Source: an optimization exercise on an open RTL-to-GDS flow (aim: small area). Production flows keep margins and buffers that such runs may drop. Where RTL was checked, it was by simulation tests only, not by an equivalence proof against the original. Some runs may be left out. An edit can pass the tests and still lose a function that they never use. Only the layout flow was run in run 2; the RTL was not checked for function there.

==> design.v <==
module debouncer (
 input CLOCK_50,
 input rst,
 input in,
 output reg out
 );
 reg [9:0] count;
 always @(posedge CLOCK_50)
 if (rst)
 count <= 10'd0;
 else
 count <= count + 1'b1;
 always @(posedge CLOCK_50)
 if (rst)
 out <= 1'b0;
 else if (count == 10'h1ff)
 out <= in;
endmodule
module incrementer(
    input CLOCK_50,
    input rst,
    input [1:0] SW,
    input DB,
    output reg [7:0] BPM
    );
	reg DB_q;
	always @(posedge CLOCK_50)
		if (rst)
			DB_q <= 1'b0;
		else
			DB_q <= DB;
	always @(posedge CLOCK_50) begin 
		if (rst)
			BPM <= 8'd121;
		else if (DB & ~DB_q) begin
		if(SW[1])
			BPM <= 8'd120;
		else if(BPM == 1 & SW[0] == 0)
			BPM <= 8'd255;
		else if(BPM == 255 & SW[0] == 1)
			BPM <= 8'd1;
		else if(SW[0])
			BPM <= BPM + 1;
		else
			BPM <= BPM - 1;
		end
	end
endmodule
module bin_to_dec (
	input [7:0] binary,
	output reg [3:0] huns,
	output reg [3:0] tens,
	output reg [3:0] ones
	);
	integer count;
	always @(binary)	
		begin
			huns = 4'd0;
			tens = 4'd0;
			ones = 4'd0;
		for ( count = 7; count >=0; count = count-1)
			begin	 
				if (huns >= 5)
					huns = huns + 3;
				if (tens >= 5)
					tens = tens + 3;
				if (ones >= 5)
					ones = ones + 3;
				huns = huns << 1;
				huns[0] = tens[3];
				tens = tens << 1;
				tens[0] = ones[3];
				ones = ones << 1;
				ones[0] = binary[count];
			end
		end
endmodule		
module clk_det(
   input [7:0]BPM,
   input    CLOCK_50,
   input    rst,
   output reg BEEP
	);
	reg [31:0] goal;
	reg [31:0] counter;
	reg [31:0] lightcount;
	always@ (posedge(CLOCK_50)) begin
		if (rst) begin
			goal <= 0;
			counter <= 0;
			lightcount <= 0;
			BEEP <= 0;
		end
		else begin
		goal <= 50000 * 60 / BPM;
		counter <= counter + 1;
		lightcount <= lightcount + 1;
		if(counter >= goal) begin
			BEEP <= 1;
			counter <= 0;
			lightcount <= 0;
		end
		else if(lightcount > 1000)	
			BEEP <= 0;
		end
	end
endmodule
module disp(
	input [3:0]in,
	output reg [6:0]out);
	always @(in) begin
		case (in)
			4'h0: out = 7'b1000000;
			4'h1: out = 7'b1111001;
			4'h2: out = 7'b0100100;
			4'h3: out = 7'b0110000;
			4'h4: out = 7'b0011001;
			4'h5: out = 7'b0010010;
			4'h6: out = 7'b0000010;
			4'h7: out = 7'b1111000;
			4'h8: out = 7'b0000000;
			4'h9: out = 7'b0010000;
			4'ha: out = 7'b0001000;
			4'hb: out = 7'b0000011;
			4'hc: out = 7'b1000110;
			4'hd: out = 7'b0100001;
			4'he: out = 7'b0000110;
			4'hf: out = 7'b0001110;
		endcase
	end
endmodule
module system(
	input [1:0] SW,
	input KEY,
	input CLOCK_50,
	input rst,
	output LEDG,
	output [6:0] HEX0,
	output [6:0] HEX1,
	output [6:0] HEX2);
	wire debouncer_to_inc;
	wire debouncer_to_res;
	wire [7:0]inc_to_clk_det;
	wire [3:0]inc_to_disp100;
	wire [3:0]inc_to_disp10;
	wire [3:0]inc_to_disp1;
	debouncer d(
		.CLOCK_50		(CLOCK_50),
		.rst				(rst),
		.in				(KEY),
		.out				(debouncer_to_inc)
	);
	incrementer inc(
		.CLOCK_50		(CLOCK_50),
		.rst				(rst),
		.SW				(SW),
		.DB				(debouncer_to_inc),
		.BPM				(inc_to_clk_det)
	);
	bin_to_dec conv(
		.binary			(inc_to_clk_det),
		.huns				(inc_to_disp100),
		.tens				(inc_to_disp10),
		.ones				(inc_to_disp1)
	);
	clk_det	clk_det(
		.BPM				(inc_to_clk_det),
		.CLOCK_50		(CLOCK_50),
		.rst				(rst),
		.BEEP				(LEDG)
	);
	disp disp100(
		.in				(inc_to_disp100),
		.out				(HEX2)
	);
	disp disp10(
		.in		(inc_to_disp10),
		.out		(HEX1)		
	);
	disp disp1(
		.in		(inc_to_disp1),
		.out		(HEX0)		
	);	
endmodule
==> run.sh <==
#!/bin/bash
# synth_recipe.tcl (not shown) runs the flow's synth.tcl, then flattens the netlist and writes it again
# the make line also repeats each setting of config.mk as NAME=value (left out here)
make -C /OpenROAD-flow-scripts/flow DESIGN_CONFIG=/design/flow/config.mk WORK_HOME=/design/flow/orfs CLKGATE_MAP_FILE= SYNTH_SCRIPT=/design/flow/synth_recipe.tcl finish
==> config.mk <==
export PLATFORM = sky130hd
export DESIGN_NAME = system
export DESIGN_NICKNAME = system
export VERILOG_FILES = /design/flow/design.v
export SDC_FILE = /design/flow/constraint.sdc
export NUM_CORES = 4
export LEC_CHECK = 0
export CAP_MARGIN = 20
export CORE_MARGIN = 2
export CORE_UTILIZATION = 40
export SLEW_MARGIN = 20
==> constraint.sdc <==
create_clock -name core_clock -period 100.0 [get_ports {CLOCK_50}]
set_input_delay 20.0000 -clock core_clock [delete_from_list [all_inputs] [get_ports {CLOCK_50}]]
set_output_delay 20.0000 -clock core_clock [all_outputs]
set_load 0.01 [all_outputs]
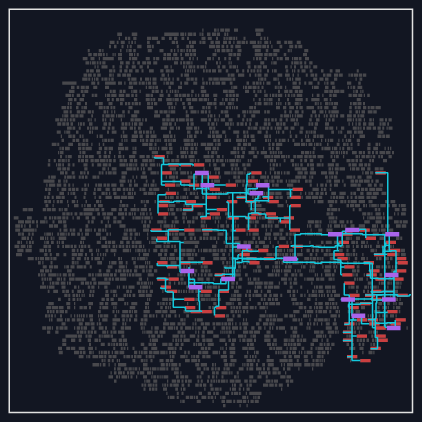
**Above:** run 1 (clock wires, drivers and flops).
(1.5 px per um)
- flip-flops: red (count 117)
- clock drivers: purple (count 17)
- clock wires: cyan (length 1,890 um)
- routed clock nets: 18
Final Skew: 0.0127 ns
clock latency on the worst-skew pair: 0.43 ns

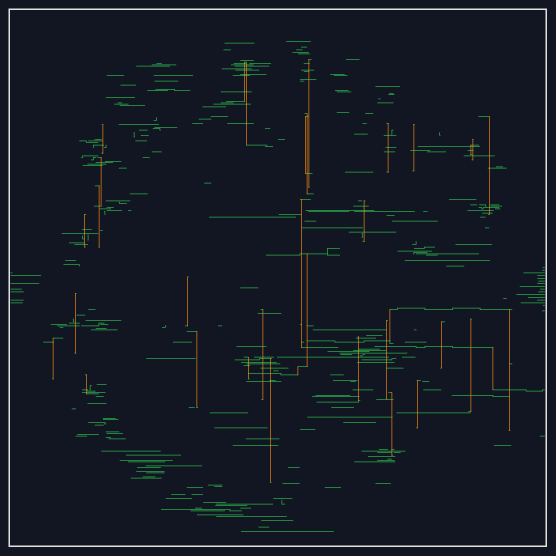
**Above:** run 1 (routed metal, one colour a layer).
(2 px per um) Two of the layers only.
- metal 3: green (wire length 3,400 um)
- metal 4: orange (wire length 1,080 um)
routed vias: 28,900
Total GRT Usage: 22.0%
Post-Route WL: 80,900 um

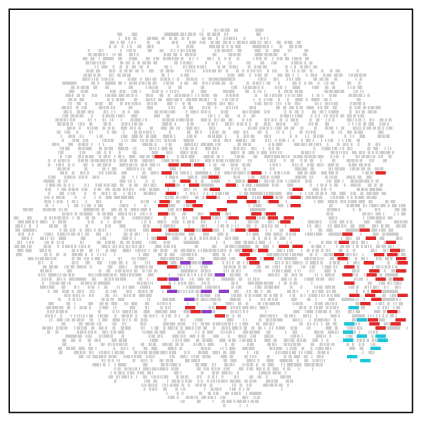
**Above:** run 1 (sequential cells coloured by instance or generate block).
(1.5 px per um) Other cells in grey.
- d: cyan (placed flops 11; where south-east)
- clk_det: red (placed flops 97)
- inc: purple (placed flops 9)
Final Instance Count excl. Fillers: 4,834
die footprint: 71,700 sq um
fin util: 42.8%

==> flow_summary_export.csv, run 1 <==
group,metric,value,unit
placement,dpl.hpwl,62600,um
placement,finalWeightedCongestion,0.917,
clock_tree,clk_pin_slew,0.06,ns
clock_tree,cts_resized,0,
routing,dr.first_iter.drc_count,2219,
run_status,status,"no timing/DRC/antenna violations",
clock_tree,htree_levels,4,
placement,place_worst_setup_slack,15.49,ns
critical_path,slowest_delay,0.84,ns
critical_path,cp_common_cell,"o21a_1",
yosys,yosysUniqueCellTypes,135,
yosys,synth_nets,4218,
yosys,yosysTopAreaCell,"ha_1",
finish,fin_nets,4157,
sta,fin_tns_setup,0,ns
clock_tree,clkSinkCount,117,
placement,place_area,28800,sq um
clock_tree,cts.path.max_buffers,2,
sta,timing.fmax,11.7,MHz
yosys,syn_avg_cell_area,7.05,sq um
yosys,ys_ff_latch,117,
placement,io_buffers,25,
global_route,grt_pass1_vias,26600,
floorplan,io_pins,27,
global_route,grt_max_degree,55,
global_route,grt_pass1_wl,134000,um
global_route,antenna_found_initial,1,
finish,syn_to_final_growth,5.76,%
sta,setup_ws,14.38,ns
critical_path,crit_type,"reg2reg",
routing,ant_nets,0,
yosys,synth_cells,3950,
global_route,globalRouteOverflowTotal,0,
job,drv_cap,0,
run 1: flip-flops by register name, summed over array words and instances, names as in the netlist:
signal,cells
clk_det.BEEP,1
clk_det.counter,32
clk_det.goal,32
clk_det.lightcount,32
d.count,10
d.out,1
inc.BPM,8
inc.DB_q,1
run 1: path summary, 6_finish.rpt:
check	start	end	slack, ns	cells past startpoint
max reg2reg	inc.BPM[0]	clk_det.goal[0]	14.38	361
min	d.count[0]	d.count[0]	0.45	1
max	inc.BPM[0]	clk_det.goal[0]	14.38	361
min reg2reg	d.count[0]	d.count[0]	0.45	1
run 1: per-stage QoR:
stage	cells
after detailed placement	4801
after floorplan	3950
after global placement	4801
after global routing	4834
final	4834
after CTS	4833
run 1: critical path, delay by kind of cell, from the launching register on:
| family | cells | cell delay [ns] |
|---|---|---|
| buffers and inverters | 6 | 1.07 |
| AND/OR/NAND/NOR | 137 | 33.75 |
| AO/OA/AOI/OAI | 184 | 39.36 |
| adder cells (fa/ha/maj) | 31 | 9.58 |
| flip-flops | 1 | 0.80 |
| multiplexers | 3 | 0.76 |
run 1: cells in the final DEF (no fill, tap or decap), types with 17 or more instances in the layout:
cell,synthesis,routed
nor3_1,127,126
mux2_2,53,53
nor2_1,462,462
and2_1,59,59
a31oi_1,47,47
or2_2,25,25
ha_1,263,263
xor2_1,135,135
o211ai_1,46,46
o31ai_1,54,54
nor4_1,47,47
nor2b_1,70,70
o21a_1,99,99
o21ai_1,31,31
nand3_1,141,141
mux2i_1,56,56
a21o_1,123,123
a21boi_0,18,18
o22ai_1,18,18
o31a_1,18,18
dfxtp_1,117,116
a211oi_1,52,52
nand2_1,301,301
clkbuf_16,0,17
o21ai_0,190,190
nand4_1,58,58
and3_1,52,52
nor3b_1,17,17
clkdlybuf4s50_1,0,24
xnor2_1,166,166
inv_1,118,116
or3_1,51,51
nand2b_1,97,97
a21oi_1,295,295
buf_4,17,27
run 1: layout make-up:
cell class | instances | area, sq um
Multi-Input combinational cell | 3580 | 24400
Clock buffer | 19 | 433
Sequential cell | 117 | 2340
Fill cell | 7157 | 39300
Inverter | 121 | 454
Timing Repair Buffer | 52 | 448
Clock inverter | 13 | 170
Tap cell | 931 | 1160
Antenna cell | 1 | 2.50
run 1: kinds of logic after synthesis:
kind of cell / after synthesis / synth area share, %
multiplexers: 120 / 4.68
buffers and inverters: 253 / 3.87
adder cells (fa/ha/maj): 263 / 11.8
XOR/XNOR: 304 / 9.70
other: 1 / 0.0135
AO/OA/AOI/OAI: 1249 / 30.9
AND/OR/NAND/NOR: 1643 / 30.6
flip-flops: 117 / 8.42
run 1: metal layers:
layer / GRT usage (%) / up-vias / wire length (um)
met5: 0 / - / 0
met4: 4.05 / 0 / 1080
met3: 1.70 / 80 / 3400
met2: 37.1 / 703 / 36400
met1: 30.9 / 13400 / 40000
li1: - / 14700 / -
## Run 2: files that changed since run 1, shown whole
==> design.v <==
module debouncer (
	input CLOCK_50,
	input rst,
	input in,
	output reg out,
	output reg [9:0] count
	);
	always @(posedge CLOCK_50)
		if (rst)
			count <= 10'd0;
		else
			count <= count + 1'b1;
	always @(posedge CLOCK_50)
		if (rst)
			out <= 1'b0;
		else if (count == 10'h1ff)
			out <= in;
endmodule
module incrementer(
	input CLOCK_50,
	input rst,
	input [1:0] SW,
	input DB,
	output reg [7:0] BPM,
	output press
	);
	reg DB_q;
	always @(posedge CLOCK_50)
		if (rst)
			DB_q <= 1'b0;
		else
			DB_q <= DB;
	assign press = DB & ~DB_q;
	always @(posedge CLOCK_50)
		if (rst)
			BPM <= 8'd121;
		else if (press) begin
			if (SW[1])
				BPM <= 8'd120;
			else if (SW[0])
				BPM <= (BPM == 8'd255) ? 8'd1 : BPM + 8'd1;
			else
				BPM <= (BPM == 8'd1) ? 8'd255 : BPM - 8'd1;
		end
endmodule
module bin_to_dec (
	input [7:0] binary,
	output reg [3:0] huns,
	output reg [3:0] tens,
	output reg [3:0] ones
	);
	integer count;
	always @(binary)	
		begin
			huns = 4'd0;
			tens = 4'd0;
			ones = 4'd0;
		for ( count = 7; count >=0; count = count-1)
			begin	 
				if (huns >= 5)
					huns = huns + 3;
				if (tens >= 5)
					tens = tens + 3;
				if (ones >= 5)
					ones = ones + 3;
				huns = huns << 1;
				huns[0] = tens[3];
				tens = tens << 1;
				tens[0] = ones[3];
				ones = ones << 1;
				ones[0] = binary[count];
			end
		end
endmodule		
module clk_det(
	input  [7:0] BPM,
	input        CLOCK_50,
	input        rst,
	input  [1:0] SW,
	input        press,
	input  [9:0] P,
	output reg   BEEP
	);
	localparam [21:0] N = 22'd3000000;
	reg [21:0] G, GU, C;
	reg  [7:0] rem;
	reg  [1:0] mode;           
	wire p512  = (P == 10'd512);
	wire p513  = (P == 10'd513);
	wire win   = (P[9:5] == 5'b10000);
	wire step  = win & (P[4:0] >= 5'd10);           
	wire hold  = win & (P[4:0] >= 5'd2);            
	wire top   = (BPM == 8'd255);
	wire up    = (mode == 2'b01);
	wire down  = (mode == 2'b10);
	wire div   = (up | down) & ~top;
	wire [4:0] idx  = 5'd31 - P[4:0];
	wire       nbit = N[idx];
	wire [8:0] rs   = {rem, nbit};
	wire [9:0] diff = {1'b0, rs} - {2'b0, BPM} - {9'b0, up};
	wire       q    = ~diff[9];
	wire beat = (C >= G) & ~(down & ~top & hold);
	always @(posedge CLOCK_50) begin
		if (p512)
			mode <= {press & (SW[1] | ~SW[0]), press & (SW[1] | SW[0])};
		if (div & step)
			rem <= q ? diff[7:0] : rs[7:0];
		else
			rem <= 8'd0;
		if (rst) begin
			G  <= 22'd24793;
			GU <= 22'd24590;
		end
		else if (p513) begin
			case (mode)
			2'b01: begin G <= GU; if (top) GU <= 22'd3000000; end
			2'b10: begin GU <= G; if (top) G <= 22'd11764; end
			2'b11: begin G <= 22'd25000; GU <= 22'd24793; end
			default: ;
			endcase
		end
		else if (div & step) begin
			if (up) GU <= {GU[20:0], q};
			else    G  <= {G[20:0], q};
		end
		if (rst) begin
			C    <= 22'h3fffff;
			BEEP <= 1'b0;
		end
		else if (beat) begin
			C    <= 22'd0;
			BEEP <= 1'b1;
		end
		else begin
			C <= C + 22'd1;
			if (C > 22'd1000)
				BEEP <= 1'b0;
		end
	end
endmodule
module disp(
	input [3:0]in,
	output reg [6:0]out);
	always @(in) begin
		case (in)
			4'h0: out = 7'b1000000;
			4'h1: out = 7'b1111001;
			4'h2: out = 7'b0100100;
			4'h3: out = 7'b0110000;
			4'h4: out = 7'b0011001;
			4'h5: out = 7'b0010010;
			4'h6: out = 7'b0000010;
			4'h7: out = 7'b1111000;
			4'h8: out = 7'b0000000;
			4'h9: out = 7'b0010000;
			4'ha: out = 7'b0001000;
			4'hb: out = 7'b0000011;
			4'hc: out = 7'b1000110;
			4'hd: out = 7'b0100001;
			4'he: out = 7'b0000110;
			4'hf: out = 7'b0001110;
		endcase
	end
endmodule
module system(
	input [1:0] SW,
	input KEY,
	input CLOCK_50,
	input rst,
	output LEDG,
	output [6:0] HEX0,
	output [6:0] HEX1,
	output [6:0] HEX2);
	wire       db;
	wire [9:0] P;
	wire [7:0] bpm;
	wire       press;
	wire [3:0] d100, d10, d1;
	debouncer d(
		.CLOCK_50 (CLOCK_50),
		.rst      (rst),
		.in       (KEY),
		.out      (db),
		.count    (P)
	);
	incrementer inc(
		.CLOCK_50 (CLOCK_50),
		.rst      (rst),
		.SW       (SW),
		.DB       (db),
		.BPM      (bpm),
		.press    (press)
	);
	bin_to_dec conv(
		.binary (bpm),
		.huns   (d100),
		.tens   (d10),
		.ones   (d1)
	);
	clk_det clk_det(
		.BPM      (bpm),
		.CLOCK_50 (CLOCK_50),
		.rst      (rst),
		.SW       (SW),
		.press    (press),
		.P        (P),
		.BEEP     (LEDG)
	);
	disp disp100(.in(d100), .out(HEX2));
	disp disp10 (.in(d10),  .out(HEX1));
	disp disp1  (.in(d1),   .out(HEX0));
endmodule
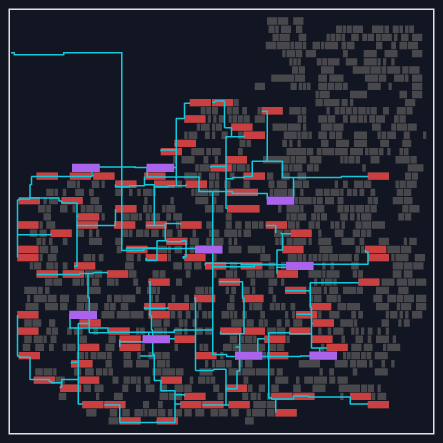
**Above:** run 2 (clock wires, drivers and flops).
(3 px per um)
- clock drivers: purple (count 9)
- clock wires: cyan (length 1,390 um)
- flip-flops: red (count 97)
- routed clock nets: 10

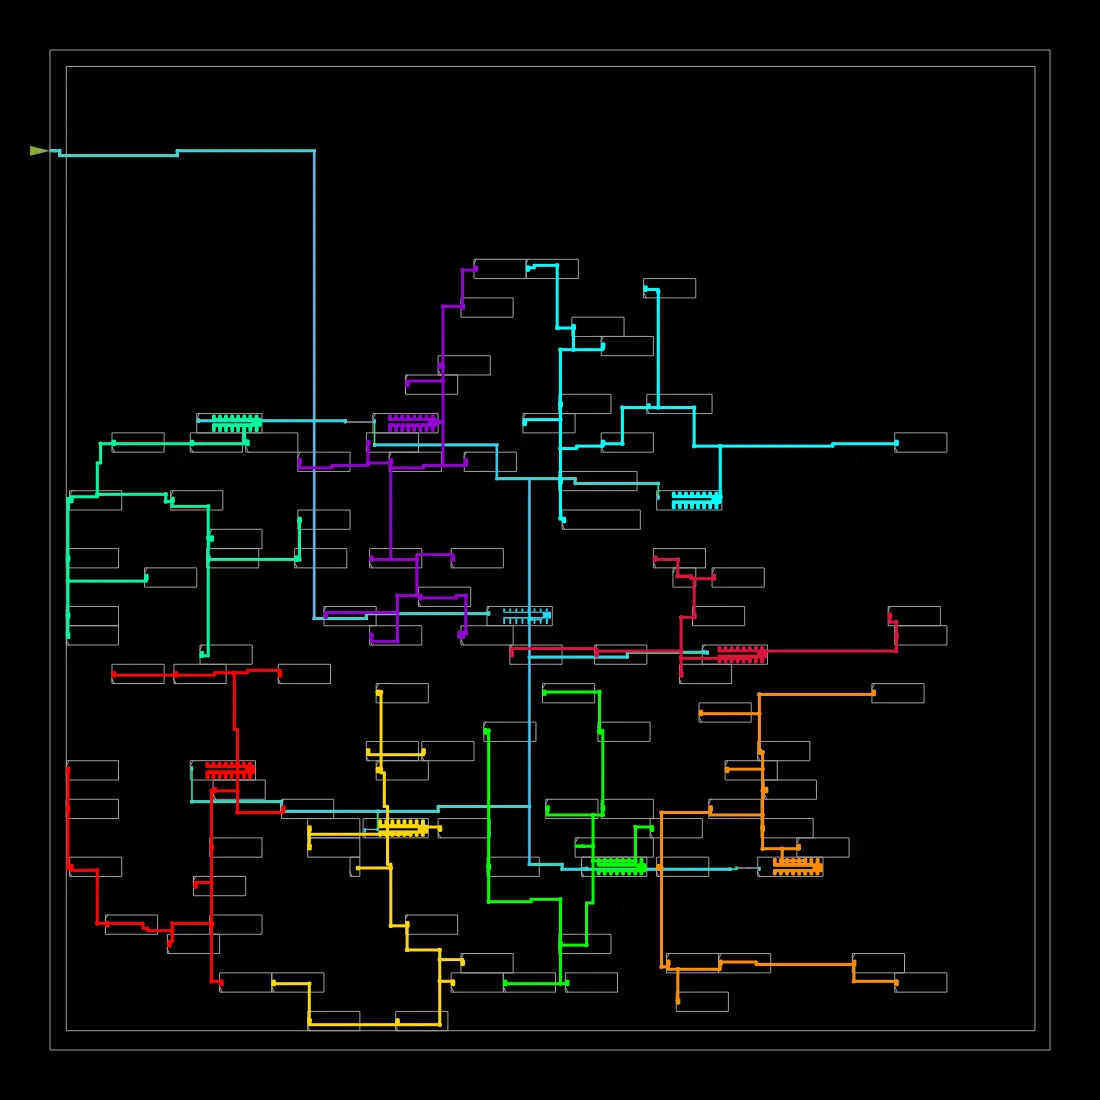
**Above:** run 2 (clock tree branches).
H-tree levels: 3
clock root buffer: clkbuf_16
FF+latch count: 97

==> flow_summary_export.csv, run 2 <==
group,metric,value,unit
critical_path,r2r_cells,17,
global_route,globalRouteOverflowTotal,0,
floorplan,io_pins,27,
yosys,syn_avg_cell_area,8.03,sq um
finish,fill_cells,1881,
finish,num_antenna_cells,0,
sta,setup_ws,72.07,ns
clock_tree,clk_pin_slew,0.06,ns
global_route,antenna_found_initial,0,
placement,finalWeightedCongestion,0.803,
clock_tree,clock_latency,0.35,ns
critical_path,slowest_delay,0.55,ns
finish,fin_nets,995,
placement,dpl.hpwl,12000,um
clock_tree,cts_resized,0,
global_route,track_usage,17.5,%
yosys,yosysTopAreaCell,"dfxtp_1",
placement,place_worst_setup_slack,72.52,ns
job,drv_cap,0,
finish,postLayoutCoreUtil,43.8,%
routing,routed_wirelength,16900,um
global_route,grt_pass1_vias,6009,
finish,top_regs,"clk_det.C x22, clk_det.GU x22, clk_det.G x22",
yosys,yosysUniqueCellTypes,90,
clock_tree,cts.path.max_buffers,2,
finish,syn_to_final_growth,8.38,%
global_route,grt_pass1_wl,29200,um
routing,ant_nets,0,
run_status,status,"no timing/DRC/antenna violations",
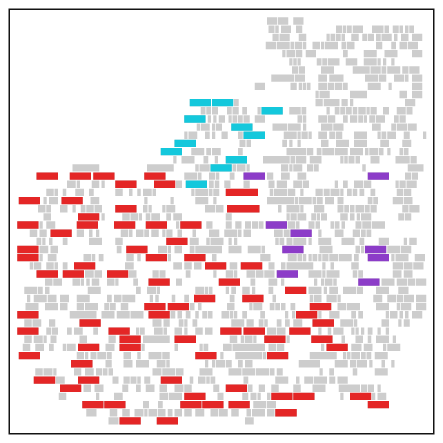
**Above:** run 2 (sequential cells coloured by instance or generate block).
(3 px per um) Other cells in grey.
- clk_det: red (placed flops 77)
- inc: purple (placed flops 9)
- d: cyan (placed flops 11)
die footprint: 19,900 sq um
Final Instance Count excl. Fillers: 1,154

[run 2: cell types whose count changed in the layout (fill, tap and decap cells not counted), moves of 146 or more]
cell     previous run  this run
a21oi_1           295        49
ha_1              263        70
nand2_1           301        52
nor2_1            462        80
o21ai_0           190        29
xnor2_1           166        20
[run 2: worst paths after layout]
kind | startpoint | to | slack (ns)
max | inc.BPM[6] | HEX1[2] | 72.07
min | clk_det.GU[4] | clk_det.GU[4] | 0.48
max reg2reg | d.count[0] | clk_det.G[0] | 95.70
min reg2reg | clk_det.GU[4] | clk_det.GU[4] | 0.48
[run 2: cell type report]
| cell class | instances | area, sq um | area share, % |
|---|---|---|---|
| Multi-Input combinational cell | 705 | 5030 | 61.8 |
| Sequential cell | 97 | 1960 | 24.1 |
| Tap cell | 234 | 293 | 3.60 |
| Timing Repair Buffer | 30 | 283 | 3.47 |
| Inverter | 75 | 282 | 3.46 |
| Clock buffer | 11 | 254 | 3.12 |
| Clock inverter | 2 | 38.8 | 0.476 |
[run 2: cell families (layout without fill, tap and decap cells)]
logic type,count (synthesis),in the layout,synth area share (%)
simple gates,301,301,20.5
compound gates,267,267,25.8
buf+inv,133,118,7.11
flops,97,97,26.1
fa+ha+maj,72,72,12.2
xor+xnor,39,39,4.75
mux,25,25,3.48
other cells,1,1,0.0499
[run 2: stage by stage]
step	instances	instance area (sq um)	hold WS, ns
2_1_floorplan	935	7510	0.445
3_3_place_gp	1141	7850	0.464
3_5_place_dp	1141	7850	0.472
4_1_cts	1154	8140	0.483
5_1_grt	1154	8140	0.516
6_report	1154	8140	0.479
[run 2: per-layer routing]
layer  global-route usage, %  share of wire [%]  vias up
li1                        -                  -     3351
met1                    23.2                 49     2949
met2                    29.4                 47       84
met3                    3.50                2.8       15
met4                    4.37                1.4        0
met5                       0                  0        -
[run 2: worst max-delay path: cells and delay by family, from the launching register on]
| family | cells | cell delay [ns] |
|---|---|---|
| AOI/OAI and AO/OA | 6 | 1.19 |
| xor gates and xnor gates | 3 | 1.14 |
| adders and majority gates | 6 | 1.66 |
| buffers and inverters | 6 | 1.07 |
| DFF | 1 | 0.54 |
| muxes | 1 | 0.14 |
| and+or+nand+nor | 7 | 1.84 |
==> run 2 -> run 3 <==
--- a/design.v
+++ b/design.v
@@ -31,16 +31,29 @@
 		else
 			DB_q <= DB;
 	assign press = DB & ~DB_q;
+	wire       dn = ~SW[0];
+	wire [7:0] a  = BPM ^ {8{dn}};
+	wire [7:0] t;
+	assign t[0] = 1'b1;
+	genvar i;
+	generate for (i = 1; i < 8; i = i + 1) begin : g
+		assign t[i] = t[i-1] & a[i-1];
+	end endgenerate
+	wire [7:0] pm  = BPM ^ t;
+	wire       top = &BPM;                      
+	wire       bot = (BPM[7:1] == 7'd0);        
 	always @(posedge CLOCK_50)
 		if (rst)
 			BPM <= 8'd121;
 		else if (press) begin
 			if (SW[1])
 				BPM <= 8'd120;
-			else if (SW[0])
-				BPM <= (BPM == 8'd255) ? 8'd1 : BPM + 8'd1;
+			else if (~dn & top)
+				BPM <= 8'd1;
+			else if (dn & bot)
+				BPM <= 8'd255;
 			else
-				BPM <= (BPM == 8'd1) ? 8'd255 : BPM - 8'd1;
+				BPM <= pm;
 		end
 endmodule
 module bin_to_dec (
@@ -85,44 +98,62 @@
 	reg [21:0] G, GU, C;
 	reg  [7:0] rem;
 	reg  [1:0] mode;           
+	reg        init;
 	wire p512  = (P == 10'd512);
 	wire p513  = (P == 10'd513);
-	wire win   = (P[9:5] == 5'b10000);
-	wire step  = win & (P[4:0] >= 5'd10);           
-	wire hold  = win & (P[4:0] >= 5'd2);            
-	wire top   = (BPM == 8'd255);
+	wire step  = (P[8:5] == 4'b0000) & (P[4:0] >= 5'd10);   
+	wire w1    = step & P[9];
+	wire w2    = step & ~P[9];
+	wire hold  = (P[9:5] == 5'b10000) & (P[4:1] != 4'd0);   
+	wire top   = &BPM;
 	wire up    = (mode == 2'b01);
 	wire down  = (mode == 2'b10);
-	wire div   = (up | down) & ~top;
-	wire [4:0] idx  = 5'd31 - P[4:0];
-	wire       nbit = N[idx];
+	wire gdiv  = (down & ~top) | init;
+	wire       nbit = N[5'd31 - P[4:0]];
 	wire [8:0] rs   = {rem, nbit};
-	wire [9:0] diff = {1'b0, rs} - {2'b0, BPM} - {9'b0, up};
-	wire       q    = ~diff[9];
-	wire beat = (C >= G) & ~(down & ~top & hold);
+	wire [8:0] d    = {1'b0, BPM & {8{~(w2 & top)}}};
+	wire       cin  = w2;             
+	wire [9:0] b;                     
+	wire [8:0] df;
+	assign b[0] = cin;
+	genvar i;
+	generate for (i = 0; i < 9; i = i + 1) begin : sub
+		assign df[i]  = rs[i] ^ d[i] ^ b[i];
+		assign b[i+1] = (~rs[i] & (d[i] | b[i])) | (d[i] & b[i]);
+	end endgenerate
+	wire q = ~b[9];
+	wire [22:0] c;
+	assign c[0] = 1'b1;
+	generate for (i = 0; i < 22; i = i + 1) begin : cmp
+		assign c[i+1] = (C[i] & ~G[i]) | ((C[i] | ~G[i]) & c[i]);
+	end endgenerate
+	wire ge = c[22];
+	wire beat = ge & ~(hold & gdiv);
+	wire [22:0] cc;
+	assign cc[0] = 1'b1;
+	generate for (i = 0; i < 22; i = i + 1) begin : inc
+		assign cc[i+1] = cc[i] & C[i];
+	end endgenerate
+	wire [21:0] cn = C ^ cc[21:0];
 	always @(posedge CLOCK_50) begin
 		if (p512)
 			mode <= {press & (SW[1] | ~SW[0]), press & (SW[1] | SW[0])};
-		if (div & step)
-			rem <= q ? diff[7:0] : rs[7:0];
+		if (rst)
+			init <= 1'b1;
+		else if (P[9:5] == 5'b10001)
+			init <= 1'b0;
+		if (step)
+			rem <= q ? df[7:0] : rs[7:0];
 		else
 			rem <= 8'd0;
-		if (rst) begin
-			G  <= 22'd24793;
-			GU <= 22'd24590;
-		end
-		else if (p513) begin
-			case (mode)
-			2'b01: begin G <= GU; if (top) GU <= 22'd3000000; end
-			2'b10: begin GU <= G; if (top) G <= 22'd11764; end
-			2'b11: begin G <= 22'd25000; GU <= 22'd24793; end
-			default: ;
-			endcase
-		end
-		else if (div & step) begin
-			if (up) GU <= {GU[20:0], q};
-			else    G  <= {G[20:0], q};
-		end
+		if (w2)
+			GU <= {GU[20:0], q};
+		if (rst)
+			G[13] <= 1'b1;
+		else if (p513 & (mode != 2'b00) & ~(down & ~top))
+			G <= up ? GU : mode[0] ? 22'd25000 : 22'd11764;
+		else if (w1 & gdiv)
+			G <= {G[20:0], q};
 		if (rst) begin
 			C    <= 22'h3fffff;
 			BEEP <= 1'b0;
@@ -132,8 +163,8 @@
 			BEEP <= 1'b1;
 		end
 		else begin
-			C <= C + 22'd1;
-			if (C > 22'd1000)
+			C <= cn;
+			if ({C[9:5], C[3], C[0]} == 7'b1111111)
 				BEEP <= 1'b0;
 		end
 	end
--- a/config.mk
+++ b/config.mk
@@ -5,6 +5,7 @@
 export SDC_FILE = /design/flow/constraint.sdc
 export NUM_CORES = 4
 export LEC_CHECK = 0
+export ABC_AREA = 1
 export CAP_MARGIN = 20
 export CORE_MARGIN = 2
 export CORE_UTILIZATION = 40
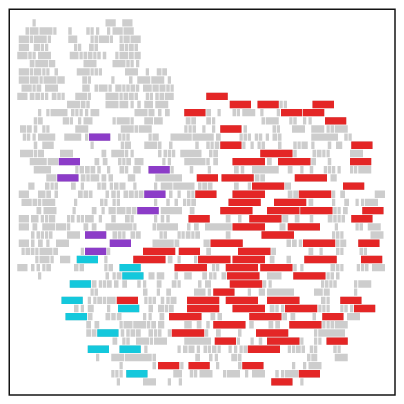
**Above:** run 3 (sequential cells coloured by instance or generate block).
(3 px per um) Other cells in grey.
fin util: 45.3%
die footprint: 16,400 sq um
Final Instance Count excl. Fillers: 1,011

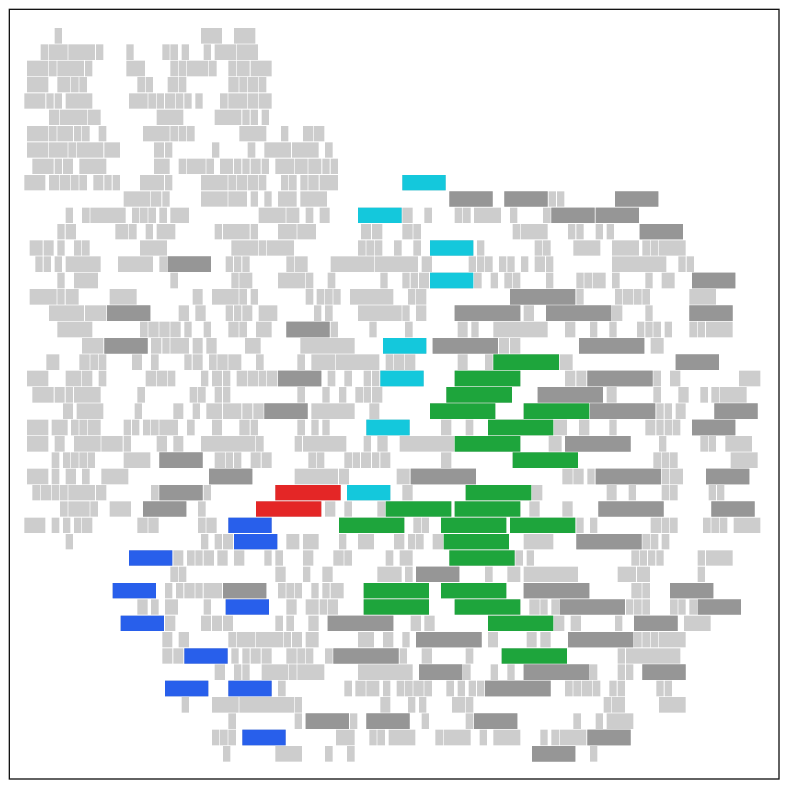
**Above:** run 3 (sequential cells grouped by signal name).
(6 px per um) Other sequential cells in the stronger grey, the rest of the logic in the fainter grey.
- clk_det.rem: cyan (placed flops 8)
- clk_det.mode: red (placed flops 2)
- d.count: blue (placed flops 10; where south-west)
- clk_det.GU: green (placed flops 22)
- not coloured: 56
Seq area share: 35.1%

==> flow_summary_export.csv, run 3 <==
group,metric,value,unit
run_status,status,"no timing/DRC/antenna violations",
finish,final_cell_mix,"204 x nand2_1, 138 x inv_1, 54 x ha_1",
routing,dr.first_iter.drc_count,199,
hold_path,hold_end,"clk_det.GU[15]",
sta,setup_ws,73.14,ns
global_route,grt_pass1_vias,4559,
finish,num_antenna_cells,0,
critical_path,crit_type,"reg2out",
clock_tree,cts_resized,0,
clock_tree,htree_levels,3,
finish,final_common_cell,"nand2_1",
critical_path,r2r_cells,22,
sta,finClkSkew,0.00835,ns
hold_path,hp-start,"clk_det.GU[14]",
finish,syn_to_final_growth,11.6,%
routing,ant_nets,0,
global_route,antenna_found_initial,0,
global_route,globalRouteOverflowTotal,0,
sta,fin_tns_setup,0,ns
finish,top_regs,"clk_det.C x22, clk_det.GU x22, clk_det.G x22",
yosys,synth_cells,801,
clock_tree,clk_pin_slew,0.07,ns
critical_path,reg2reg_to,"clk_det.rem[5]",
global_route,grt_max_degree,32,
finish,fill_cells,1498,
clock_tree,clkSinkCount,98,
clock_tree,clock_latency,0.35,ns
finish,fin_nets,885,
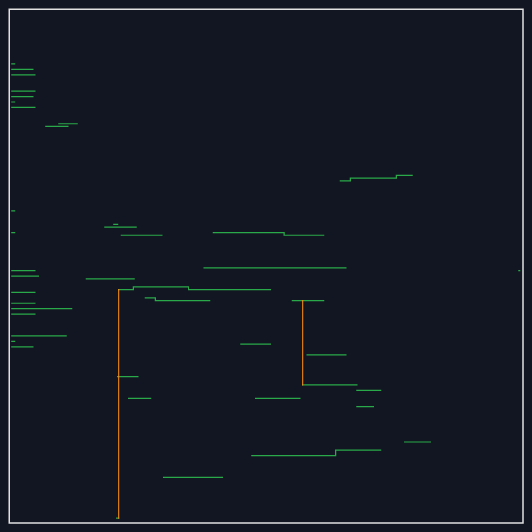
**Above:** run 3 (routed metal, one colour a layer).
(4 px per um) Two of the layers only.
- metal 4: orange (wire length 78.2 um)
- metal 3: green (wire length 400 um)
routed vias: 4,918
Post-Route WL: 11,900 um
Total GRT Usage: 15.3%
wire length per cell: 11.8 um

## run 3: changes by cell type after synthesis, moves of 16 or more
cell | previous run | this run
inv_1 | 73 | 139
xnor2_1 | 20 | 1
o21ai_0 | 29 | 50
dfxtp_1 | 95 | 53
clkbuf_1 | 46 | 19
nand2_1 | 52 | 204
a211oi_1 | 45 | 0
edfxtp_1 | 2 | 45
nand2b_1 | 20 | 0
nor2_1 | 80 | 48
mux2i_1 | 21 | 0
ha_1 | 70 | 54
o21bai_1 | 29 | 0
## run 3: worst max-delay path by stage
stage,startpoint,end,slack [ns],cells past startpoint
after floorplan,inc.BPM[5],HEX1[2],74.52,36
after global placement,inc.BPM[5],HEX1[2],73.73,36
after detailed placement,inc.BPM[5],HEX1[2],73.57,36
after CTS,inc.BPM[5],HEX1[2],73.14,36
after global routing,inc.BPM[5],HEX1[0],72.51,37
final,inc.BPM[5],HEX1[2],73.14,36
## run 3: final cells by class
| cell class | instances | area [sq um] | share of cell area (%) |
|---|---|---|---|
| Inverter | 148 | 558 | 8.13 |
| Timing Repair Buffer | 27 | 265 | 3.86 |
| Multi-Input combinational cell | 534 | 3110 | 45.3 |
| Sequential cell | 98 | 2410 | 35.1 |
| Tap cell | 188 | 235 | 3.43 |
| Clock buffer | 10 | 239 | 3.48 |
| Clock inverter | 6 | 48.8 | 0.711 |
## run 3: through the flow
stage	cells	hold WS (ns)	util (%)
2_1_floorplan	801	0.425	-
3_3_place_gp	995	0.432	43.4
3_5_place_dp	995	0.436	43.4
4_1_cts	1011	0.453	45.3
5_1_grt	1011	0.459	45.3
6_report	1011	0.453	45.3
## run 3: logic make-up (layout without fill, tap and decap cells)
group / after synthesis / in the layout / share of synthesized area, %
flip-flops: 98 / 98 / 39.2
AND/OR/NAND/NOR: 327 / 327 / 22.1
AO/OA/AOI/OAI: 132 / 132 / 12.6
other: 1 / 1 / 0.0609
adder cells (fa/ha/maj): 62 / 62 / 13.6
XOR/XNOR: 12 / 12 / 1.95
buffers and inverters: 169 / 191 / 10.5
## run 3: worst max-delay path: cells and delay by family, from the launching register on
family	cells	cell delay (ns)
AO/OA/AOI/OAI	4	0.77
XOR/XNOR	4	1.15
adder cells (fa/ha/maj)	8	1.54
buffers and inverters	11	1.54
flip-flops	1	0.49
AND/OR/NAND/NOR	9	0.98
## run 3: per-layer routing
layer	global-route usage, %	part of all wire (%)
met5	0	0
met4	4.14	0.66
met3	3.96	3.4
met2	25.9	47
met1	19.4	49
==> run 3 -> run 4 <==
==> flow/run.sh (new file) <==
#!/bin/bash
# Own flow: the standard synthesis, then its combinational logic re-mapped
# for area by ABC (flip-flops untouched), then the standard layout with
# small port buffers and a lighter clock tree.
set -euo pipefail
W=$(pwd)
F=$W/flow
R=$W/orfs/results/$FLOW_PLATFORM/system/base
LIB=$FLOW_HOME/platforms/$FLOW_PLATFORM/lib/sky130_fd_sc_hd__tt_025C_1v80.lib
YOSYS=$(command -v yosys || echo "$FLOW_HOME/../tools/install/yosys/bin/yosys")

bash standard.sh synth > $W/log_1_standard_synth.txt 2>&1

cp $R/1_2_yosys.v $W/std_synth.v
FFS=$(grep -oE '^\s*sky130_fd_sc_hd__[a-z0-9_]+' $W/std_synth.v | tr -d ' ' | sort -u | grep -E '__(s?e?df|dl[xr]|dlclkp|sdlclkp)' | tr '\n' ' ')
REOPT_LIB=$LIB REOPT_FFS="$FFS" REOPT_DONT_USE="$(cat $F/dont_use.txt | tr '\n' ' ')" \
REOPT_IN=$W/std_synth.v REOPT_OUT=$W/reopt.v REOPT_STAT=$W/reopt_stat.txt REOPT_SCRIPT=$F/abc_area.script \
  $YOSYS -c $F/reopt.tcl > $W/log_2_reopt.txt 2>&1

ffs() { grep -E '^\s*sky130_fd_sc_hd__(s?e?df|dl[xr]|dlclkp|sdlclkp)' "$1" | awk '{print $1, $2}' | sort; }
if [[ "$(ffs $W/std_synth.v)" == "$(ffs $W/reopt.v)" ]] && [[ -s $W/reopt.v ]]; then
  cp $W/reopt.v $R/1_2_yosys.v
  echo "re-mapped netlist used" > $W/log_3_choice.txt
else
  echo "flip-flops differ; standard netlist kept" > $W/log_3_choice.txt
fi
touch $R/1_2_yosys.v

export BUFFER_PORTS_ARGS="-buffer_cell sky130_fd_sc_hd__buf_1"
export CTS_ARGS="-sink_clustering_enable -repair_clock_nets -dont_use_dummy_load -buf_list sky130_fd_sc_hd__clkbuf_8"
bash standard.sh > $W/log_4_standard_layout.txt 2>&1
==> flow/abc_area.script (new file) <==
strash
dch
map -a
strash
dch
map -a
==> flow/dont_use.txt (new file) <==
sky130_fd_sc_hd__probe_p_8
sky130_fd_sc_hd__probec_p_8
sky130_fd_sc_hd__lpflow_bleeder_1
sky130_fd_sc_hd__lpflow_clkbufkapwr_1
sky130_fd_sc_hd__lpflow_clkbufkapwr_16
sky130_fd_sc_hd__lpflow_clkbufkapwr_2
sky130_fd_sc_hd__lpflow_clkbufkapwr_4
sky130_fd_sc_hd__lpflow_clkbufkapwr_8
sky130_fd_sc_hd__lpflow_clkinvkapwr_1
sky130_fd_sc_hd__lpflow_clkinvkapwr_16
sky130_fd_sc_hd__lpflow_clkinvkapwr_2
sky130_fd_sc_hd__lpflow_clkinvkapwr_4
sky130_fd_sc_hd__lpflow_clkinvkapwr_8
sky130_fd_sc_hd__lpflow_decapkapwr_12
sky130_fd_sc_hd__lpflow_decapkapwr_3
sky130_fd_sc_hd__lpflow_decapkapwr_4
sky130_fd_sc_hd__lpflow_decapkapwr_6
sky130_fd_sc_hd__lpflow_decapkapwr_8
sky130_fd_sc_hd__lpflow_inputiso0n_1
sky130_fd_sc_hd__lpflow_inputiso0p_1
sky130_fd_sc_hd__lpflow_inputiso1n_1
sky130_fd_sc_hd__lpflow_inputiso1p_1
sky130_fd_sc_hd__lpflow_inputisolatch_1
sky130_fd_sc_hd__lpflow_isobufsrc_1
sky130_fd_sc_hd__lpflow_isobufsrc_16
sky130_fd_sc_hd__lpflow_isobufsrc_2
sky130_fd_sc_hd__lpflow_isobufsrc_4
sky130_fd_sc_hd__lpflow_isobufsrc_8
sky130_fd_sc_hd__lpflow_isobufsrckapwr_16
sky130_fd_sc_hd__lpflow_lsbuf_lh_hl_isowell_tap_1
sky130_fd_sc_hd__lpflow_lsbuf_lh_hl_isowell_tap_2
sky130_fd_sc_hd__lpflow_lsbuf_lh_hl_isowell_tap_4
sky130_fd_sc_hd__lpflow_lsbuf_lh_isowell_4
sky130_fd_sc_hd__lpflow_lsbuf_lh_isowell_tap_1
sky130_fd_sc_hd__lpflow_lsbuf_lh_isowell_tap_2
sky130_fd_sc_hd__lpflow_lsbuf_lh_isowell_tap_4
sky130_fd_sc_hd__fill_1
sky130_fd_sc_hd__fill_2
sky130_fd_sc_hd__fill_4
sky130_fd_sc_hd__fill_8
==> flow/reopt.tcl (new file) <==
# Re-map the combinational logic of the standard synthesis for area.
# The flip-flops are kept as they are (same instances, names and cells).
yosys -import
set lib   $::env(REOPT_LIB)
set ffs   $::env(REOPT_FFS)
set du    {}
foreach c [split [string trim $::env(REOPT_DONT_USE)]] { lappend du -dont_use $c }
read_liberty -ignore_miss_func $lib
read_verilog $::env(REOPT_IN)
hierarchy -top $::env(FLOW_TOP)
foreach f $ffs { setattr -mod -set keep_hierarchy 1 $f }
flatten
foreach f $ffs { blackbox $f }
hierarchy -top $::env(FLOW_TOP)
opt -purge
abc -liberty $lib {*}$du -script $::env(REOPT_SCRIPT)
opt_clean -purge
splitnets
opt_clean -purge
hilomap -singleton -hicell sky130_fd_sc_hd__conb_1 HI -locell sky130_fd_sc_hd__conb_1 LO
insbuf -buf sky130_fd_sc_hd__buf_4 A X
check
tee -o $::env(REOPT_STAT) stat -liberty $lib
write_verilog -noattr -nohex -nodec $::env(REOPT_OUT)
==> standard.sh (new file) <==
#!/bin/bash
# synth_recipe.tcl (not shown) runs the flow's synth.tcl, then flattens the netlist and writes it again
# the make line also repeats each setting of config.mk as NAME=value (left out here)
make -C /OpenROAD-flow-scripts/flow DESIGN_CONFIG=/design/flow/config.mk WORK_HOME=/design/flow/orfs CLKGATE_MAP_FILE= SYNTH_SCRIPT=/design/flow/synth_recipe.tcl "${@:-finish}"
--- a/config.mk
+++ b/config.mk
@@ -8,5 +8,5 @@
 export ABC_AREA = 1
 export CAP_MARGIN = 20
 export CORE_MARGIN = 2
-export CORE_UTILIZATION = 40
+export CORE_UTILIZATION = 70
 export SLEW_MARGIN = 20
removed: run.sh
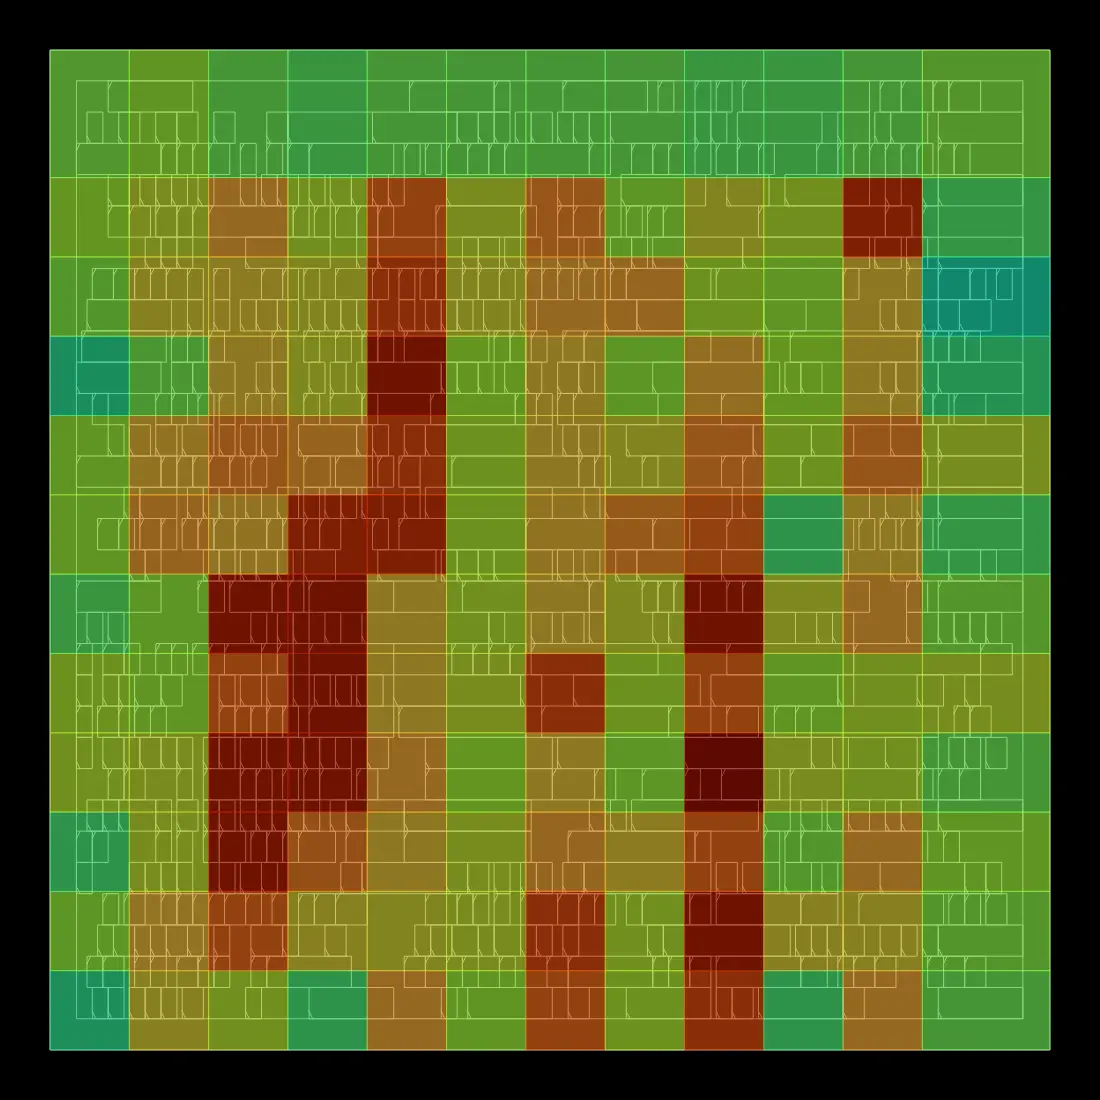
**Above:** run 4 (track usage over the die).
wire length per cell: 13.8 um
Total GRT Usage: 28.5%
GRT met2 Usage: 48.8%
GR Util met3: 4.74%
fin util: 76.6%

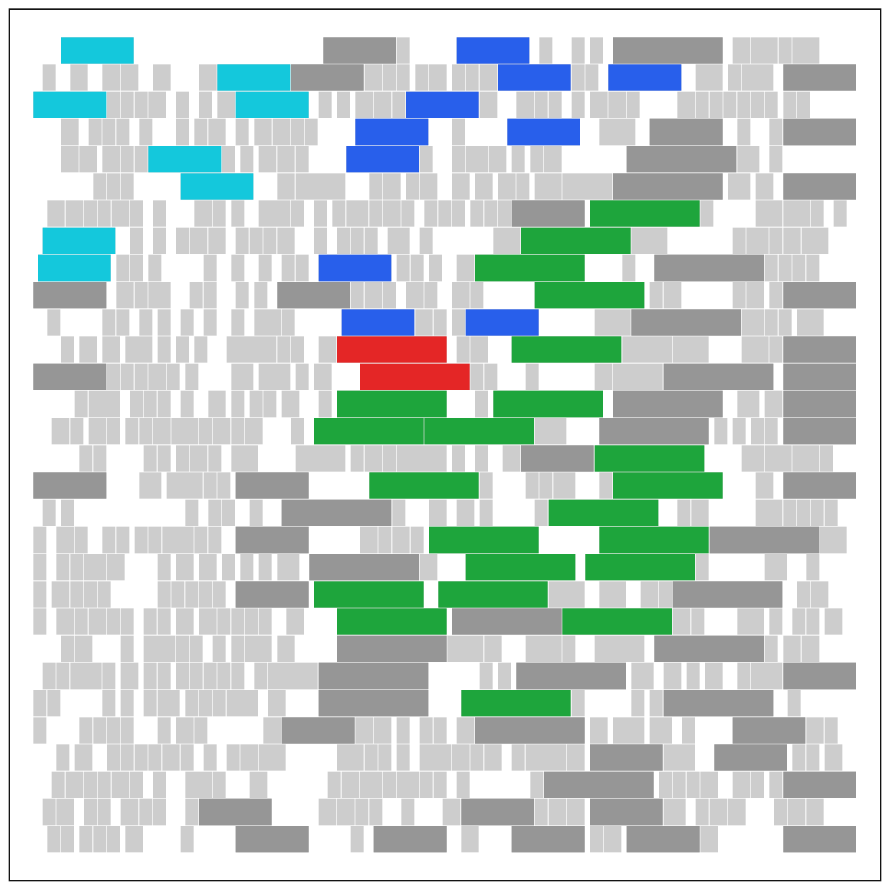
**Above:** run 4 (sequential cells grouped by signal name).
(10 px per um) Other sequential cells in the stronger grey, the rest of the logic in the fainter grey.
Reg area: 2410 sq um
Seq area share: 46.9%

==> flow_summary_export.csv, run 4 <==
group,metric,value,unit
run_status,status,"no timing/DRC/antenna violations",
routing,dr.first_iter.drc_count,218,
finish,fin_area,5150,sq um
finish,fin_nets,666,
placement,io_buffers,25,
sta,timing.fmax,39.6,MHz
clock_tree,clock_latency,0.37,ns
finish,final_cell_mix,"134 x nor2_1, 104 x clkinv_1, 84 x nand2_1",
finish,final_common_cell,"nor2_1",
finish,top_regs,"clk_det.C x22, clk_det.GU x22, clk_det.G x22",
clock_tree,clockRootBuffer,"clkbuf_8",
clock_tree,clkSinkCount,98,
clock_tree,htree_levels,3,
clock_tree,cts.path.max_buffers,2,
job,drv_cap,0,
floorplan,io_pins,27,
critical_path,crit_type,"reg2out",
sta,holdWs,0.431,ns
floorplan,dieArea,7570,sq um
global_route,grt_pass1_wl,16900,um
routing,ant_nets,0,
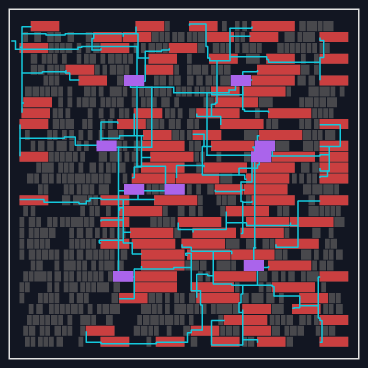
**Above:** run 4 (clock wires, drivers and flops).
(4 px per um)
- clock wires: cyan (length 1,060 um)
- flip-flops: red (count 98)
- clock drivers: purple (count 9)
- routed clock nets: 10
Final Skew: 0.0317 ns

## run 4: cell types whose count changed in the layout (fill, tap and decap cells not counted), moves of 9 or more
cell,change
clkinv_1,+102
clkdlybuf4s50_1,-25
inv_1,-138
buf_1,+25
nand2_1,-120
nand3_1,-31
ha_1,-54
a21oi_1,+9
nor2_1,+88
clkbuf_16,-9
o21ai_0,+11
## run 4: per-layer routing
metal	track usage (%)	routed length, um
met1	35.8	4510
met2	48.8	4920
met3	4.74	466
met4	11.6	308
met5	0	0
## run 4: final timing paths
check        slack [ns]           from  cells past startpoint        endpoint
min reg2reg        0.43  clk_det.GU[5]                      0   clk_det.GU[6]
max               74.77     inc.BPM[7]                     36         HEX0[3]
max reg2reg       93.98     inc.BPM[7]                     42  clk_det.rem[4]
min                0.43  clk_det.GU[5]                      0   clk_det.GU[6]
## run 4: worst max-delay path, delay by kind of cell, from the launching register on
| kind | cells | cell delay (ns) |
|---|---|---|
| compound gates | 3 | 0.52 |
| buf+inv | 11 | 1.12 |
| flops | 1 | 0.34 |
| simple gates | 22 | 2.86 |
## run 4: layout make-up
type                    count  area share [%]
flip-flops and latches     98            46.9
multi-input cells         420            38.9
inverters                 104            7.59
clock buffers               9            2.41
repair buffers             28            2.26
well taps                  80            1.95
## run 4: metrics by stage
step | setup WS [ns] | utilization, % | cells
3_3_place_gp | 75.58 | 74.7 | 730
4_1_cts | 74.81 | 76.6 | 739
5_1_grt | 74.06 | 76.6 | 739
2_1_floorplan | 75.91 | - | 625
3_5_place_dp | 75.20 | 74.7 | 730
6_report | 74.77 | 76.6 | 739
==> run 4 -> run 5 <==
--- a/config.mk
+++ b/config.mk
@@ -8,5 +8,5 @@
 export ABC_AREA = 1
 export CAP_MARGIN = 20
 export CORE_MARGIN = 2
-export CORE_UTILIZATION = 70
+export CORE_UTILIZATION = 40
 export SLEW_MARGIN = 20
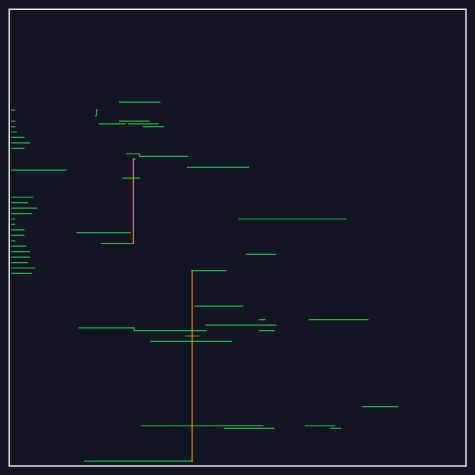
**Above:** run 5 (routed metal, one colour a layer).
(4 px per um) Two of the layers only.
wire length per cell: 12.9 um
Total GRT Usage: 17.0%
Post-Route WL: 10,400 um

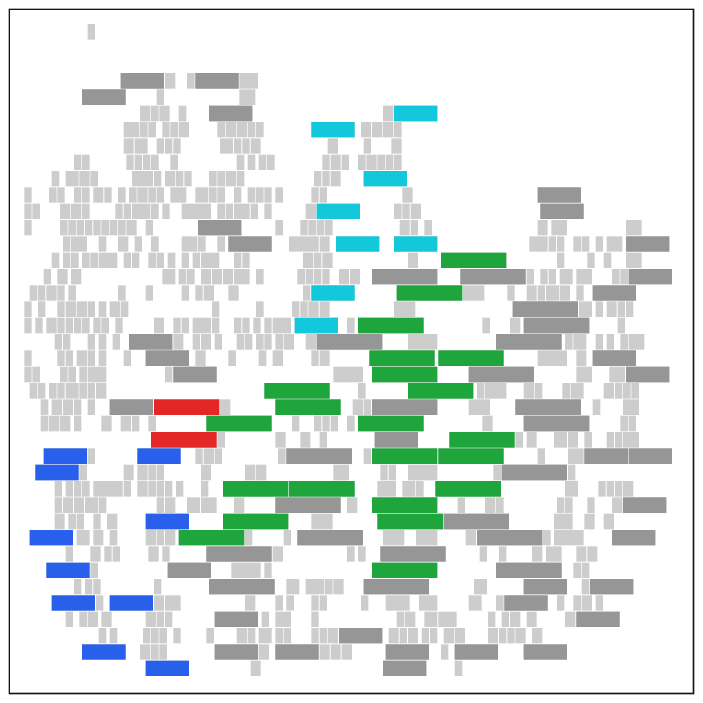
**Above:** run 5 (sequential cells grouped by signal name).
(6 px per um) Other sequential cells in the stronger grey, the rest of the logic in the fainter grey.
- clk_det.mode: red (placed flops 2)
- d.count: blue (placed flops 10; where south-west)
- clk_det.rem: cyan (placed flops 8)
- clk_det.GU: green (placed flops 22)
Seq area share: 46.2%
fin util: 43.8%

==> flow_summary_export.csv, run 5 <==
group,metric,value,unit
finish,multiInputGateArea,2000,sq um
clock_tree,clkSinkCount,98,
critical_path,r2r_slack,93.98,ns
finish,final_cell_mix,"134 x nor2_1, 104 x clkinv_1, 84 x nand2_1",
critical_path,crit_start,"inc.BPM[7]",
critical_path,crit_type,"reg2out",
finish,top_regs,"clk_det.C x22, clk_det.GU x22, clk_det.G x22",
clock_tree,htree_levels,3,
routing,dr.first_iter.drc_count,164,
sta,timing.fmax,39.6,MHz
critical_path,cp_common_cell,"nor2_1",
global_route,antenna_found_initial,0,
global_route,globalRouteOverflowTotal,0,
critical_path,reg2reg_from,"inc.BPM[7]",
critical_path,critPathCapture,"HEX0[3]",
finish,num_antenna_cells,0,
clock_tree,clockRootBuffer,"clkbuf_8",
clock_tree,clk_pin_slew,0.09,ns
routing,num_vias,4166,
finish,ff_latch_area,2410,sq um
clock_tree,clock_latency,0.37,ns
global_route,grt_pass1_vias,3839,
critical_path,r2r_cells,42,
global_route,grt_max_degree,34,
yosys,synth_cells,625,
sta,fin_tns_setup,0,ns
finish,syn_to_final_growth,8.30,%
clock_tree,cts_resized,0,
placement,dpl.hpwl,7730,um
yosys,syn_avg_cell_area,7.72,sq um
finish,fill_cells,1222,
placement,finalWeightedCongestion,0.828,
run_status,status,"no timing/DRC/antenna violations",
yosys,synth_nets,630,
critical_path,slowest_delay,0.34,ns
global_route,grt_pass1_wl,17500,um
clock_tree,cts.path.max_buffers,2,
finish,final_common_cell,"nor2_1",
routing,ant_nets,0,
critical_path,reg2reg_to,"clk_det.rem[1]",
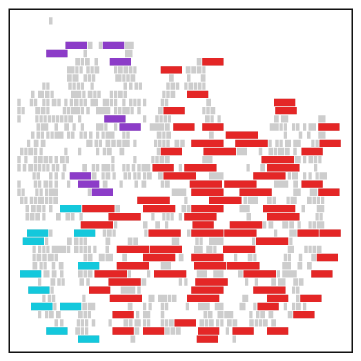
**Above:** run 5 (sequential cells coloured by instance or generate block).
(3 px per um) Other cells in grey.
- inc: purple (placed flops 9)
- d: cyan (placed flops 11; where south-west)
- clk_det: red (placed flops 78)
Final Instance Count excl. Fillers: 805
die footprint: 12,900 sq um

==> run 5: cell types whose count changed in the layout (fill, tap and decap cells not counted) <==
cell   change
buf_4      -1
==> run 5: through the flow <==
step                      hold slack, ns  cell area, sq um  worst slack (ns)
after floorplan                    0.413              4820             75.91
after global placement             0.429              5100             75.54
after detailed placement           0.436              5100             75.23
after CTS                          0.416              5220             74.80
after global routing               0.427              5220             74.01
final                              0.416              5220             74.74
==> run 5: area by class of cell <==
| type | instances | share of cell area (%) |
|---|---|---|
| Inverter | 104 | 7.47 |
| Sequential cell | 98 | 46.2 |
| Tap cell | 147 | 3.52 |
| Clock buffer | 9 | 2.37 |
| Multi-Input combinational cell | 420 | 38.4 |
| Timing Repair Buffer | 27 | 2.08 |
==> run 5: worst max-delay path, delay by kind of cell (launching register included) <==
| kind | cells | cell delay [ns] |
|---|---|---|
| AO/OA/AOI/OAI | 3 | 0.56 |
| buffers and inverters | 11 | 1.15 |
| flip-flops | 1 | 0.34 |
| AND/OR/NAND/NOR | 22 | 2.88 |
==> run 5: how the worst min path moves through the flow <==
stage | from | to | slack [ns] | cells past startpoint
after global routing | clk_det.rem[4] | clk_det.rem[5] | 0.43 | 1
after global placement | d.out | inc.DB_q | 0.43 | 2
after floorplan | d.out | inc.DB_q | 0.41 | 2
final | clk_det.rem[1] | clk_det.rem[2] | 0.42 | 1
after CTS | clk_det.rem[4] | clk_det.rem[5] | 0.42 | 1
after detailed placement | clk_det.GU[0] | clk_det.GU[1] | 0.44 | 0
==> run 5: per-layer routing <==
layer | wire length (um) | GRT usage [%]
met1 | 5070 | 21.7
met2 | 4870 | 28.9
met3 | 412 | 4.14
met4 | 68 | 4.55
met5 | 0 | 0
==> run 5 -> run 6 <==
--- a/flow/run.sh
+++ b/flow/run.sh
@@ -27,5 +27,5 @@
 touch $R/1_2_yosys.v
 
 export BUFFER_PORTS_ARGS="-buffer_cell sky130_fd_sc_hd__buf_1"
-export CTS_ARGS="-sink_clustering_enable -repair_clock_nets -dont_use_dummy_load -buf_list sky130_fd_sc_hd__clkbuf_8"
+export CTS_ARGS="-sink_clustering_enable -repair_clock_nets -dont_use_dummy_load -buf_list sky130_fd_sc_hd__clkbuf_8 -sink_clustering_size 35 -sink_clustering_max_diameter 120"
 bash standard.sh > $W/log_4_standard_layout.txt 2>&1
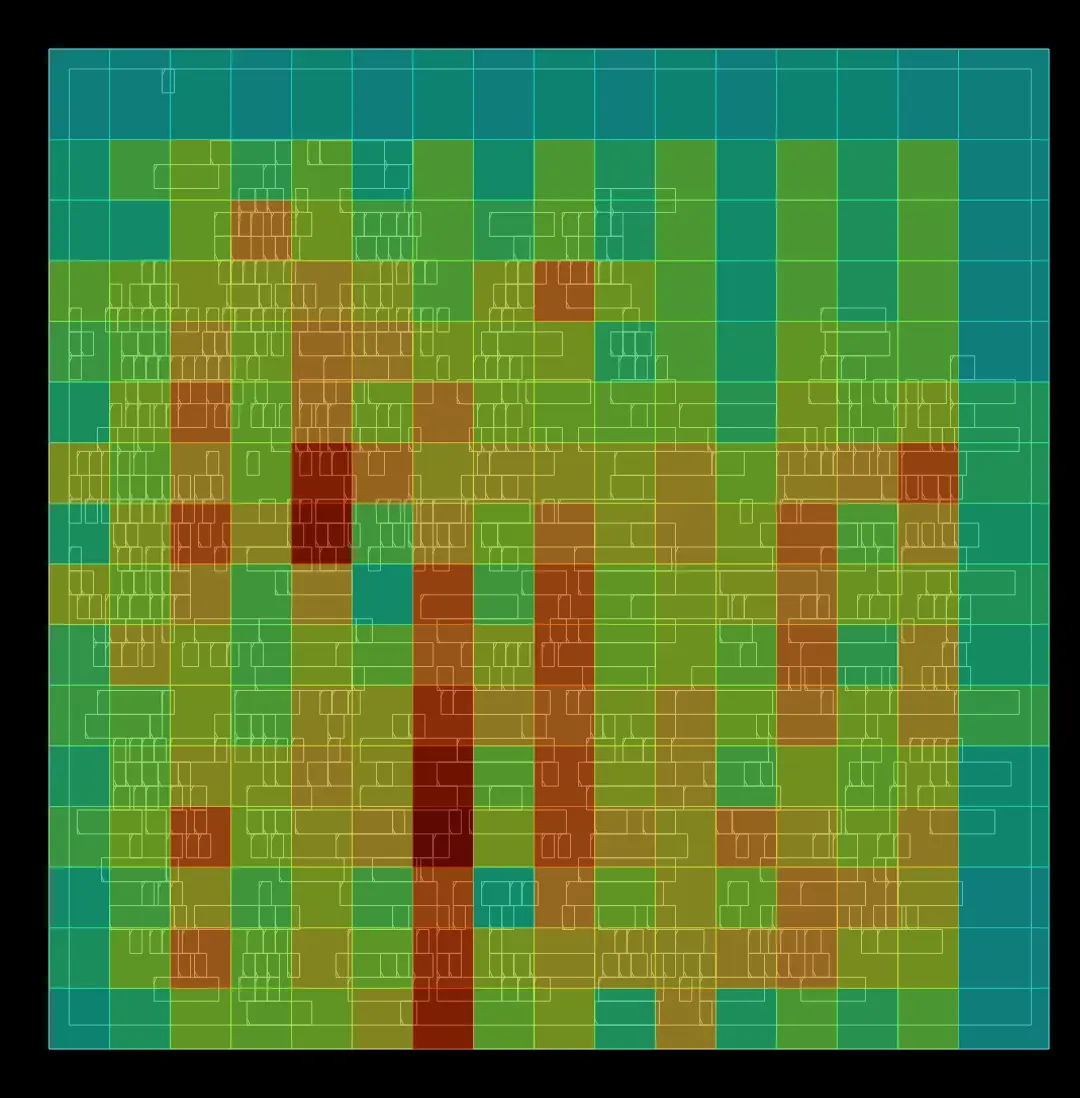
**Above:** run 6 (track usage over the die).
Most Crowded Layer GR: met2
met1 Use GR: 21.7%
GR Util met3: 4.14%
GRT met2 Usage: 28.9%

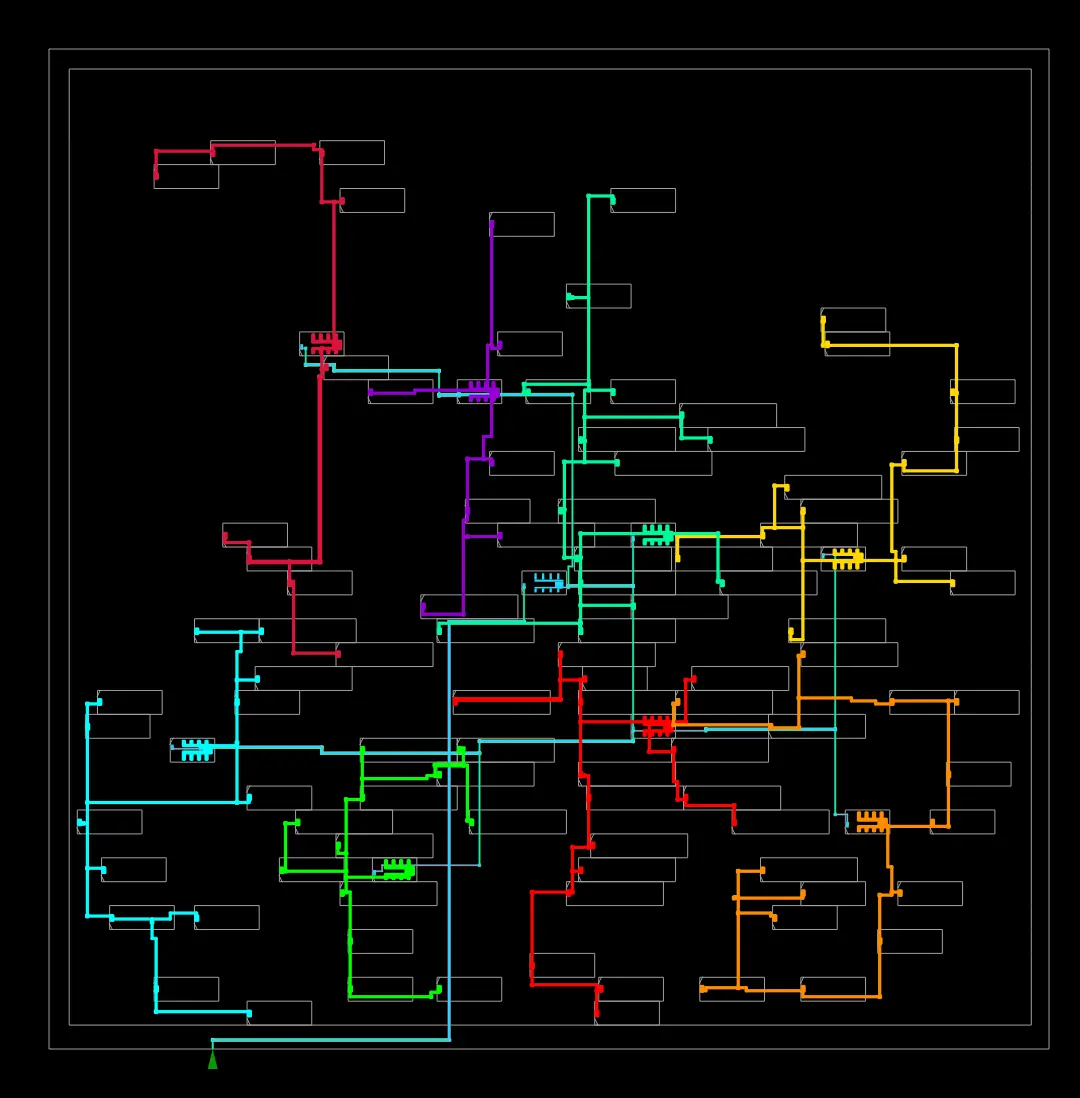
**Above:** run 6 (clock tree branches).
clock root buffer: clkbuf_8
number of CTS-inserted buffers: 9
Clock Sinks: 98
FF+latch count: 98

==> flow_summary_export.csv, run 6 <==
group,metric,value,unit
yosys,synth_nets,630,
critical_path,reg2reg_from,"inc.BPM[7]",
finish,top_regs,"clk_det.C x22, clk_det.GU x22, clk_det.G x22",
critical_path,cp.buffers_inverters,11,
placement,io_buffers,25,
clock_tree,cts_resized,0,
yosys,syn_avg_cell_area,7.72,sq um
routing,wl_per_cell,12.9,um
critical_path,cp_common_cell,"nor2_1",
critical_path,cp_num_cells,36,
global_route,grt_max_degree,34,
routing,ant_nets,0,
critical_path,r2r_cells,42,
critical_path,path_delay_family,"simple AND/OR/NAND/NOR gates",
clock_tree,cts.path.max_buffers,2,
floorplan,start_util,40.5,%
job,drv_cap,0,
clock_tree,htree_levels,3,
finish,multiInputGateArea,2000,sq um
finish,syn_to_final_growth,8.30,%
global_route,antenna_found_initial,0,
finish,num_antenna_cells,0,
hold_path,hold_depth,1,
finish,ff_latch_area,2410,sq um
finish,final_common_cell,"nor2_1",
critical_path,crit_type,"reg2out",
placement,placed_cells,796,
routing,routed_wirelength,10400,um
placement,dpl.hpwl,7730,um
sta,timing.fmax,39.6,MHz
finish,layout.cells.non_filler,805,
sta,fin_tns_setup,0,ns
global_route,track_usage,17.0,%
clock_tree,clk_pin_slew,0.09,ns
global_route,globalRouteOverflowTotal,0,
routing,num_vias,4166,
routing,dr.first_iter.drc_count,164,
critical_path,slowest_delay,0.34,ns
floorplan,dieArea,12900,sq um
finish,fin_nets,665,
floorplan,io_pins,27,
placement,finalWeightedCongestion,0.828,
finish,final_cell_mix,"134 x nor2_1, 104 x clkinv_1, 84 x nand2_1",
global_route,grt_pass1_wl,17500,um
run_status,status,"no timing/DRC/antenna violations",
routing,firstDrtPassIters,4,
finish,postLayoutCoreUtil,43.8,%
hold_path,hp-start,"clk_det.rem[1]",
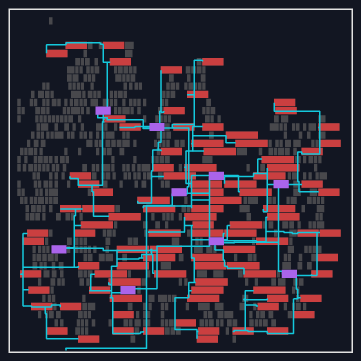
**Above:** run 6 (clock wires, drivers and flops).
(3 px per um)
clock latency on the worst-skew pair: 0.37 ns
Final Skew: 0.0313 ns

-- run 6: cell counts in the layout (fill, tap and decap cells not counted) --
No cell type changed its count.
-- run 6: worst reg2reg max path: cells and delay by family, from the launching register on --
family                 cells  cell delay [ns]
buffers and inverters      8             0.90
flip-flops                 1             0.34
AND/OR/NAND/NOR           23             3.50
AO/OA/AOI/OAI             11             1.18
-- run 6: routing by layer --
layer / part of all wire, % / wire [um] / global-route usage (%)
met1: 49 / 5070 / 21.7
met2: 47 / 4870 / 28.9
met3: 4.0 / 412 / 4.14
met4: 0.65 / 68 / 4.55
met5: 0 / 0 / 0
-- run 6: layout make-up --
class                   count  area share, %
clock buffers               9           2.37
inverters                 104           7.47
multi-input cells         420           38.4
flip-flops and latches     98           46.2
well taps                 147           3.52
repair buffers             27           2.08
-- run 6: path summary, 6_finish.rpt --
kind	to	slack, ns
setup / recovery	HEX0[3]	74.74
hold / removal	clk_det.rem[2]	0.42
setup reg to reg	clk_det.rem[1]	93.98
hold reg to reg	clk_det.rem[2]	0.42
-- run 6: stage by stage --
step | worst slack, ns | hold WS, ns | area (sq um)
after floorplan | 75.91 | 0.413 | 4820
after global placement | 75.54 | 0.429 | 5100
after detailed placement | 75.23 | 0.436 | 5100
after CTS | 74.80 | 0.416 | 5220
after global routing | 74.01 | 0.427 | 5220
final | 74.74 | 0.416 | 5220
==> run 6 -> run 7 <==
--- a/flow/run.sh
+++ b/flow/run.sh
@@ -27,5 +27,5 @@
 touch $R/1_2_yosys.v
 
 export BUFFER_PORTS_ARGS="-buffer_cell sky130_fd_sc_hd__buf_1"
-export CTS_ARGS="-sink_clustering_enable -repair_clock_nets -dont_use_dummy_load -buf_list sky130_fd_sc_hd__clkbuf_8 -sink_clustering_size 35 -sink_clustering_max_diameter 120"
+export CTS_ARGS="-sink_clustering_enable -repair_clock_nets -dont_use_dummy_load -buf_list sky130_fd_sc_hd__clkbuf_16 -sink_clustering_size 50 -sink_clustering_max_diameter 200"
 bash standard.sh > $W/log_4_standard_layout.txt 2>&1
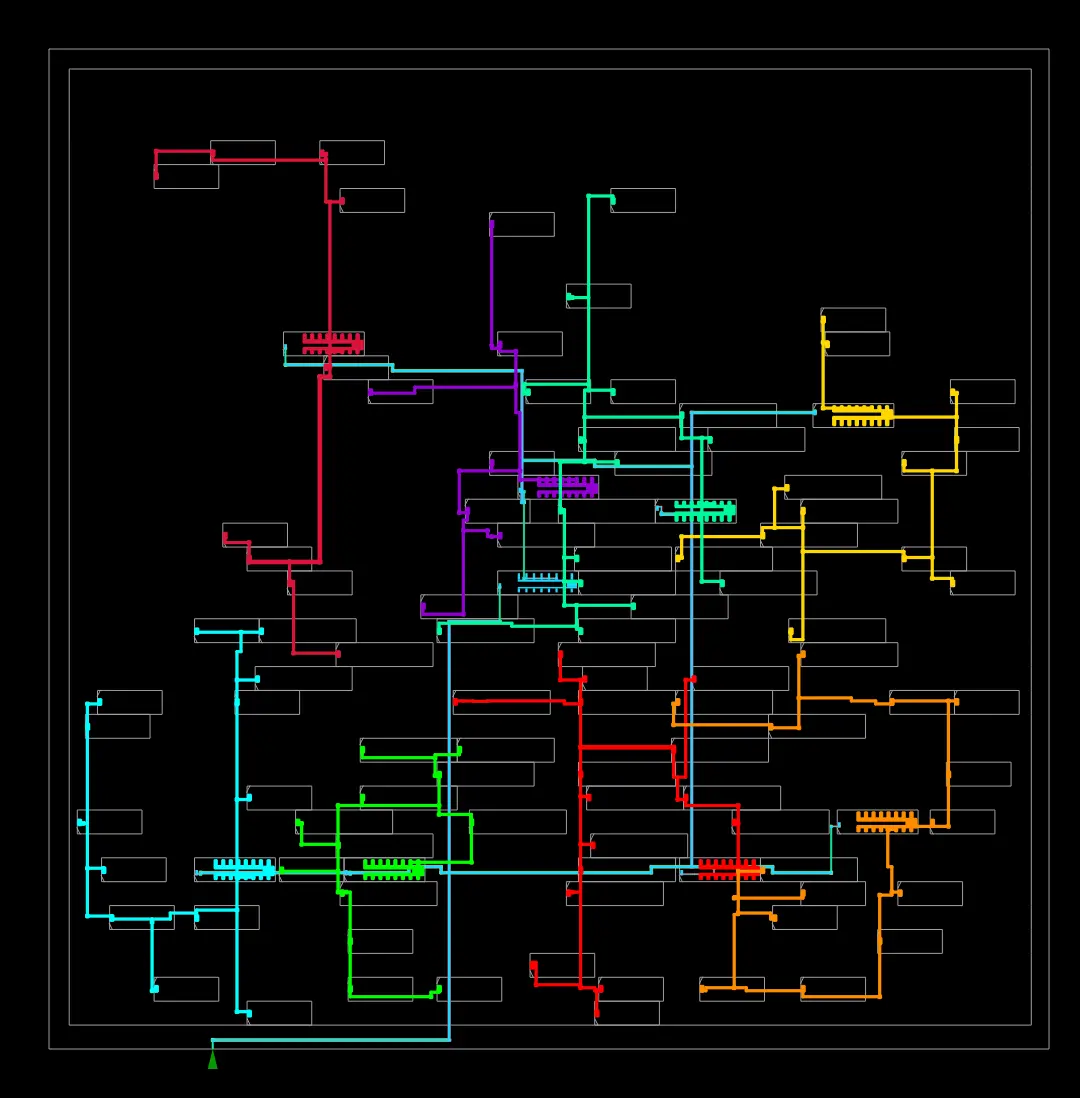
**Above:** run 7 (clock tree branches).
clock root buffer: clkbuf_16

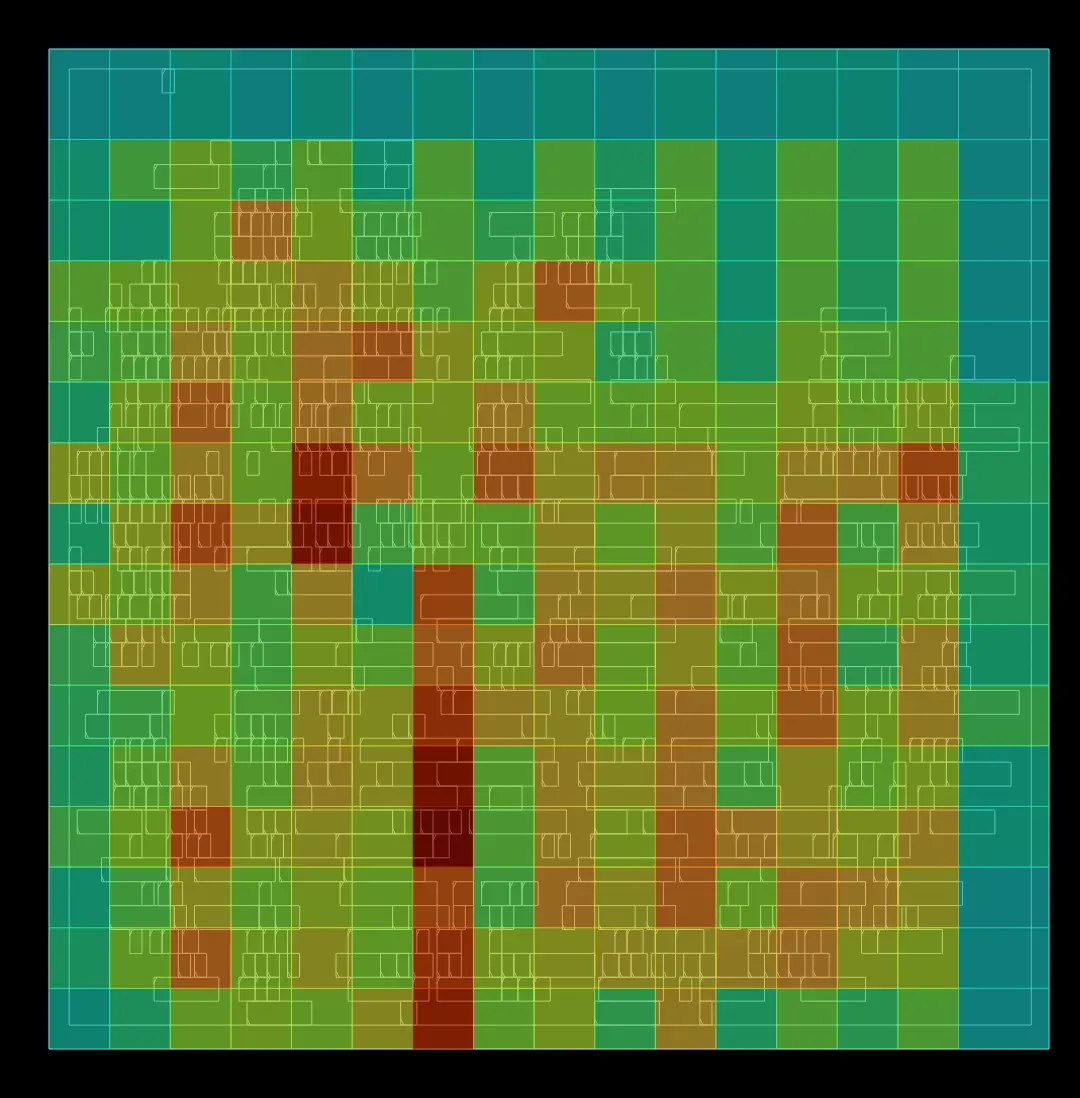
**Above:** run 7 (track usage over the die).
fin util: 44.7%
GRT met2 Usage: 29.2%
Total GRT Usage: 17.1%

==> flow_summary_export.csv, run 7 <==
group,metric,value,unit
run_status,status,"no timing/DRC/antenna violations",
sta,fin_tns_setup,0,ns
placement,io_buffers,25,
finish,num_antenna_cells,0,
finish,fill_cells,1202,
placement,finalWeightedCongestion,0.828,
yosys,synth_cells,625,
global_route,grt_pass1_vias,3865,
routing,num_vias,4182,
clock_tree,clkSinkCount,98,
routing,top_layer,"met4",
critical_path,critPathCapture,"HEX0[3]",
critical_path,r2r_cells,42,
finish,final_common_cell,"nor2_1",
clock_tree,htree_levels,3,
clock_tree,cts_resized,0,
critical_path,reg2reg_to,"clk_det.rem[1]",
clock_tree,clock_latency,0.34,ns
clock_tree,clk_pin_slew,0.07,ns
floorplan,io_pins,27,
sta,timing.fmax,39.7,MHz
routing,wl_met1,5060,um
critical_path,crit_type,"reg2out",
routing,wl_per_cell,13.0,um
yosys,synth_nets,630,
critical_path,r2r_slack,94.01,ns
routing,wl_met3,410,um
critical_path,reg2reg_from,"inc.BPM[7]",
critical_path,slowest_delay,0.33,ns
finish,fin_nets,665,
clock_tree,cts_buffers,9,
routing,dr.first_iter.drc_count,163,
routing,routed_wirelength,10500,um
sta,finClkSkew,0.0177,ns
floorplan,start_util,40.5,%
finish,fin_area,5320,sq um
finish,multiInputGateArea,2000,sq um
finish,ff_latch_area,2410,sq um
job,drv_cap,0,
finish,layout.cells.non_filler,805,
placement,dpl.hpwl,7730,um
routing,wl_met2,4840,um
global_route,globalRouteOverflowTotal,0,
clock_tree,cts.path.max_buffers,2,
global_route,grt_pass1_wl,17600,um
global_route,grt_max_degree,34,
floorplan,dieArea,12900,sq um
routing,firstDrtPassIters,4,
finish,syn_to_final_growth,10.4,%
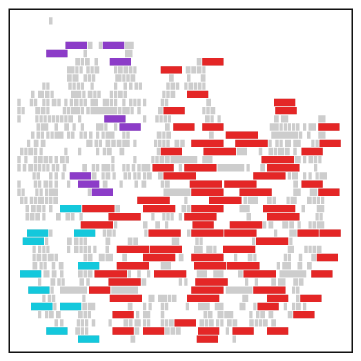
**Above:** run 7 (sequential cells coloured by instance or generate block).
(3 px per um) Other cells in grey.
- d: cyan (placed flops 11; where south-west)
- clk_det: red (placed flops 78)
- inc: purple (placed flops 9)

-- run 7: cell count changes in the layout (fill, tap and decap cells not counted) --
cell,previous run,this run
clkbuf_16,0,9
clkbuf_8,9,0
-- run 7: worst max-delay path, delay by kind of cell (launching register included) --
kind,cells,cell delay [ns]
AOI/OAI and AO/OA,3,0.55
buffers and inverters,11,1.13
DFF,1,0.33
and+or+nand+nor,22,2.87
-- run 7: cell type report --
class / count / share of cell area, %
Inverter: 104 / 7.33
Multi-Input combinational cell: 420 / 37.6
Timing Repair Buffer: 27 / 2.04
Sequential cell: 98 / 45.3
Clock buffer: 9 / 4.23
Tap cell: 147 / 3.45
-- run 7: layer usage --
layer | vias up | global-route usage [%]
li1 | 2174 | -
met1 | 1917 | 21.7
met2 | 77 | 29.2
met3 | 14 | 4.46
met4 | 0 | 4.72
met5 | - | 0
-- run 7: per-stage QoR --
stage,utilization (%),setup slack (ns),hold WS (ns)
after global routing,44.7,74.05,0.444
after floorplan,-,75.91,0.413
after CTS,44.7,74.84,0.430
after global placement,42.8,75.54,0.429
final,44.7,74.81,0.433
after detailed placement,42.8,75.23,0.436
-- run 7: worst min-delay path by stage --
stage | to | depth (start not counted) | start | slack, ns
after floorplan | inc.DB_q | 2 | d.out | 0.41
after global placement | inc.DB_q | 2 | d.out | 0.43
after detailed placement | clk_det.GU[1] | 0 | clk_det.GU[0] | 0.44
after CTS | clk_det.rem[5] | 1 | clk_det.rem[4] | 0.43
after global routing | clk_det.rem[5] | 1 | clk_det.rem[4] | 0.44
final | clk_det.rem[2] | 1 | clk_det.rem[1] | 0.43
--- run 8 (changed files replaced; the others as in run 7) ---
removed: flow/abc_area.script
==> design.v <==
module debouncer (
	input CLOCK_50,
	input rst,
	input in,
	output reg out,
	output reg [9:0] count
	);
	always @(posedge CLOCK_50)
		if (rst)
			count <= 10'd0;
		else
			count <= count + 1'b1;
	always @(posedge CLOCK_50)
		if (rst)
			out <= 1'b0;
		else if (count == 10'h1ff)
			out <= in;
endmodule
module incrementer(
	input CLOCK_50,
	input rst,
	input [1:0] SW,
	input KEY,
	input DB,
	input [9:0] P,
	output reg [7:0] BPM,
	output reg [1:0] mode
	);
	wire p511  = (P == 10'd511);
	wire p512  = (P == 10'd512);
	wire press = p512 & mode[0];
	always @(posedge CLOCK_50) begin
		if (p511)
			mode[0] <= KEY & ~DB;
		else if (p512)
			mode[0] <= mode[0] & (SW[1] | SW[0]);
		if (p512)
			mode[1] <= mode[0] & (SW[1] | ~SW[0]);
	end
	wire       dn = ~SW[0];
	wire [7:0] a  = BPM ^ {8{dn}};
	wire [7:0] t;
	assign t[0] = 1'b1;
	genvar i;
	generate for (i = 1; i < 8; i = i + 1) begin : g
		assign t[i] = t[i-1] & a[i-1];
	end endgenerate
	wire [7:0] pm  = BPM ^ t;
	wire       top = &BPM;                      
	wire       bot = (BPM[7:1] == 7'd0);        
	always @(posedge CLOCK_50)
		if (rst)
			BPM <= 8'd121;
		else if (press) begin
			if (SW[1])
				BPM <= 8'd120;
			else if (~dn & top)
				BPM <= 8'd1;
			else if (dn & bot)
				BPM <= 8'd255;
			else
				BPM <= pm;
		end
endmodule
module bin_to_dec (
	input [7:0] binary,
	output reg [3:0] huns,
	output reg [3:0] tens,
	output reg [3:0] ones
	);
	integer count;
	always @(binary)	
		begin
			huns = 4'd0;
			tens = 4'd0;
			ones = 4'd0;
		for ( count = 7; count >=0; count = count-1)
			begin	 
				if (huns >= 5)
					huns = huns + 3;
				if (tens >= 5)
					tens = tens + 3;
				if (ones >= 5)
					ones = ones + 3;
				huns = huns << 1;
				huns[0] = tens[3];
				tens = tens << 1;
				tens[0] = ones[3];
				ones = ones << 1;
				ones[0] = binary[count];
			end
		end
endmodule		
module clk_det(
	input  [7:0] BPM,
	input        CLOCK_50,
	input        rst,
	input  [9:0] P,
	input  [1:0] mode,
	output reg   BEEP
	);
	localparam [21:0] N = 22'd3000000;
	reg [21:0] G, GU, C;
	reg  [7:0] rem;
	reg        init;
	wire e1   = (P == 10'd513);
	wire cp   = (P == 10'd541);
	wire step = (P[8:5] == 4'b0000) & (P[4:0] >= 5'd7) & (P[4:0] <= 5'd28);
	wire w1   = step & P[9];                                  
	wire w2   = step & ~P[9];                                 
	wire hold = (P[9:5] == 5'b10000) & (P[4:0] >= 5'd2) & (P[4:0] <= 5'd29);
	wire top  = &BPM;
	wire up   = (mode == 2'b01);
	wire down = (mode == 2'b10);
	wire gdiv = (down & ~top) | init;
	wire       nbit = N[5'd28 - P[4:0]];
	wire [8:0] rs   = {rem, nbit};
	wire [8:0] d    = {1'b0, BPM & {8{~(w2 & top)}}};
	wire [9:0] b;                     
	wire [8:0] df;
	assign b[0] = w2;
	genvar i;
	generate for (i = 0; i < 9; i = i + 1) begin : sub
		assign df[i]  = rs[i] ^ d[i] ^ b[i];
		assign b[i+1] = (~rs[i] & (d[i] | b[i])) | (d[i] & b[i]);
	end endgenerate
	wire q = ~b[9];
	wire [22:0] c;
	assign c[0] = 1'b1;
	generate for (i = 0; i < 22; i = i + 1) begin : cmp
		assign c[i+1] = (C[i] & ~G[i]) | ((C[i] | ~G[i]) & c[i]);
	end endgenerate
	wire beat = c[22] & ~(hold & gdiv);
	wire [22:0] cc;
	assign cc[0] = 1'b1;
	generate for (i = 0; i < 22; i = i + 1) begin : inc
		assign cc[i+1] = cc[i] & C[i];
	end endgenerate
	wire [21:0] cn = C ^ cc[21:0];
	wire gload = (e1 & (mode[0] | (mode[1] & top))) | (cp & gdiv);
	wire [21:0] gx = (e1 & ~up) ? (mode[0] ? 22'd25000 : 22'd11764) : GU;
	always @(posedge CLOCK_50) begin
		if (rst)
			init <= 1'b1;
		else if (cp)
			init <= 1'b0;
		if (step)
			rem <= q ? df[7:0] : rs[7:0];
		else
			rem <= 8'd0;
		GU <= {GU[20:0], (w2 | (w1 & gdiv)) ? q : GU[21]};
		if (rst)
			G[13] <= 1'b1;
		else if (gload)
			G <= gx;
		if (rst) begin
			C    <= 22'h3fffff;
			BEEP <= 1'b0;
		end
		else if (beat) begin
			C    <= 22'd0;
			BEEP <= 1'b1;
		end
		else begin
			C <= cn;
			if ({C[9:5], C[3], C[0]} == 7'b1111111)
				BEEP <= 1'b0;
		end
	end
endmodule
module disp(
	input [3:0]in,
	output reg [6:0]out);
	always @(in) begin
		case (in)
			4'h0: out = 7'b1000000;
			4'h1: out = 7'b1111001;
			4'h2: out = 7'b0100100;
			4'h3: out = 7'b0110000;
			4'h4: out = 7'b0011001;
			4'h5: out = 7'b0010010;
			4'h6: out = 7'b0000010;
			4'h7: out = 7'b1111000;
			4'h8: out = 7'b0000000;
			4'h9: out = 7'b0010000;
			4'ha: out = 7'b0001000;
			4'hb: out = 7'b0000011;
			4'hc: out = 7'b1000110;
			4'hd: out = 7'b0100001;
			4'he: out = 7'b0000110;
			4'hf: out = 7'b0001110;
		endcase
	end
endmodule
module system(
	input [1:0] SW,
	input KEY,
	input CLOCK_50,
	input rst,
	output LEDG,
	output [6:0] HEX0,
	output [6:0] HEX1,
	output [6:0] HEX2);
	wire       db;
	wire [9:0] P;
	wire [7:0] bpm;
	wire [1:0] mode;
	wire [3:0] d100, d10, d1;
	debouncer d(
		.CLOCK_50 (CLOCK_50),
		.rst      (rst),
		.in       (KEY),
		.out      (db),
		.count    (P)
	);
	incrementer inc(
		.CLOCK_50 (CLOCK_50),
		.rst      (rst),
		.SW       (SW),
		.KEY      (KEY),
		.DB       (db),
		.P        (P),
		.BPM      (bpm),
		.mode     (mode)
	);
	bin_to_dec conv(
		.binary (bpm),
		.huns   (d100),
		.tens   (d10),
		.ones   (d1)
	);
	clk_det clk_det(
		.BPM      (bpm),
		.CLOCK_50 (CLOCK_50),
		.rst      (rst),
		.P        (P),
		.mode     (mode),
		.BEEP     (LEDG)
	);
	disp disp100(.in(d100), .out(HEX2));
	disp disp10 (.in(d10),  .out(HEX1));
	disp disp1  (.in(d1),   .out(HEX0));
endmodule
==> flow/run.sh <==
#!/bin/bash
# Own flow: the standard synthesis; then its combinational logic re-mapped
# for area by ABC with a few scripts (flip-flops untouched), each result
# checked to be fully mapped, to keep the standard flip-flops and to be
# equivalent to the standard netlist, and the smallest kept; then the
# standard layout with small port buffers and a lighter clock tree.
set -uo pipefail
W=$(pwd)
F=$W/flow
R=$W/orfs/results/$FLOW_PLATFORM/system/base
LIB=$FLOW_HOME/platforms/$FLOW_PLATFORM/lib/sky130_fd_sc_hd__tt_025C_1v80.lib
YOSYS=$(command -v yosys || echo "$FLOW_HOME/../tools/install/yosys/bin/yosys")

bash standard.sh synth > $W/log_1_standard_synth.txt 2>&1 || exit 1
cp $R/1_2_yosys.v $W/std_synth.v

FFRE='__(s?e?df|dl[xr]|dlclkp|sdlclkp)'
FFS=$(grep -oE '^\s*sky130_fd_sc_hd__[a-z0-9_]+' $W/std_synth.v | tr -d ' ' | sort -u | grep -E "$FFRE" | tr '\n' ' ')
ffs() { grep -E "^\s*sky130_fd_sc_hd__(s?e?df|dl[xr]|dlclkp|sdlclkp)" "$1" | awk '{print $1, $2}' | sort; }

remap() {  # remap NAME
  local n=$1
  REOPT_LIB=$LIB REOPT_FFS="$FFS" REOPT_DONT_USE="$(tr '\n' ' ' < $F/dont_use.txt)" \
  REOPT_IN=$W/std_synth.v REOPT_OUT=$W/reopt_$n.v REOPT_STAT=$W/reopt_$n.stat REOPT_SCRIPT=$F/abc_$n.script \
    timeout 1200 $YOSYS -c $F/reopt.tcl > $W/log_2_reopt_$n.txt 2>&1 || return 1
  [[ "$(ffs $W/std_synth.v)" == "$(ffs $W/reopt_$n.v)" ]] || { echo "flip-flops differ" >> $W/log_2_reopt_$n.txt; return 1; }
  EQ_LIB=$LIB EQ_GOLD=$W/std_synth.v EQ_GATE=$W/reopt_$n.v \
    timeout 1200 $YOSYS -c $F/eqv.tcl > $W/log_3_equiv_$n.txt 2>&1 || return 1
  grep 'Chip area' $W/reopt_$n.stat | awk '{print $NF}' > $W/reopt_$n.area
}
for n in a b c; do remap $n & done
wait

best=""; barea=""
for n in a b c; do
  [[ -s $W/reopt_$n.area ]] || continue
  a=$(cat $W/reopt_$n.area)
  if [[ -z "$best" ]] || awk -v x="$a" -v y="$barea" 'BEGIN{exit !(x<y)}'; then best=$n; barea=$a; fi
done
if [[ -n "$best" ]]; then
  cp $W/reopt_$best.v $R/1_2_yosys.v
  echo "re-mapped netlist $best used, area $barea" > $W/log_4_choice.txt
else
  echo "no re-mapped netlist passed; standard netlist kept" > $W/log_4_choice.txt
fi
touch $R/1_2_yosys.v

export BUFFER_PORTS_ARGS="-buffer_cell sky130_fd_sc_hd__buf_1"
export CTS_ARGS="-sink_clustering_enable -repair_clock_nets -dont_use_dummy_load -buf_list sky130_fd_sc_hd__clkbuf_8 -sink_clustering_size 30 -sink_clustering_max_diameter 80 -sink_clustering_levels 1"
bash standard.sh > $W/log_5_standard_layout.txt 2>&1
==> flow/abc_a.script <==
strash
dch -f
amap
mfs
strash
dch -f
amap
mfs
strash
dch -f
amap
==> flow/abc_b.script <==
strash
&get -n
&deepsyn -T 60
&put
dch -f
amap
mfs
strash
dch -f
amap
==> flow/abc_c.script <==
strash
dch
map -a
strash
dch
map -a
==> flow/eqv.tcl <==
yosys -import
set lib $::env(EQ_LIB)
read_liberty -ignore_miss_func $lib
read_verilog $::env(EQ_GOLD)
yosys rename $::env(FLOW_TOP) gold
read_verilog $::env(EQ_GATE)
yosys rename $::env(FLOW_TOP) gate
hierarchy -check
flatten gold gate
opt_clean
yosys rename -hide gold/w:_* gate/w:_*
async2sync
check -assert gate
setundef -undriven -zero gate
equiv_make gold gate equiv
hierarchy -top equiv
equiv_simple -seq 2
equiv_induct
equiv_status -assert
==> flow/reopt.tcl <==
# Re-map the combinational logic of the standard synthesis for area.
# The flip-flops are kept as they are (same instances, names and cells).
yosys -import
set lib   $::env(REOPT_LIB)
set ffs   $::env(REOPT_FFS)
set du    {}
foreach c [split [string trim $::env(REOPT_DONT_USE)]] { lappend du -dont_use $c }
read_liberty -ignore_miss_func $lib
read_verilog $::env(REOPT_IN)
hierarchy -top $::env(FLOW_TOP)
foreach f $ffs { setattr -mod -set keep_hierarchy 1 $f }
flatten
foreach f $ffs { blackbox $f }
hierarchy -top $::env(FLOW_TOP)
opt -purge
abc -liberty $lib {*}$du -script $::env(REOPT_SCRIPT)
opt_clean -purge
splitnets
opt_clean -purge
hilomap -singleton -hicell sky130_fd_sc_hd__conb_1 HI -locell sky130_fd_sc_hd__conb_1 LO
insbuf -buf sky130_fd_sc_hd__buf_4 A X
check
select -assert-none t:$*
tee -o $::env(REOPT_STAT) stat -liberty $lib
write_verilog -noattr -nohex -nodec $::env(REOPT_OUT)
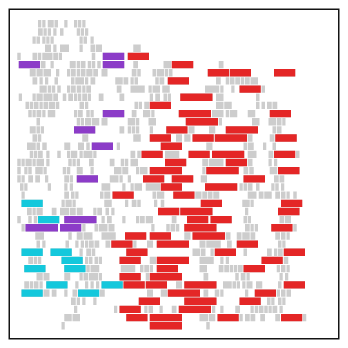
**Above:** run 8 (sequential cells coloured by instance or generate block).
(3 px per um) Other cells in grey.
fin util: 44.7%
die footprint: 12,000 sq um
Final Instance Count excl. Fillers: 738

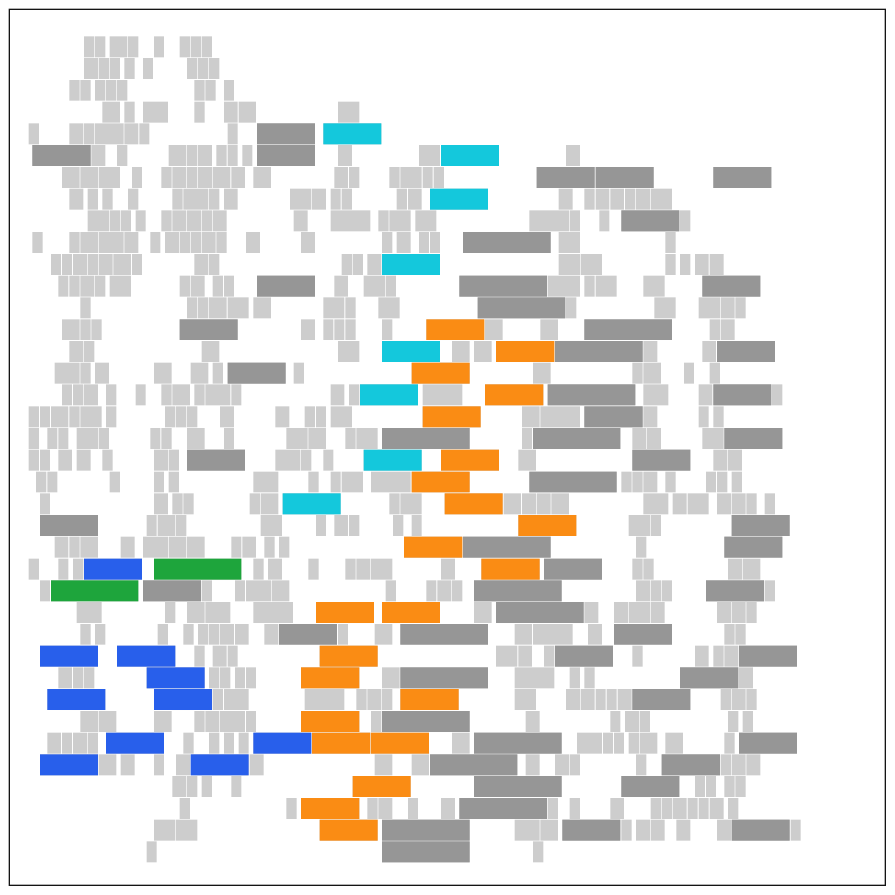
**Above:** run 8 (sequential cells grouped by signal name).
(8 px per um) Other sequential cells in the stronger grey, the rest of the logic in the fainter grey.
- d.count: blue (placed flops 10; where south-west)
- inc.mode: green (placed flops 2)
- clk_det.GU: orange (placed flops 22)
- clk_det.rem: cyan (placed flops 8)
- not coloured: 55
Reg area: 2170 sq um
Seq area share: 44.9%

==> flow_summary_export.csv, run 8 <==
group,metric,value,unit
routing,num_vias,3794,
finish,num_antenna_cells,0,
finish,final_common_cell,"nor2_1",
yosys,syn_avg_cell_area,7.88,sq um
sta,finClkSkew,0.0262,ns
global_route,grt_max_degree,26,
sta,timing.fmax,42.6,MHz
placement,place_worst_setup_slack,77.05,ns
routing,wl_met1,4360,um
global_route,track_usage,16.2,%
routing,wl_met3,252,um
finish,final_cell_mix,"115 x nor2_1, 87 x clkinv_1, 77 x o21ai_0",
finish,top_regs,"clk_det.C x22, clk_det.GU x22, clk_det.G x22",
clock_tree,cts_buffers,9,
global_route,antenna_found_initial,0,
floorplan,start_util,40.9,%
routing,ant_nets,0,
yosys,synth_nets,568,
critical_path,crit_type,"reg2out",
routing,wl_met2,4230,um
finish,fill_cells,1124,
clock_tree,clock_latency,0.36,ns
floorplan,io_pins,27,
run_status,status,"no timing/DRC/antenna violations",
placement,io_buffers,25,
sta,fin_tns_setup,0,ns
routing,top_layer,"met4",
finish,fin_nets,605,
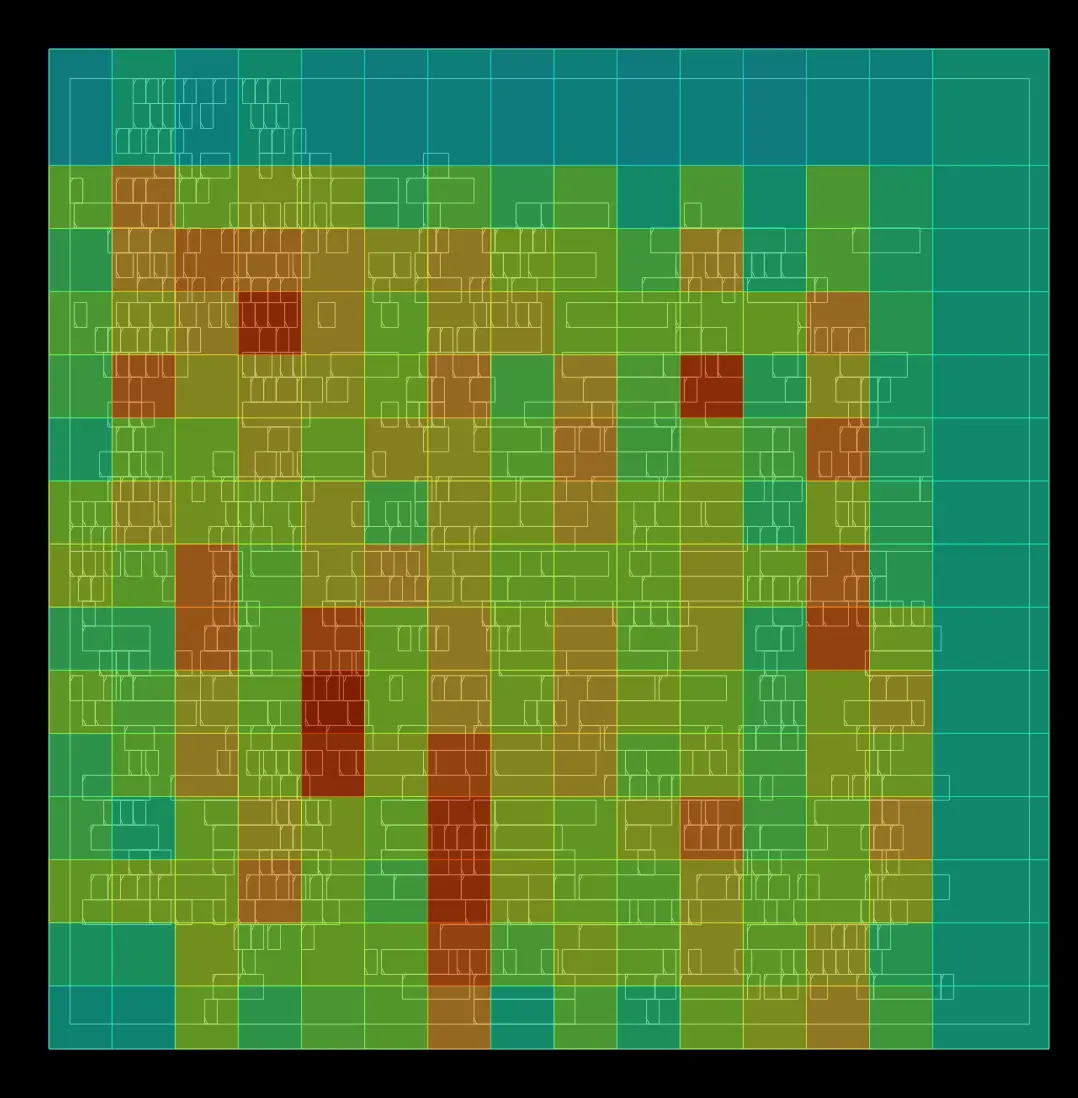
**Above:** run 8 (track usage over the die).
GRT met2 Usage: 27.6%
GR Util met3: 2.73%

run 8: final cells by class:
cell class	count	area, sq um	area share (%)
Timing Repair Buffer	29	124	2.56
Multi-Input combinational cell	376	1920	39.6
Tap cell	140	175	3.62
Inverter	87	327	6.75
Sequential cell	97	2170	44.9
Clock buffer	9	124	2.56
run 8: path summary, 6_finish.rpt:
| kind | start | slack [ns] | depth (start not counted) | end |
|---|---|---|---|---|
| setup / recovery | inc.BPM[5] | 76.54 | 14 | HEX0[3] |
| hold / removal | clk_det.GU[17] | 0.32 | 0 | clk_det.GU[18] |
| setup reg to reg | inc.BPM[5] | 93.59 | 32 | clk_det.rem[0] |
| hold reg to reg | clk_det.GU[17] | 0.32 | 0 | clk_det.GU[18] |
run 8: worst max-delay path, cell delays in order, from the launching register on:
cell and delay, ns:
dfxtp_1 0.46, clkinv_1 0.21, nor2_1 0.21, clkinv_1 0.11, nor2_1 0.26, nor2b_1 0.12, a21oi_1 0.24, nand2_1 0.13
nor2_1 0.26, clkinv_1 0.19, nor4_1 0.31, o31ai_1 0.15, o21ai_0 0.25, clkinv_1 0.10, buf_1 0.13
run 8: per-stage QoR:
stage,std cells,hold WS (ns),utilization (%),cell area [sq um]
2_1_floorplan,563,0.324,-,4440
3_3_place_gp,729,0.331,43.5,4720
3_5_place_dp,729,0.333,43.5,4720
4_1_cts,738,0.319,44.7,4840
5_1_grt,738,0.325,44.7,4840
6_report,738,0.324,44.7,4840
run 8: metal layers:
layer	GRT usage [%]	vias up
met4	5.24	0
met1	21.0	1708
met5	0	-
met2	27.6	65
met3	2.73	15
li1	-	2006
==> run 8 -> run 9 <==
--- a/flow/run.sh
+++ b/flow/run.sh
@@ -46,5 +46,5 @@
 touch $R/1_2_yosys.v
 
 export BUFFER_PORTS_ARGS="-buffer_cell sky130_fd_sc_hd__buf_1"
-export CTS_ARGS="-sink_clustering_enable -repair_clock_nets -dont_use_dummy_load -buf_list sky130_fd_sc_hd__clkbuf_8 -sink_clustering_size 30 -sink_clustering_max_diameter 80 -sink_clustering_levels 1"
+export CTS_ARGS="-sink_clustering_enable -repair_clock_nets -dont_use_dummy_load -buf_list \"sky130_fd_sc_hd__clkbuf_4 sky130_fd_sc_hd__clkbuf_8\""
 bash standard.sh > $W/log_5_standard_layout.txt 2>&1
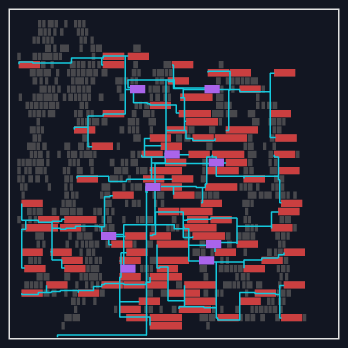
**Above:** run 9 (clock wires, drivers and flops).
(3 px per um)
Final Skew: 0.0262 ns
clock latency on the worst-skew pair: 0.36 ns

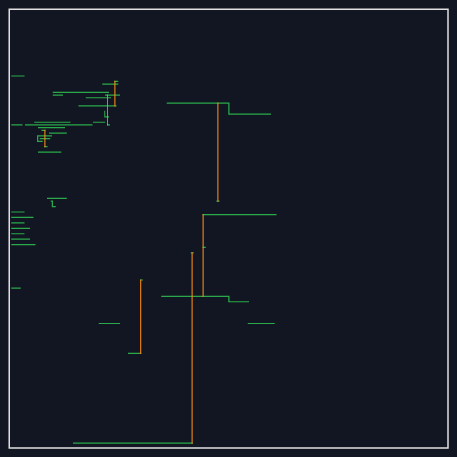
**Above:** run 9 (routed metal, one colour a layer).
(4 px per um) Two of the layers only.
- metal 4: orange (wire length 129 um)
- metal 3: green (wire length 253 um)
wire length per cell: 12.2 um
Total GRT Usage: 16.2%
routed vias: 3,794

==> flow_summary_export.csv, run 9 <==
group,metric,value,unit
yosys,syn_avg_cell_area,7.88,sq um
placement,finalWeightedCongestion,0.865,
placement,io_buffers,25,
critical_path,crit_path_cell_trace,"clkinv_1 -> nor2_1 -> clkinv_1 -> nor2_1 -> nor2b_1 -> a21oi_1 -> nand2_1 -> nor2_1 -> clkinv_1 -> nor4_1 -> o31ai_1 -> o21ai_0 -> clkinv_1 -> buf_1",
critical_path,cp_common_cell,"clkinv_1",
floorplan,io_pins,27,
routing,firstDrtPassIters,5,
critical_path,cp.buffers_inverters,5,
critical_path,slowest_delay,0.46,ns
sta,timing.fmax,42.6,MHz
critical_path,crit_type,"reg2out",
clock_tree,cts_buffers,9,
routing,ant_nets,0,
finish,fin_nets,605,
critical_path,critPathCapture,"HEX0[3]",
critical_path,cp_slowest_cell,"dfxtp_1",
finish,final_cell_mix,"115 x nor2_1, 87 x clkinv_1, 77 x o21ai_0",
critical_path,cp_num_cells,14,
clock_tree,clk_pin_slew,0.09,ns
clock_tree,cts.path.max_buffers,2,
finish,syn_to_final_growth,9.11,%
run_status,status,"no timing/DRC/antenna violations",
placement,dpl.hpwl,6760,um
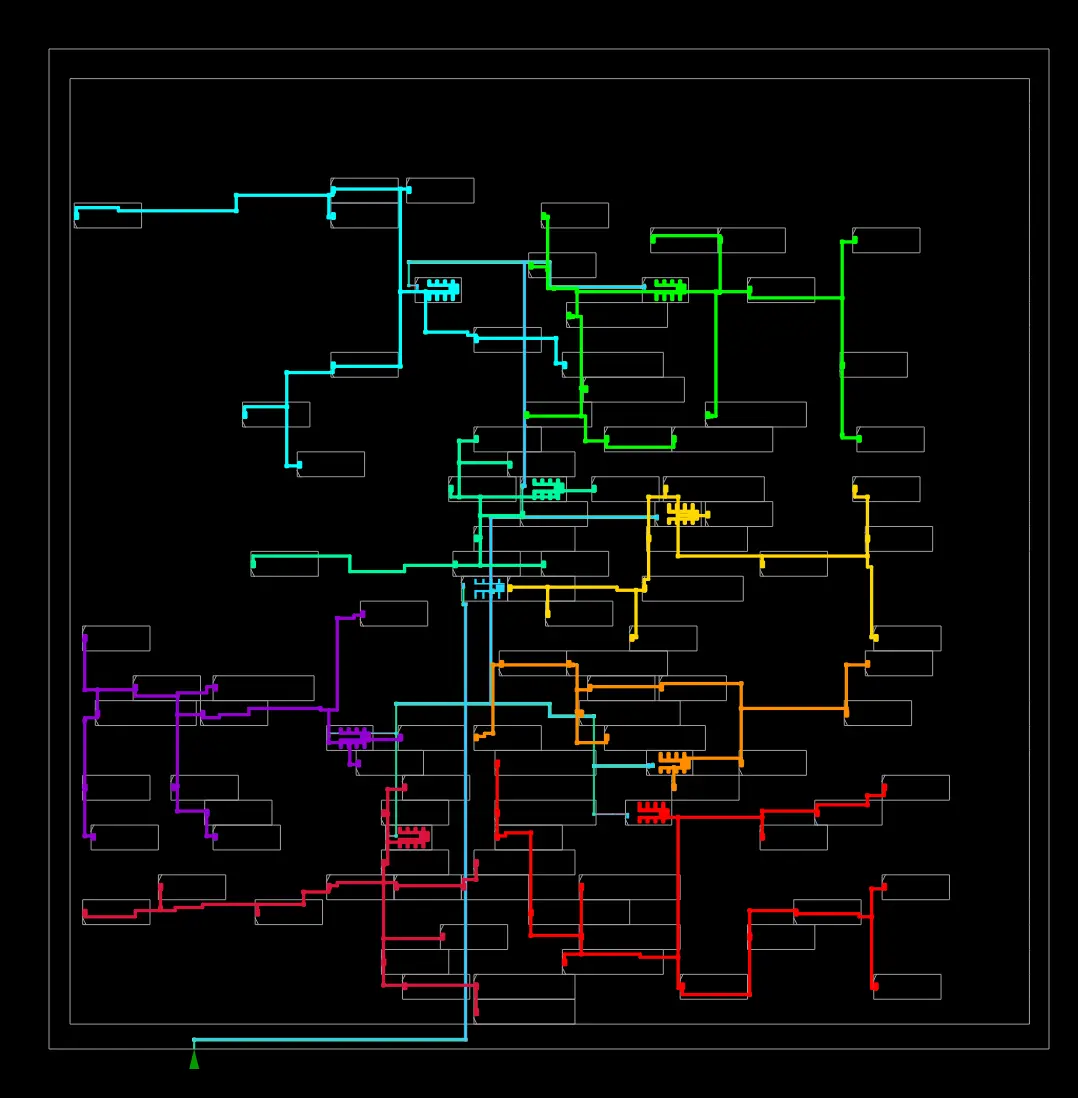
**Above:** run 9 (clock tree branches).
Clock Sinks: 97
FF+latch count: 97

[run 9: cell counts in the layout (fill, tap and decap cells not counted)]
No cell type changed its count.
[run 9: area by class of cell]
cell class	instances	area [sq um]
fill	1124	6000
sequential	97	2170
multi-input combinational	376	1920
inverter	87	327
tap	140	175
clock buffer	9	124
timing repair buffer	29	124
[run 9: through the flow]
step | utilization, % | setup slack, ns | instance area (sq um) | instances
after global routing | 44.7 | 76.28 | 4840 | 738
after detailed placement | 43.5 | 77.05 | 4720 | 729
after global placement | 43.5 | 77.20 | 4720 | 729
after floorplan | - | 77.37 | 4440 | 563
final | 44.7 | 76.54 | 4840 | 738
after CTS | 44.7 | 76.65 | 4840 | 738
[run 9: layer usage]
layer	global-route usage, %	routed length [um]
met1	21.0	4360
met3	2.73	252
met2	27.6	4230
met5	0	0
met4	5.24	128
[run 9: worst min-delay path by stage]
| stage | depth (start not counted) | to | slack (ns) | startpoint |
|---|---|---|---|---|
| 6_report | 0 | clk_det.GU[18] | 0.32 | clk_det.GU[17] |
| 5_1_grt | 0 | clk_det.GU[18] | 0.33 | clk_det.GU[17] |
| 2_1_floorplan | 0 | clk_det.GU[10] | 0.32 | clk_det.GU[9] |
| 3_5_place_dp | 0 | clk_det.GU[18] | 0.33 | clk_det.GU[17] |
| 4_1_cts | 0 | clk_det.GU[18] | 0.32 | clk_det.GU[17] |
| 3_3_place_gp | 0 | clk_det.GU[13] | 0.33 | clk_det.GU[12] |
[run 9: worst reg2reg max path, delay by kind of cell, from the launching register on]
kind / cells / cell delay [ns]
flops: 1 / 0.46
compound gates: 12 / 2.59
buf+inv: 3 / 0.51
simple gates: 17 / 2.78
==> run 9 -> run 10 <==
--- a/flow/run.sh
+++ b/flow/run.sh
@@ -46,5 +46,5 @@
 touch $R/1_2_yosys.v
 
 export BUFFER_PORTS_ARGS="-buffer_cell sky130_fd_sc_hd__buf_1"
-export CTS_ARGS="-sink_clustering_enable -repair_clock_nets -dont_use_dummy_load -buf_list \"sky130_fd_sc_hd__clkbuf_4 sky130_fd_sc_hd__clkbuf_8\""
+export CTS_ARGS="-sink_clustering_enable -repair_clock_nets -dont_use_dummy_load -root_buf sky130_fd_sc_hd__clkbuf_8 -buf_list sky130_fd_sc_hd__clkbuf_4"
 bash standard.sh > $W/log_5_standard_layout.txt 2>&1
==> flow_summary_export.csv, run 10 <==
group,metric,value,unit
run_status,status,"no timing/DRC/antenna violations",
routing,ant_nets,0,
clock_tree,htree_levels,3,
finish,num_antenna_cells,0,
sta,fin_tns_setup,0,ns
finish,fin_nets,605,
clock_tree,clkSinkCount,97,
critical_path,critPathCapture,"HEX0[3]",
critical_path,crit_type,"reg2out",
critical_path,r2r_slack,93.59,ns
routing,wl_per_cell,12.2,um
job,drv_cap,0,
yosys,synth_nets,568,
placement,dpl.hpwl,6760,um
global_route,grt_pass1_wl,15600,um
sta,timing.fmax,42.6,MHz
finish,final_common_cell,"nor2_1",
routing,routed_wirelength,8980,um
global_route,antenna_found_initial,0,
global_route,met2_usage,27.6,%
clock_tree,clockRootBuffer,"clkbuf_8",
global_route,grt_max_degree,26,
clock_tree,clk_pin_slew,0.09,ns
placement,finalWeightedCongestion,0.865,
critical_path,crit_start,"inc.BPM[5]",
clock_tree,clock_latency,0.36,ns
finish,final_cell_mix,"115 x nor2_1, 87 x clkinv_1, 77 x o21ai_0",
critical_path,r2r_cells,32,
placement,io_buffers,25,
clock_tree,cts_buffers,9,
clock_tree,cts.path.max_buffers,2,
critical_path,reg2reg_from,"inc.BPM[5]",
global_route,globalRouteOverflowTotal,0,
finish,layout.cells.non_filler,738,
global_route,grt-busiest-layer,"met2",
==> run 10: cell counts in the layout (fill, tap and decap cells not counted) <==
No cell type changed its count.
==> run 10: worst min-delay path by stage <==
stage                           to            from  cells after the start  slack, ns
detailed placement  clk_det.GU[18]  clk_det.GU[17]                      0       0.33
CTS                 clk_det.GU[18]  clk_det.GU[17]                      0       0.32
floorplan           clk_det.GU[10]   clk_det.GU[9]                      0       0.32
global route        clk_det.GU[18]  clk_det.GU[17]                      0       0.33
global placement    clk_det.GU[13]  clk_det.GU[12]                      0       0.33
finish              clk_det.GU[18]  clk_det.GU[17]                      0       0.32
==> run 10: per-stage QoR <==
stage	setup slack [ns]	cell area [sq um]	util (%)	hold WS [ns]
6_report	76.54	4840	44.7	0.324
4_1_cts	76.65	4840	44.7	0.319
3_3_place_gp	77.20	4720	43.5	0.331
5_1_grt	76.28	4840	44.7	0.325
3_5_place_dp	77.05	4720	43.5	0.333
2_1_floorplan	77.37	4440	-	0.324
==> run 10: final cells by class <==
cell class / instances / area, sq um
fillers: 1124 / 6000
well taps: 140 / 175
flip-flops and latches: 97 / 2170
multi-input cells: 376 / 1920
inverters: 87 / 327
repair buffers: 29 / 124
clock buffers: 9 / 124
==> run 10: layer usage <==
metal  share of wire [%]  vias to the layer above
met4                 1.4                        0
met3                 2.8                       15
met2                  47                       65
li1                    -                     2006
met1                  49                     1708
met5                   0                        -
==> run 10: critical path, stage by stage, from the launching register on <==
cell	delay, ns
dfxtp_1	0.46
clkinv_1	0.21
nor2_1	0.21
clkinv_1	0.11
nor2_1	0.26
nor2b_1	0.12
a21oi_1	0.24
nand2_1	0.13
nor2_1	0.26
clkinv_1	0.19
nor4_1	0.31
o31ai_1	0.15
o21ai_0	0.25
clkinv_1	0.10
buf_1	0.13

==> screenshots <==
Clock tree branches.
(a)
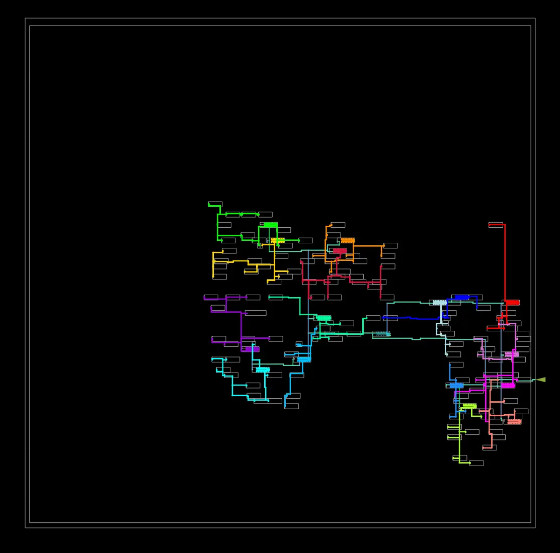
(b)
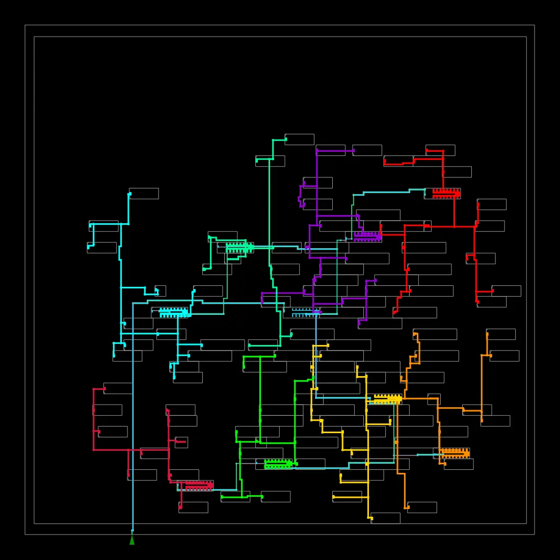
(c)
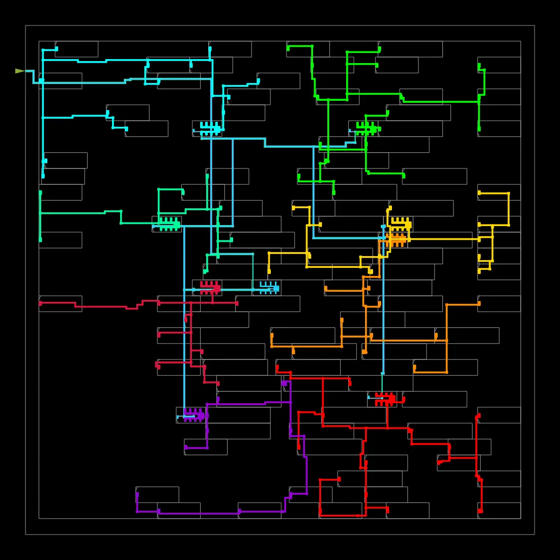
run 3: (b)
run 1: (a)
run 4: (c)
- most sequential cells: (a)


## Gallery

Routed metal, one colour a layer.
image #1
(4 px per um) Two of the layers only.
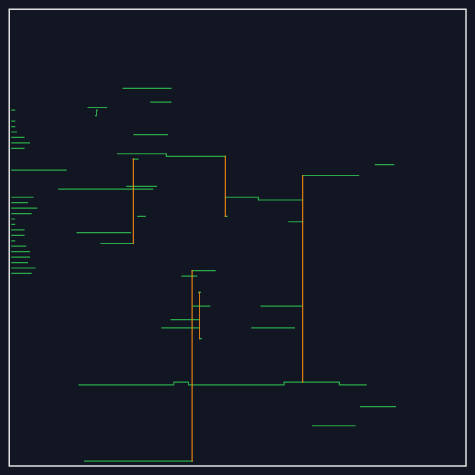
image #2
(6 px per um) Two of the layers only.
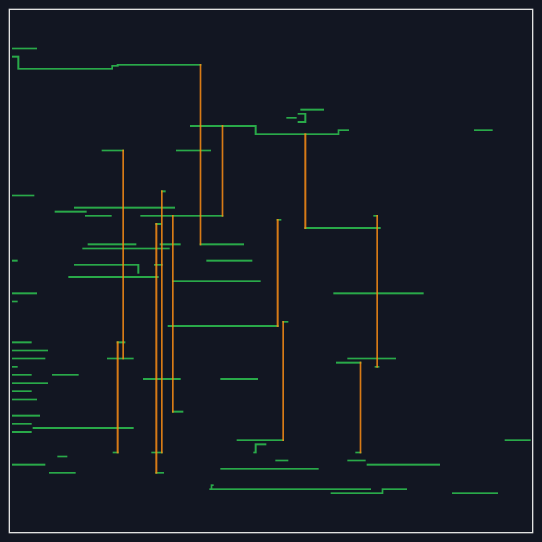
image #3
(3 px per um) Two of the layers only.
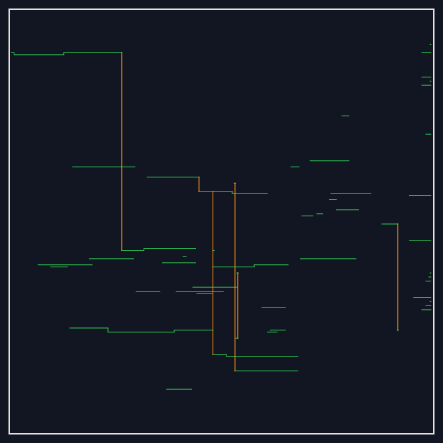
The one with the smallest die is image #2.
The one with the most wire is image #3.
For run 2, see image #3.
For run 7, see image #1.
For run 4, see image #2.

-- static timing again, ports no longer ideal --
In the flow no input, the clock included, has a driving cell. The finished layouts below were timed again as built, in two steps.
Step 1 assumes that a clkbuf_16 drives the clock port and a buf_2 every other input.
Step 2, shift: input delay + t, output delay - t, t = (earliest + latest rising clock arrival at the registers) / 2. This alone moves slack from input paths to output paths.
Three values: ideal, step 1, step 2; two values: the first two.
run	shift t [ns]	slack for setup (ns)	hold slack, ns
run 1	0.470	14.379 / 14.379 / 14.379	0.450 / 0.450 / 0.450
run 2	0.385	72.074 / 72.033 / 72.417	0.479 / 0.479 / 0.479
run 3	0.389	73.142 / 73.103 / 73.492	0.453 / 0.453 / 0.453
run 4	0.384	74.775 / 74.744 / 75.128	0.431 / 0.431 / 0.431
run 5	0.383	74.740 / 74.709 / 75.092	0.416 / 0.416 / 0.416
run 6	0.383	74.740 / 74.709 / 75.092	0.416 / 0.416 / 0.416
run 7	0.372	74.809 / 74.773 / 75.145	0.433 / 0.433 / 0.433
run 8	0.373	76.539 / 76.509 / 76.883	0.324 / 0.324 / 0.324
run 9	0.373	76.539 / 76.509 / 76.883	0.324 / 0.324 / 0.324
run 10	0.373	76.539 / 76.509 / 76.883	0.324 / 0.324 / 0.324
After both steps every run listed still meets setup and hold.
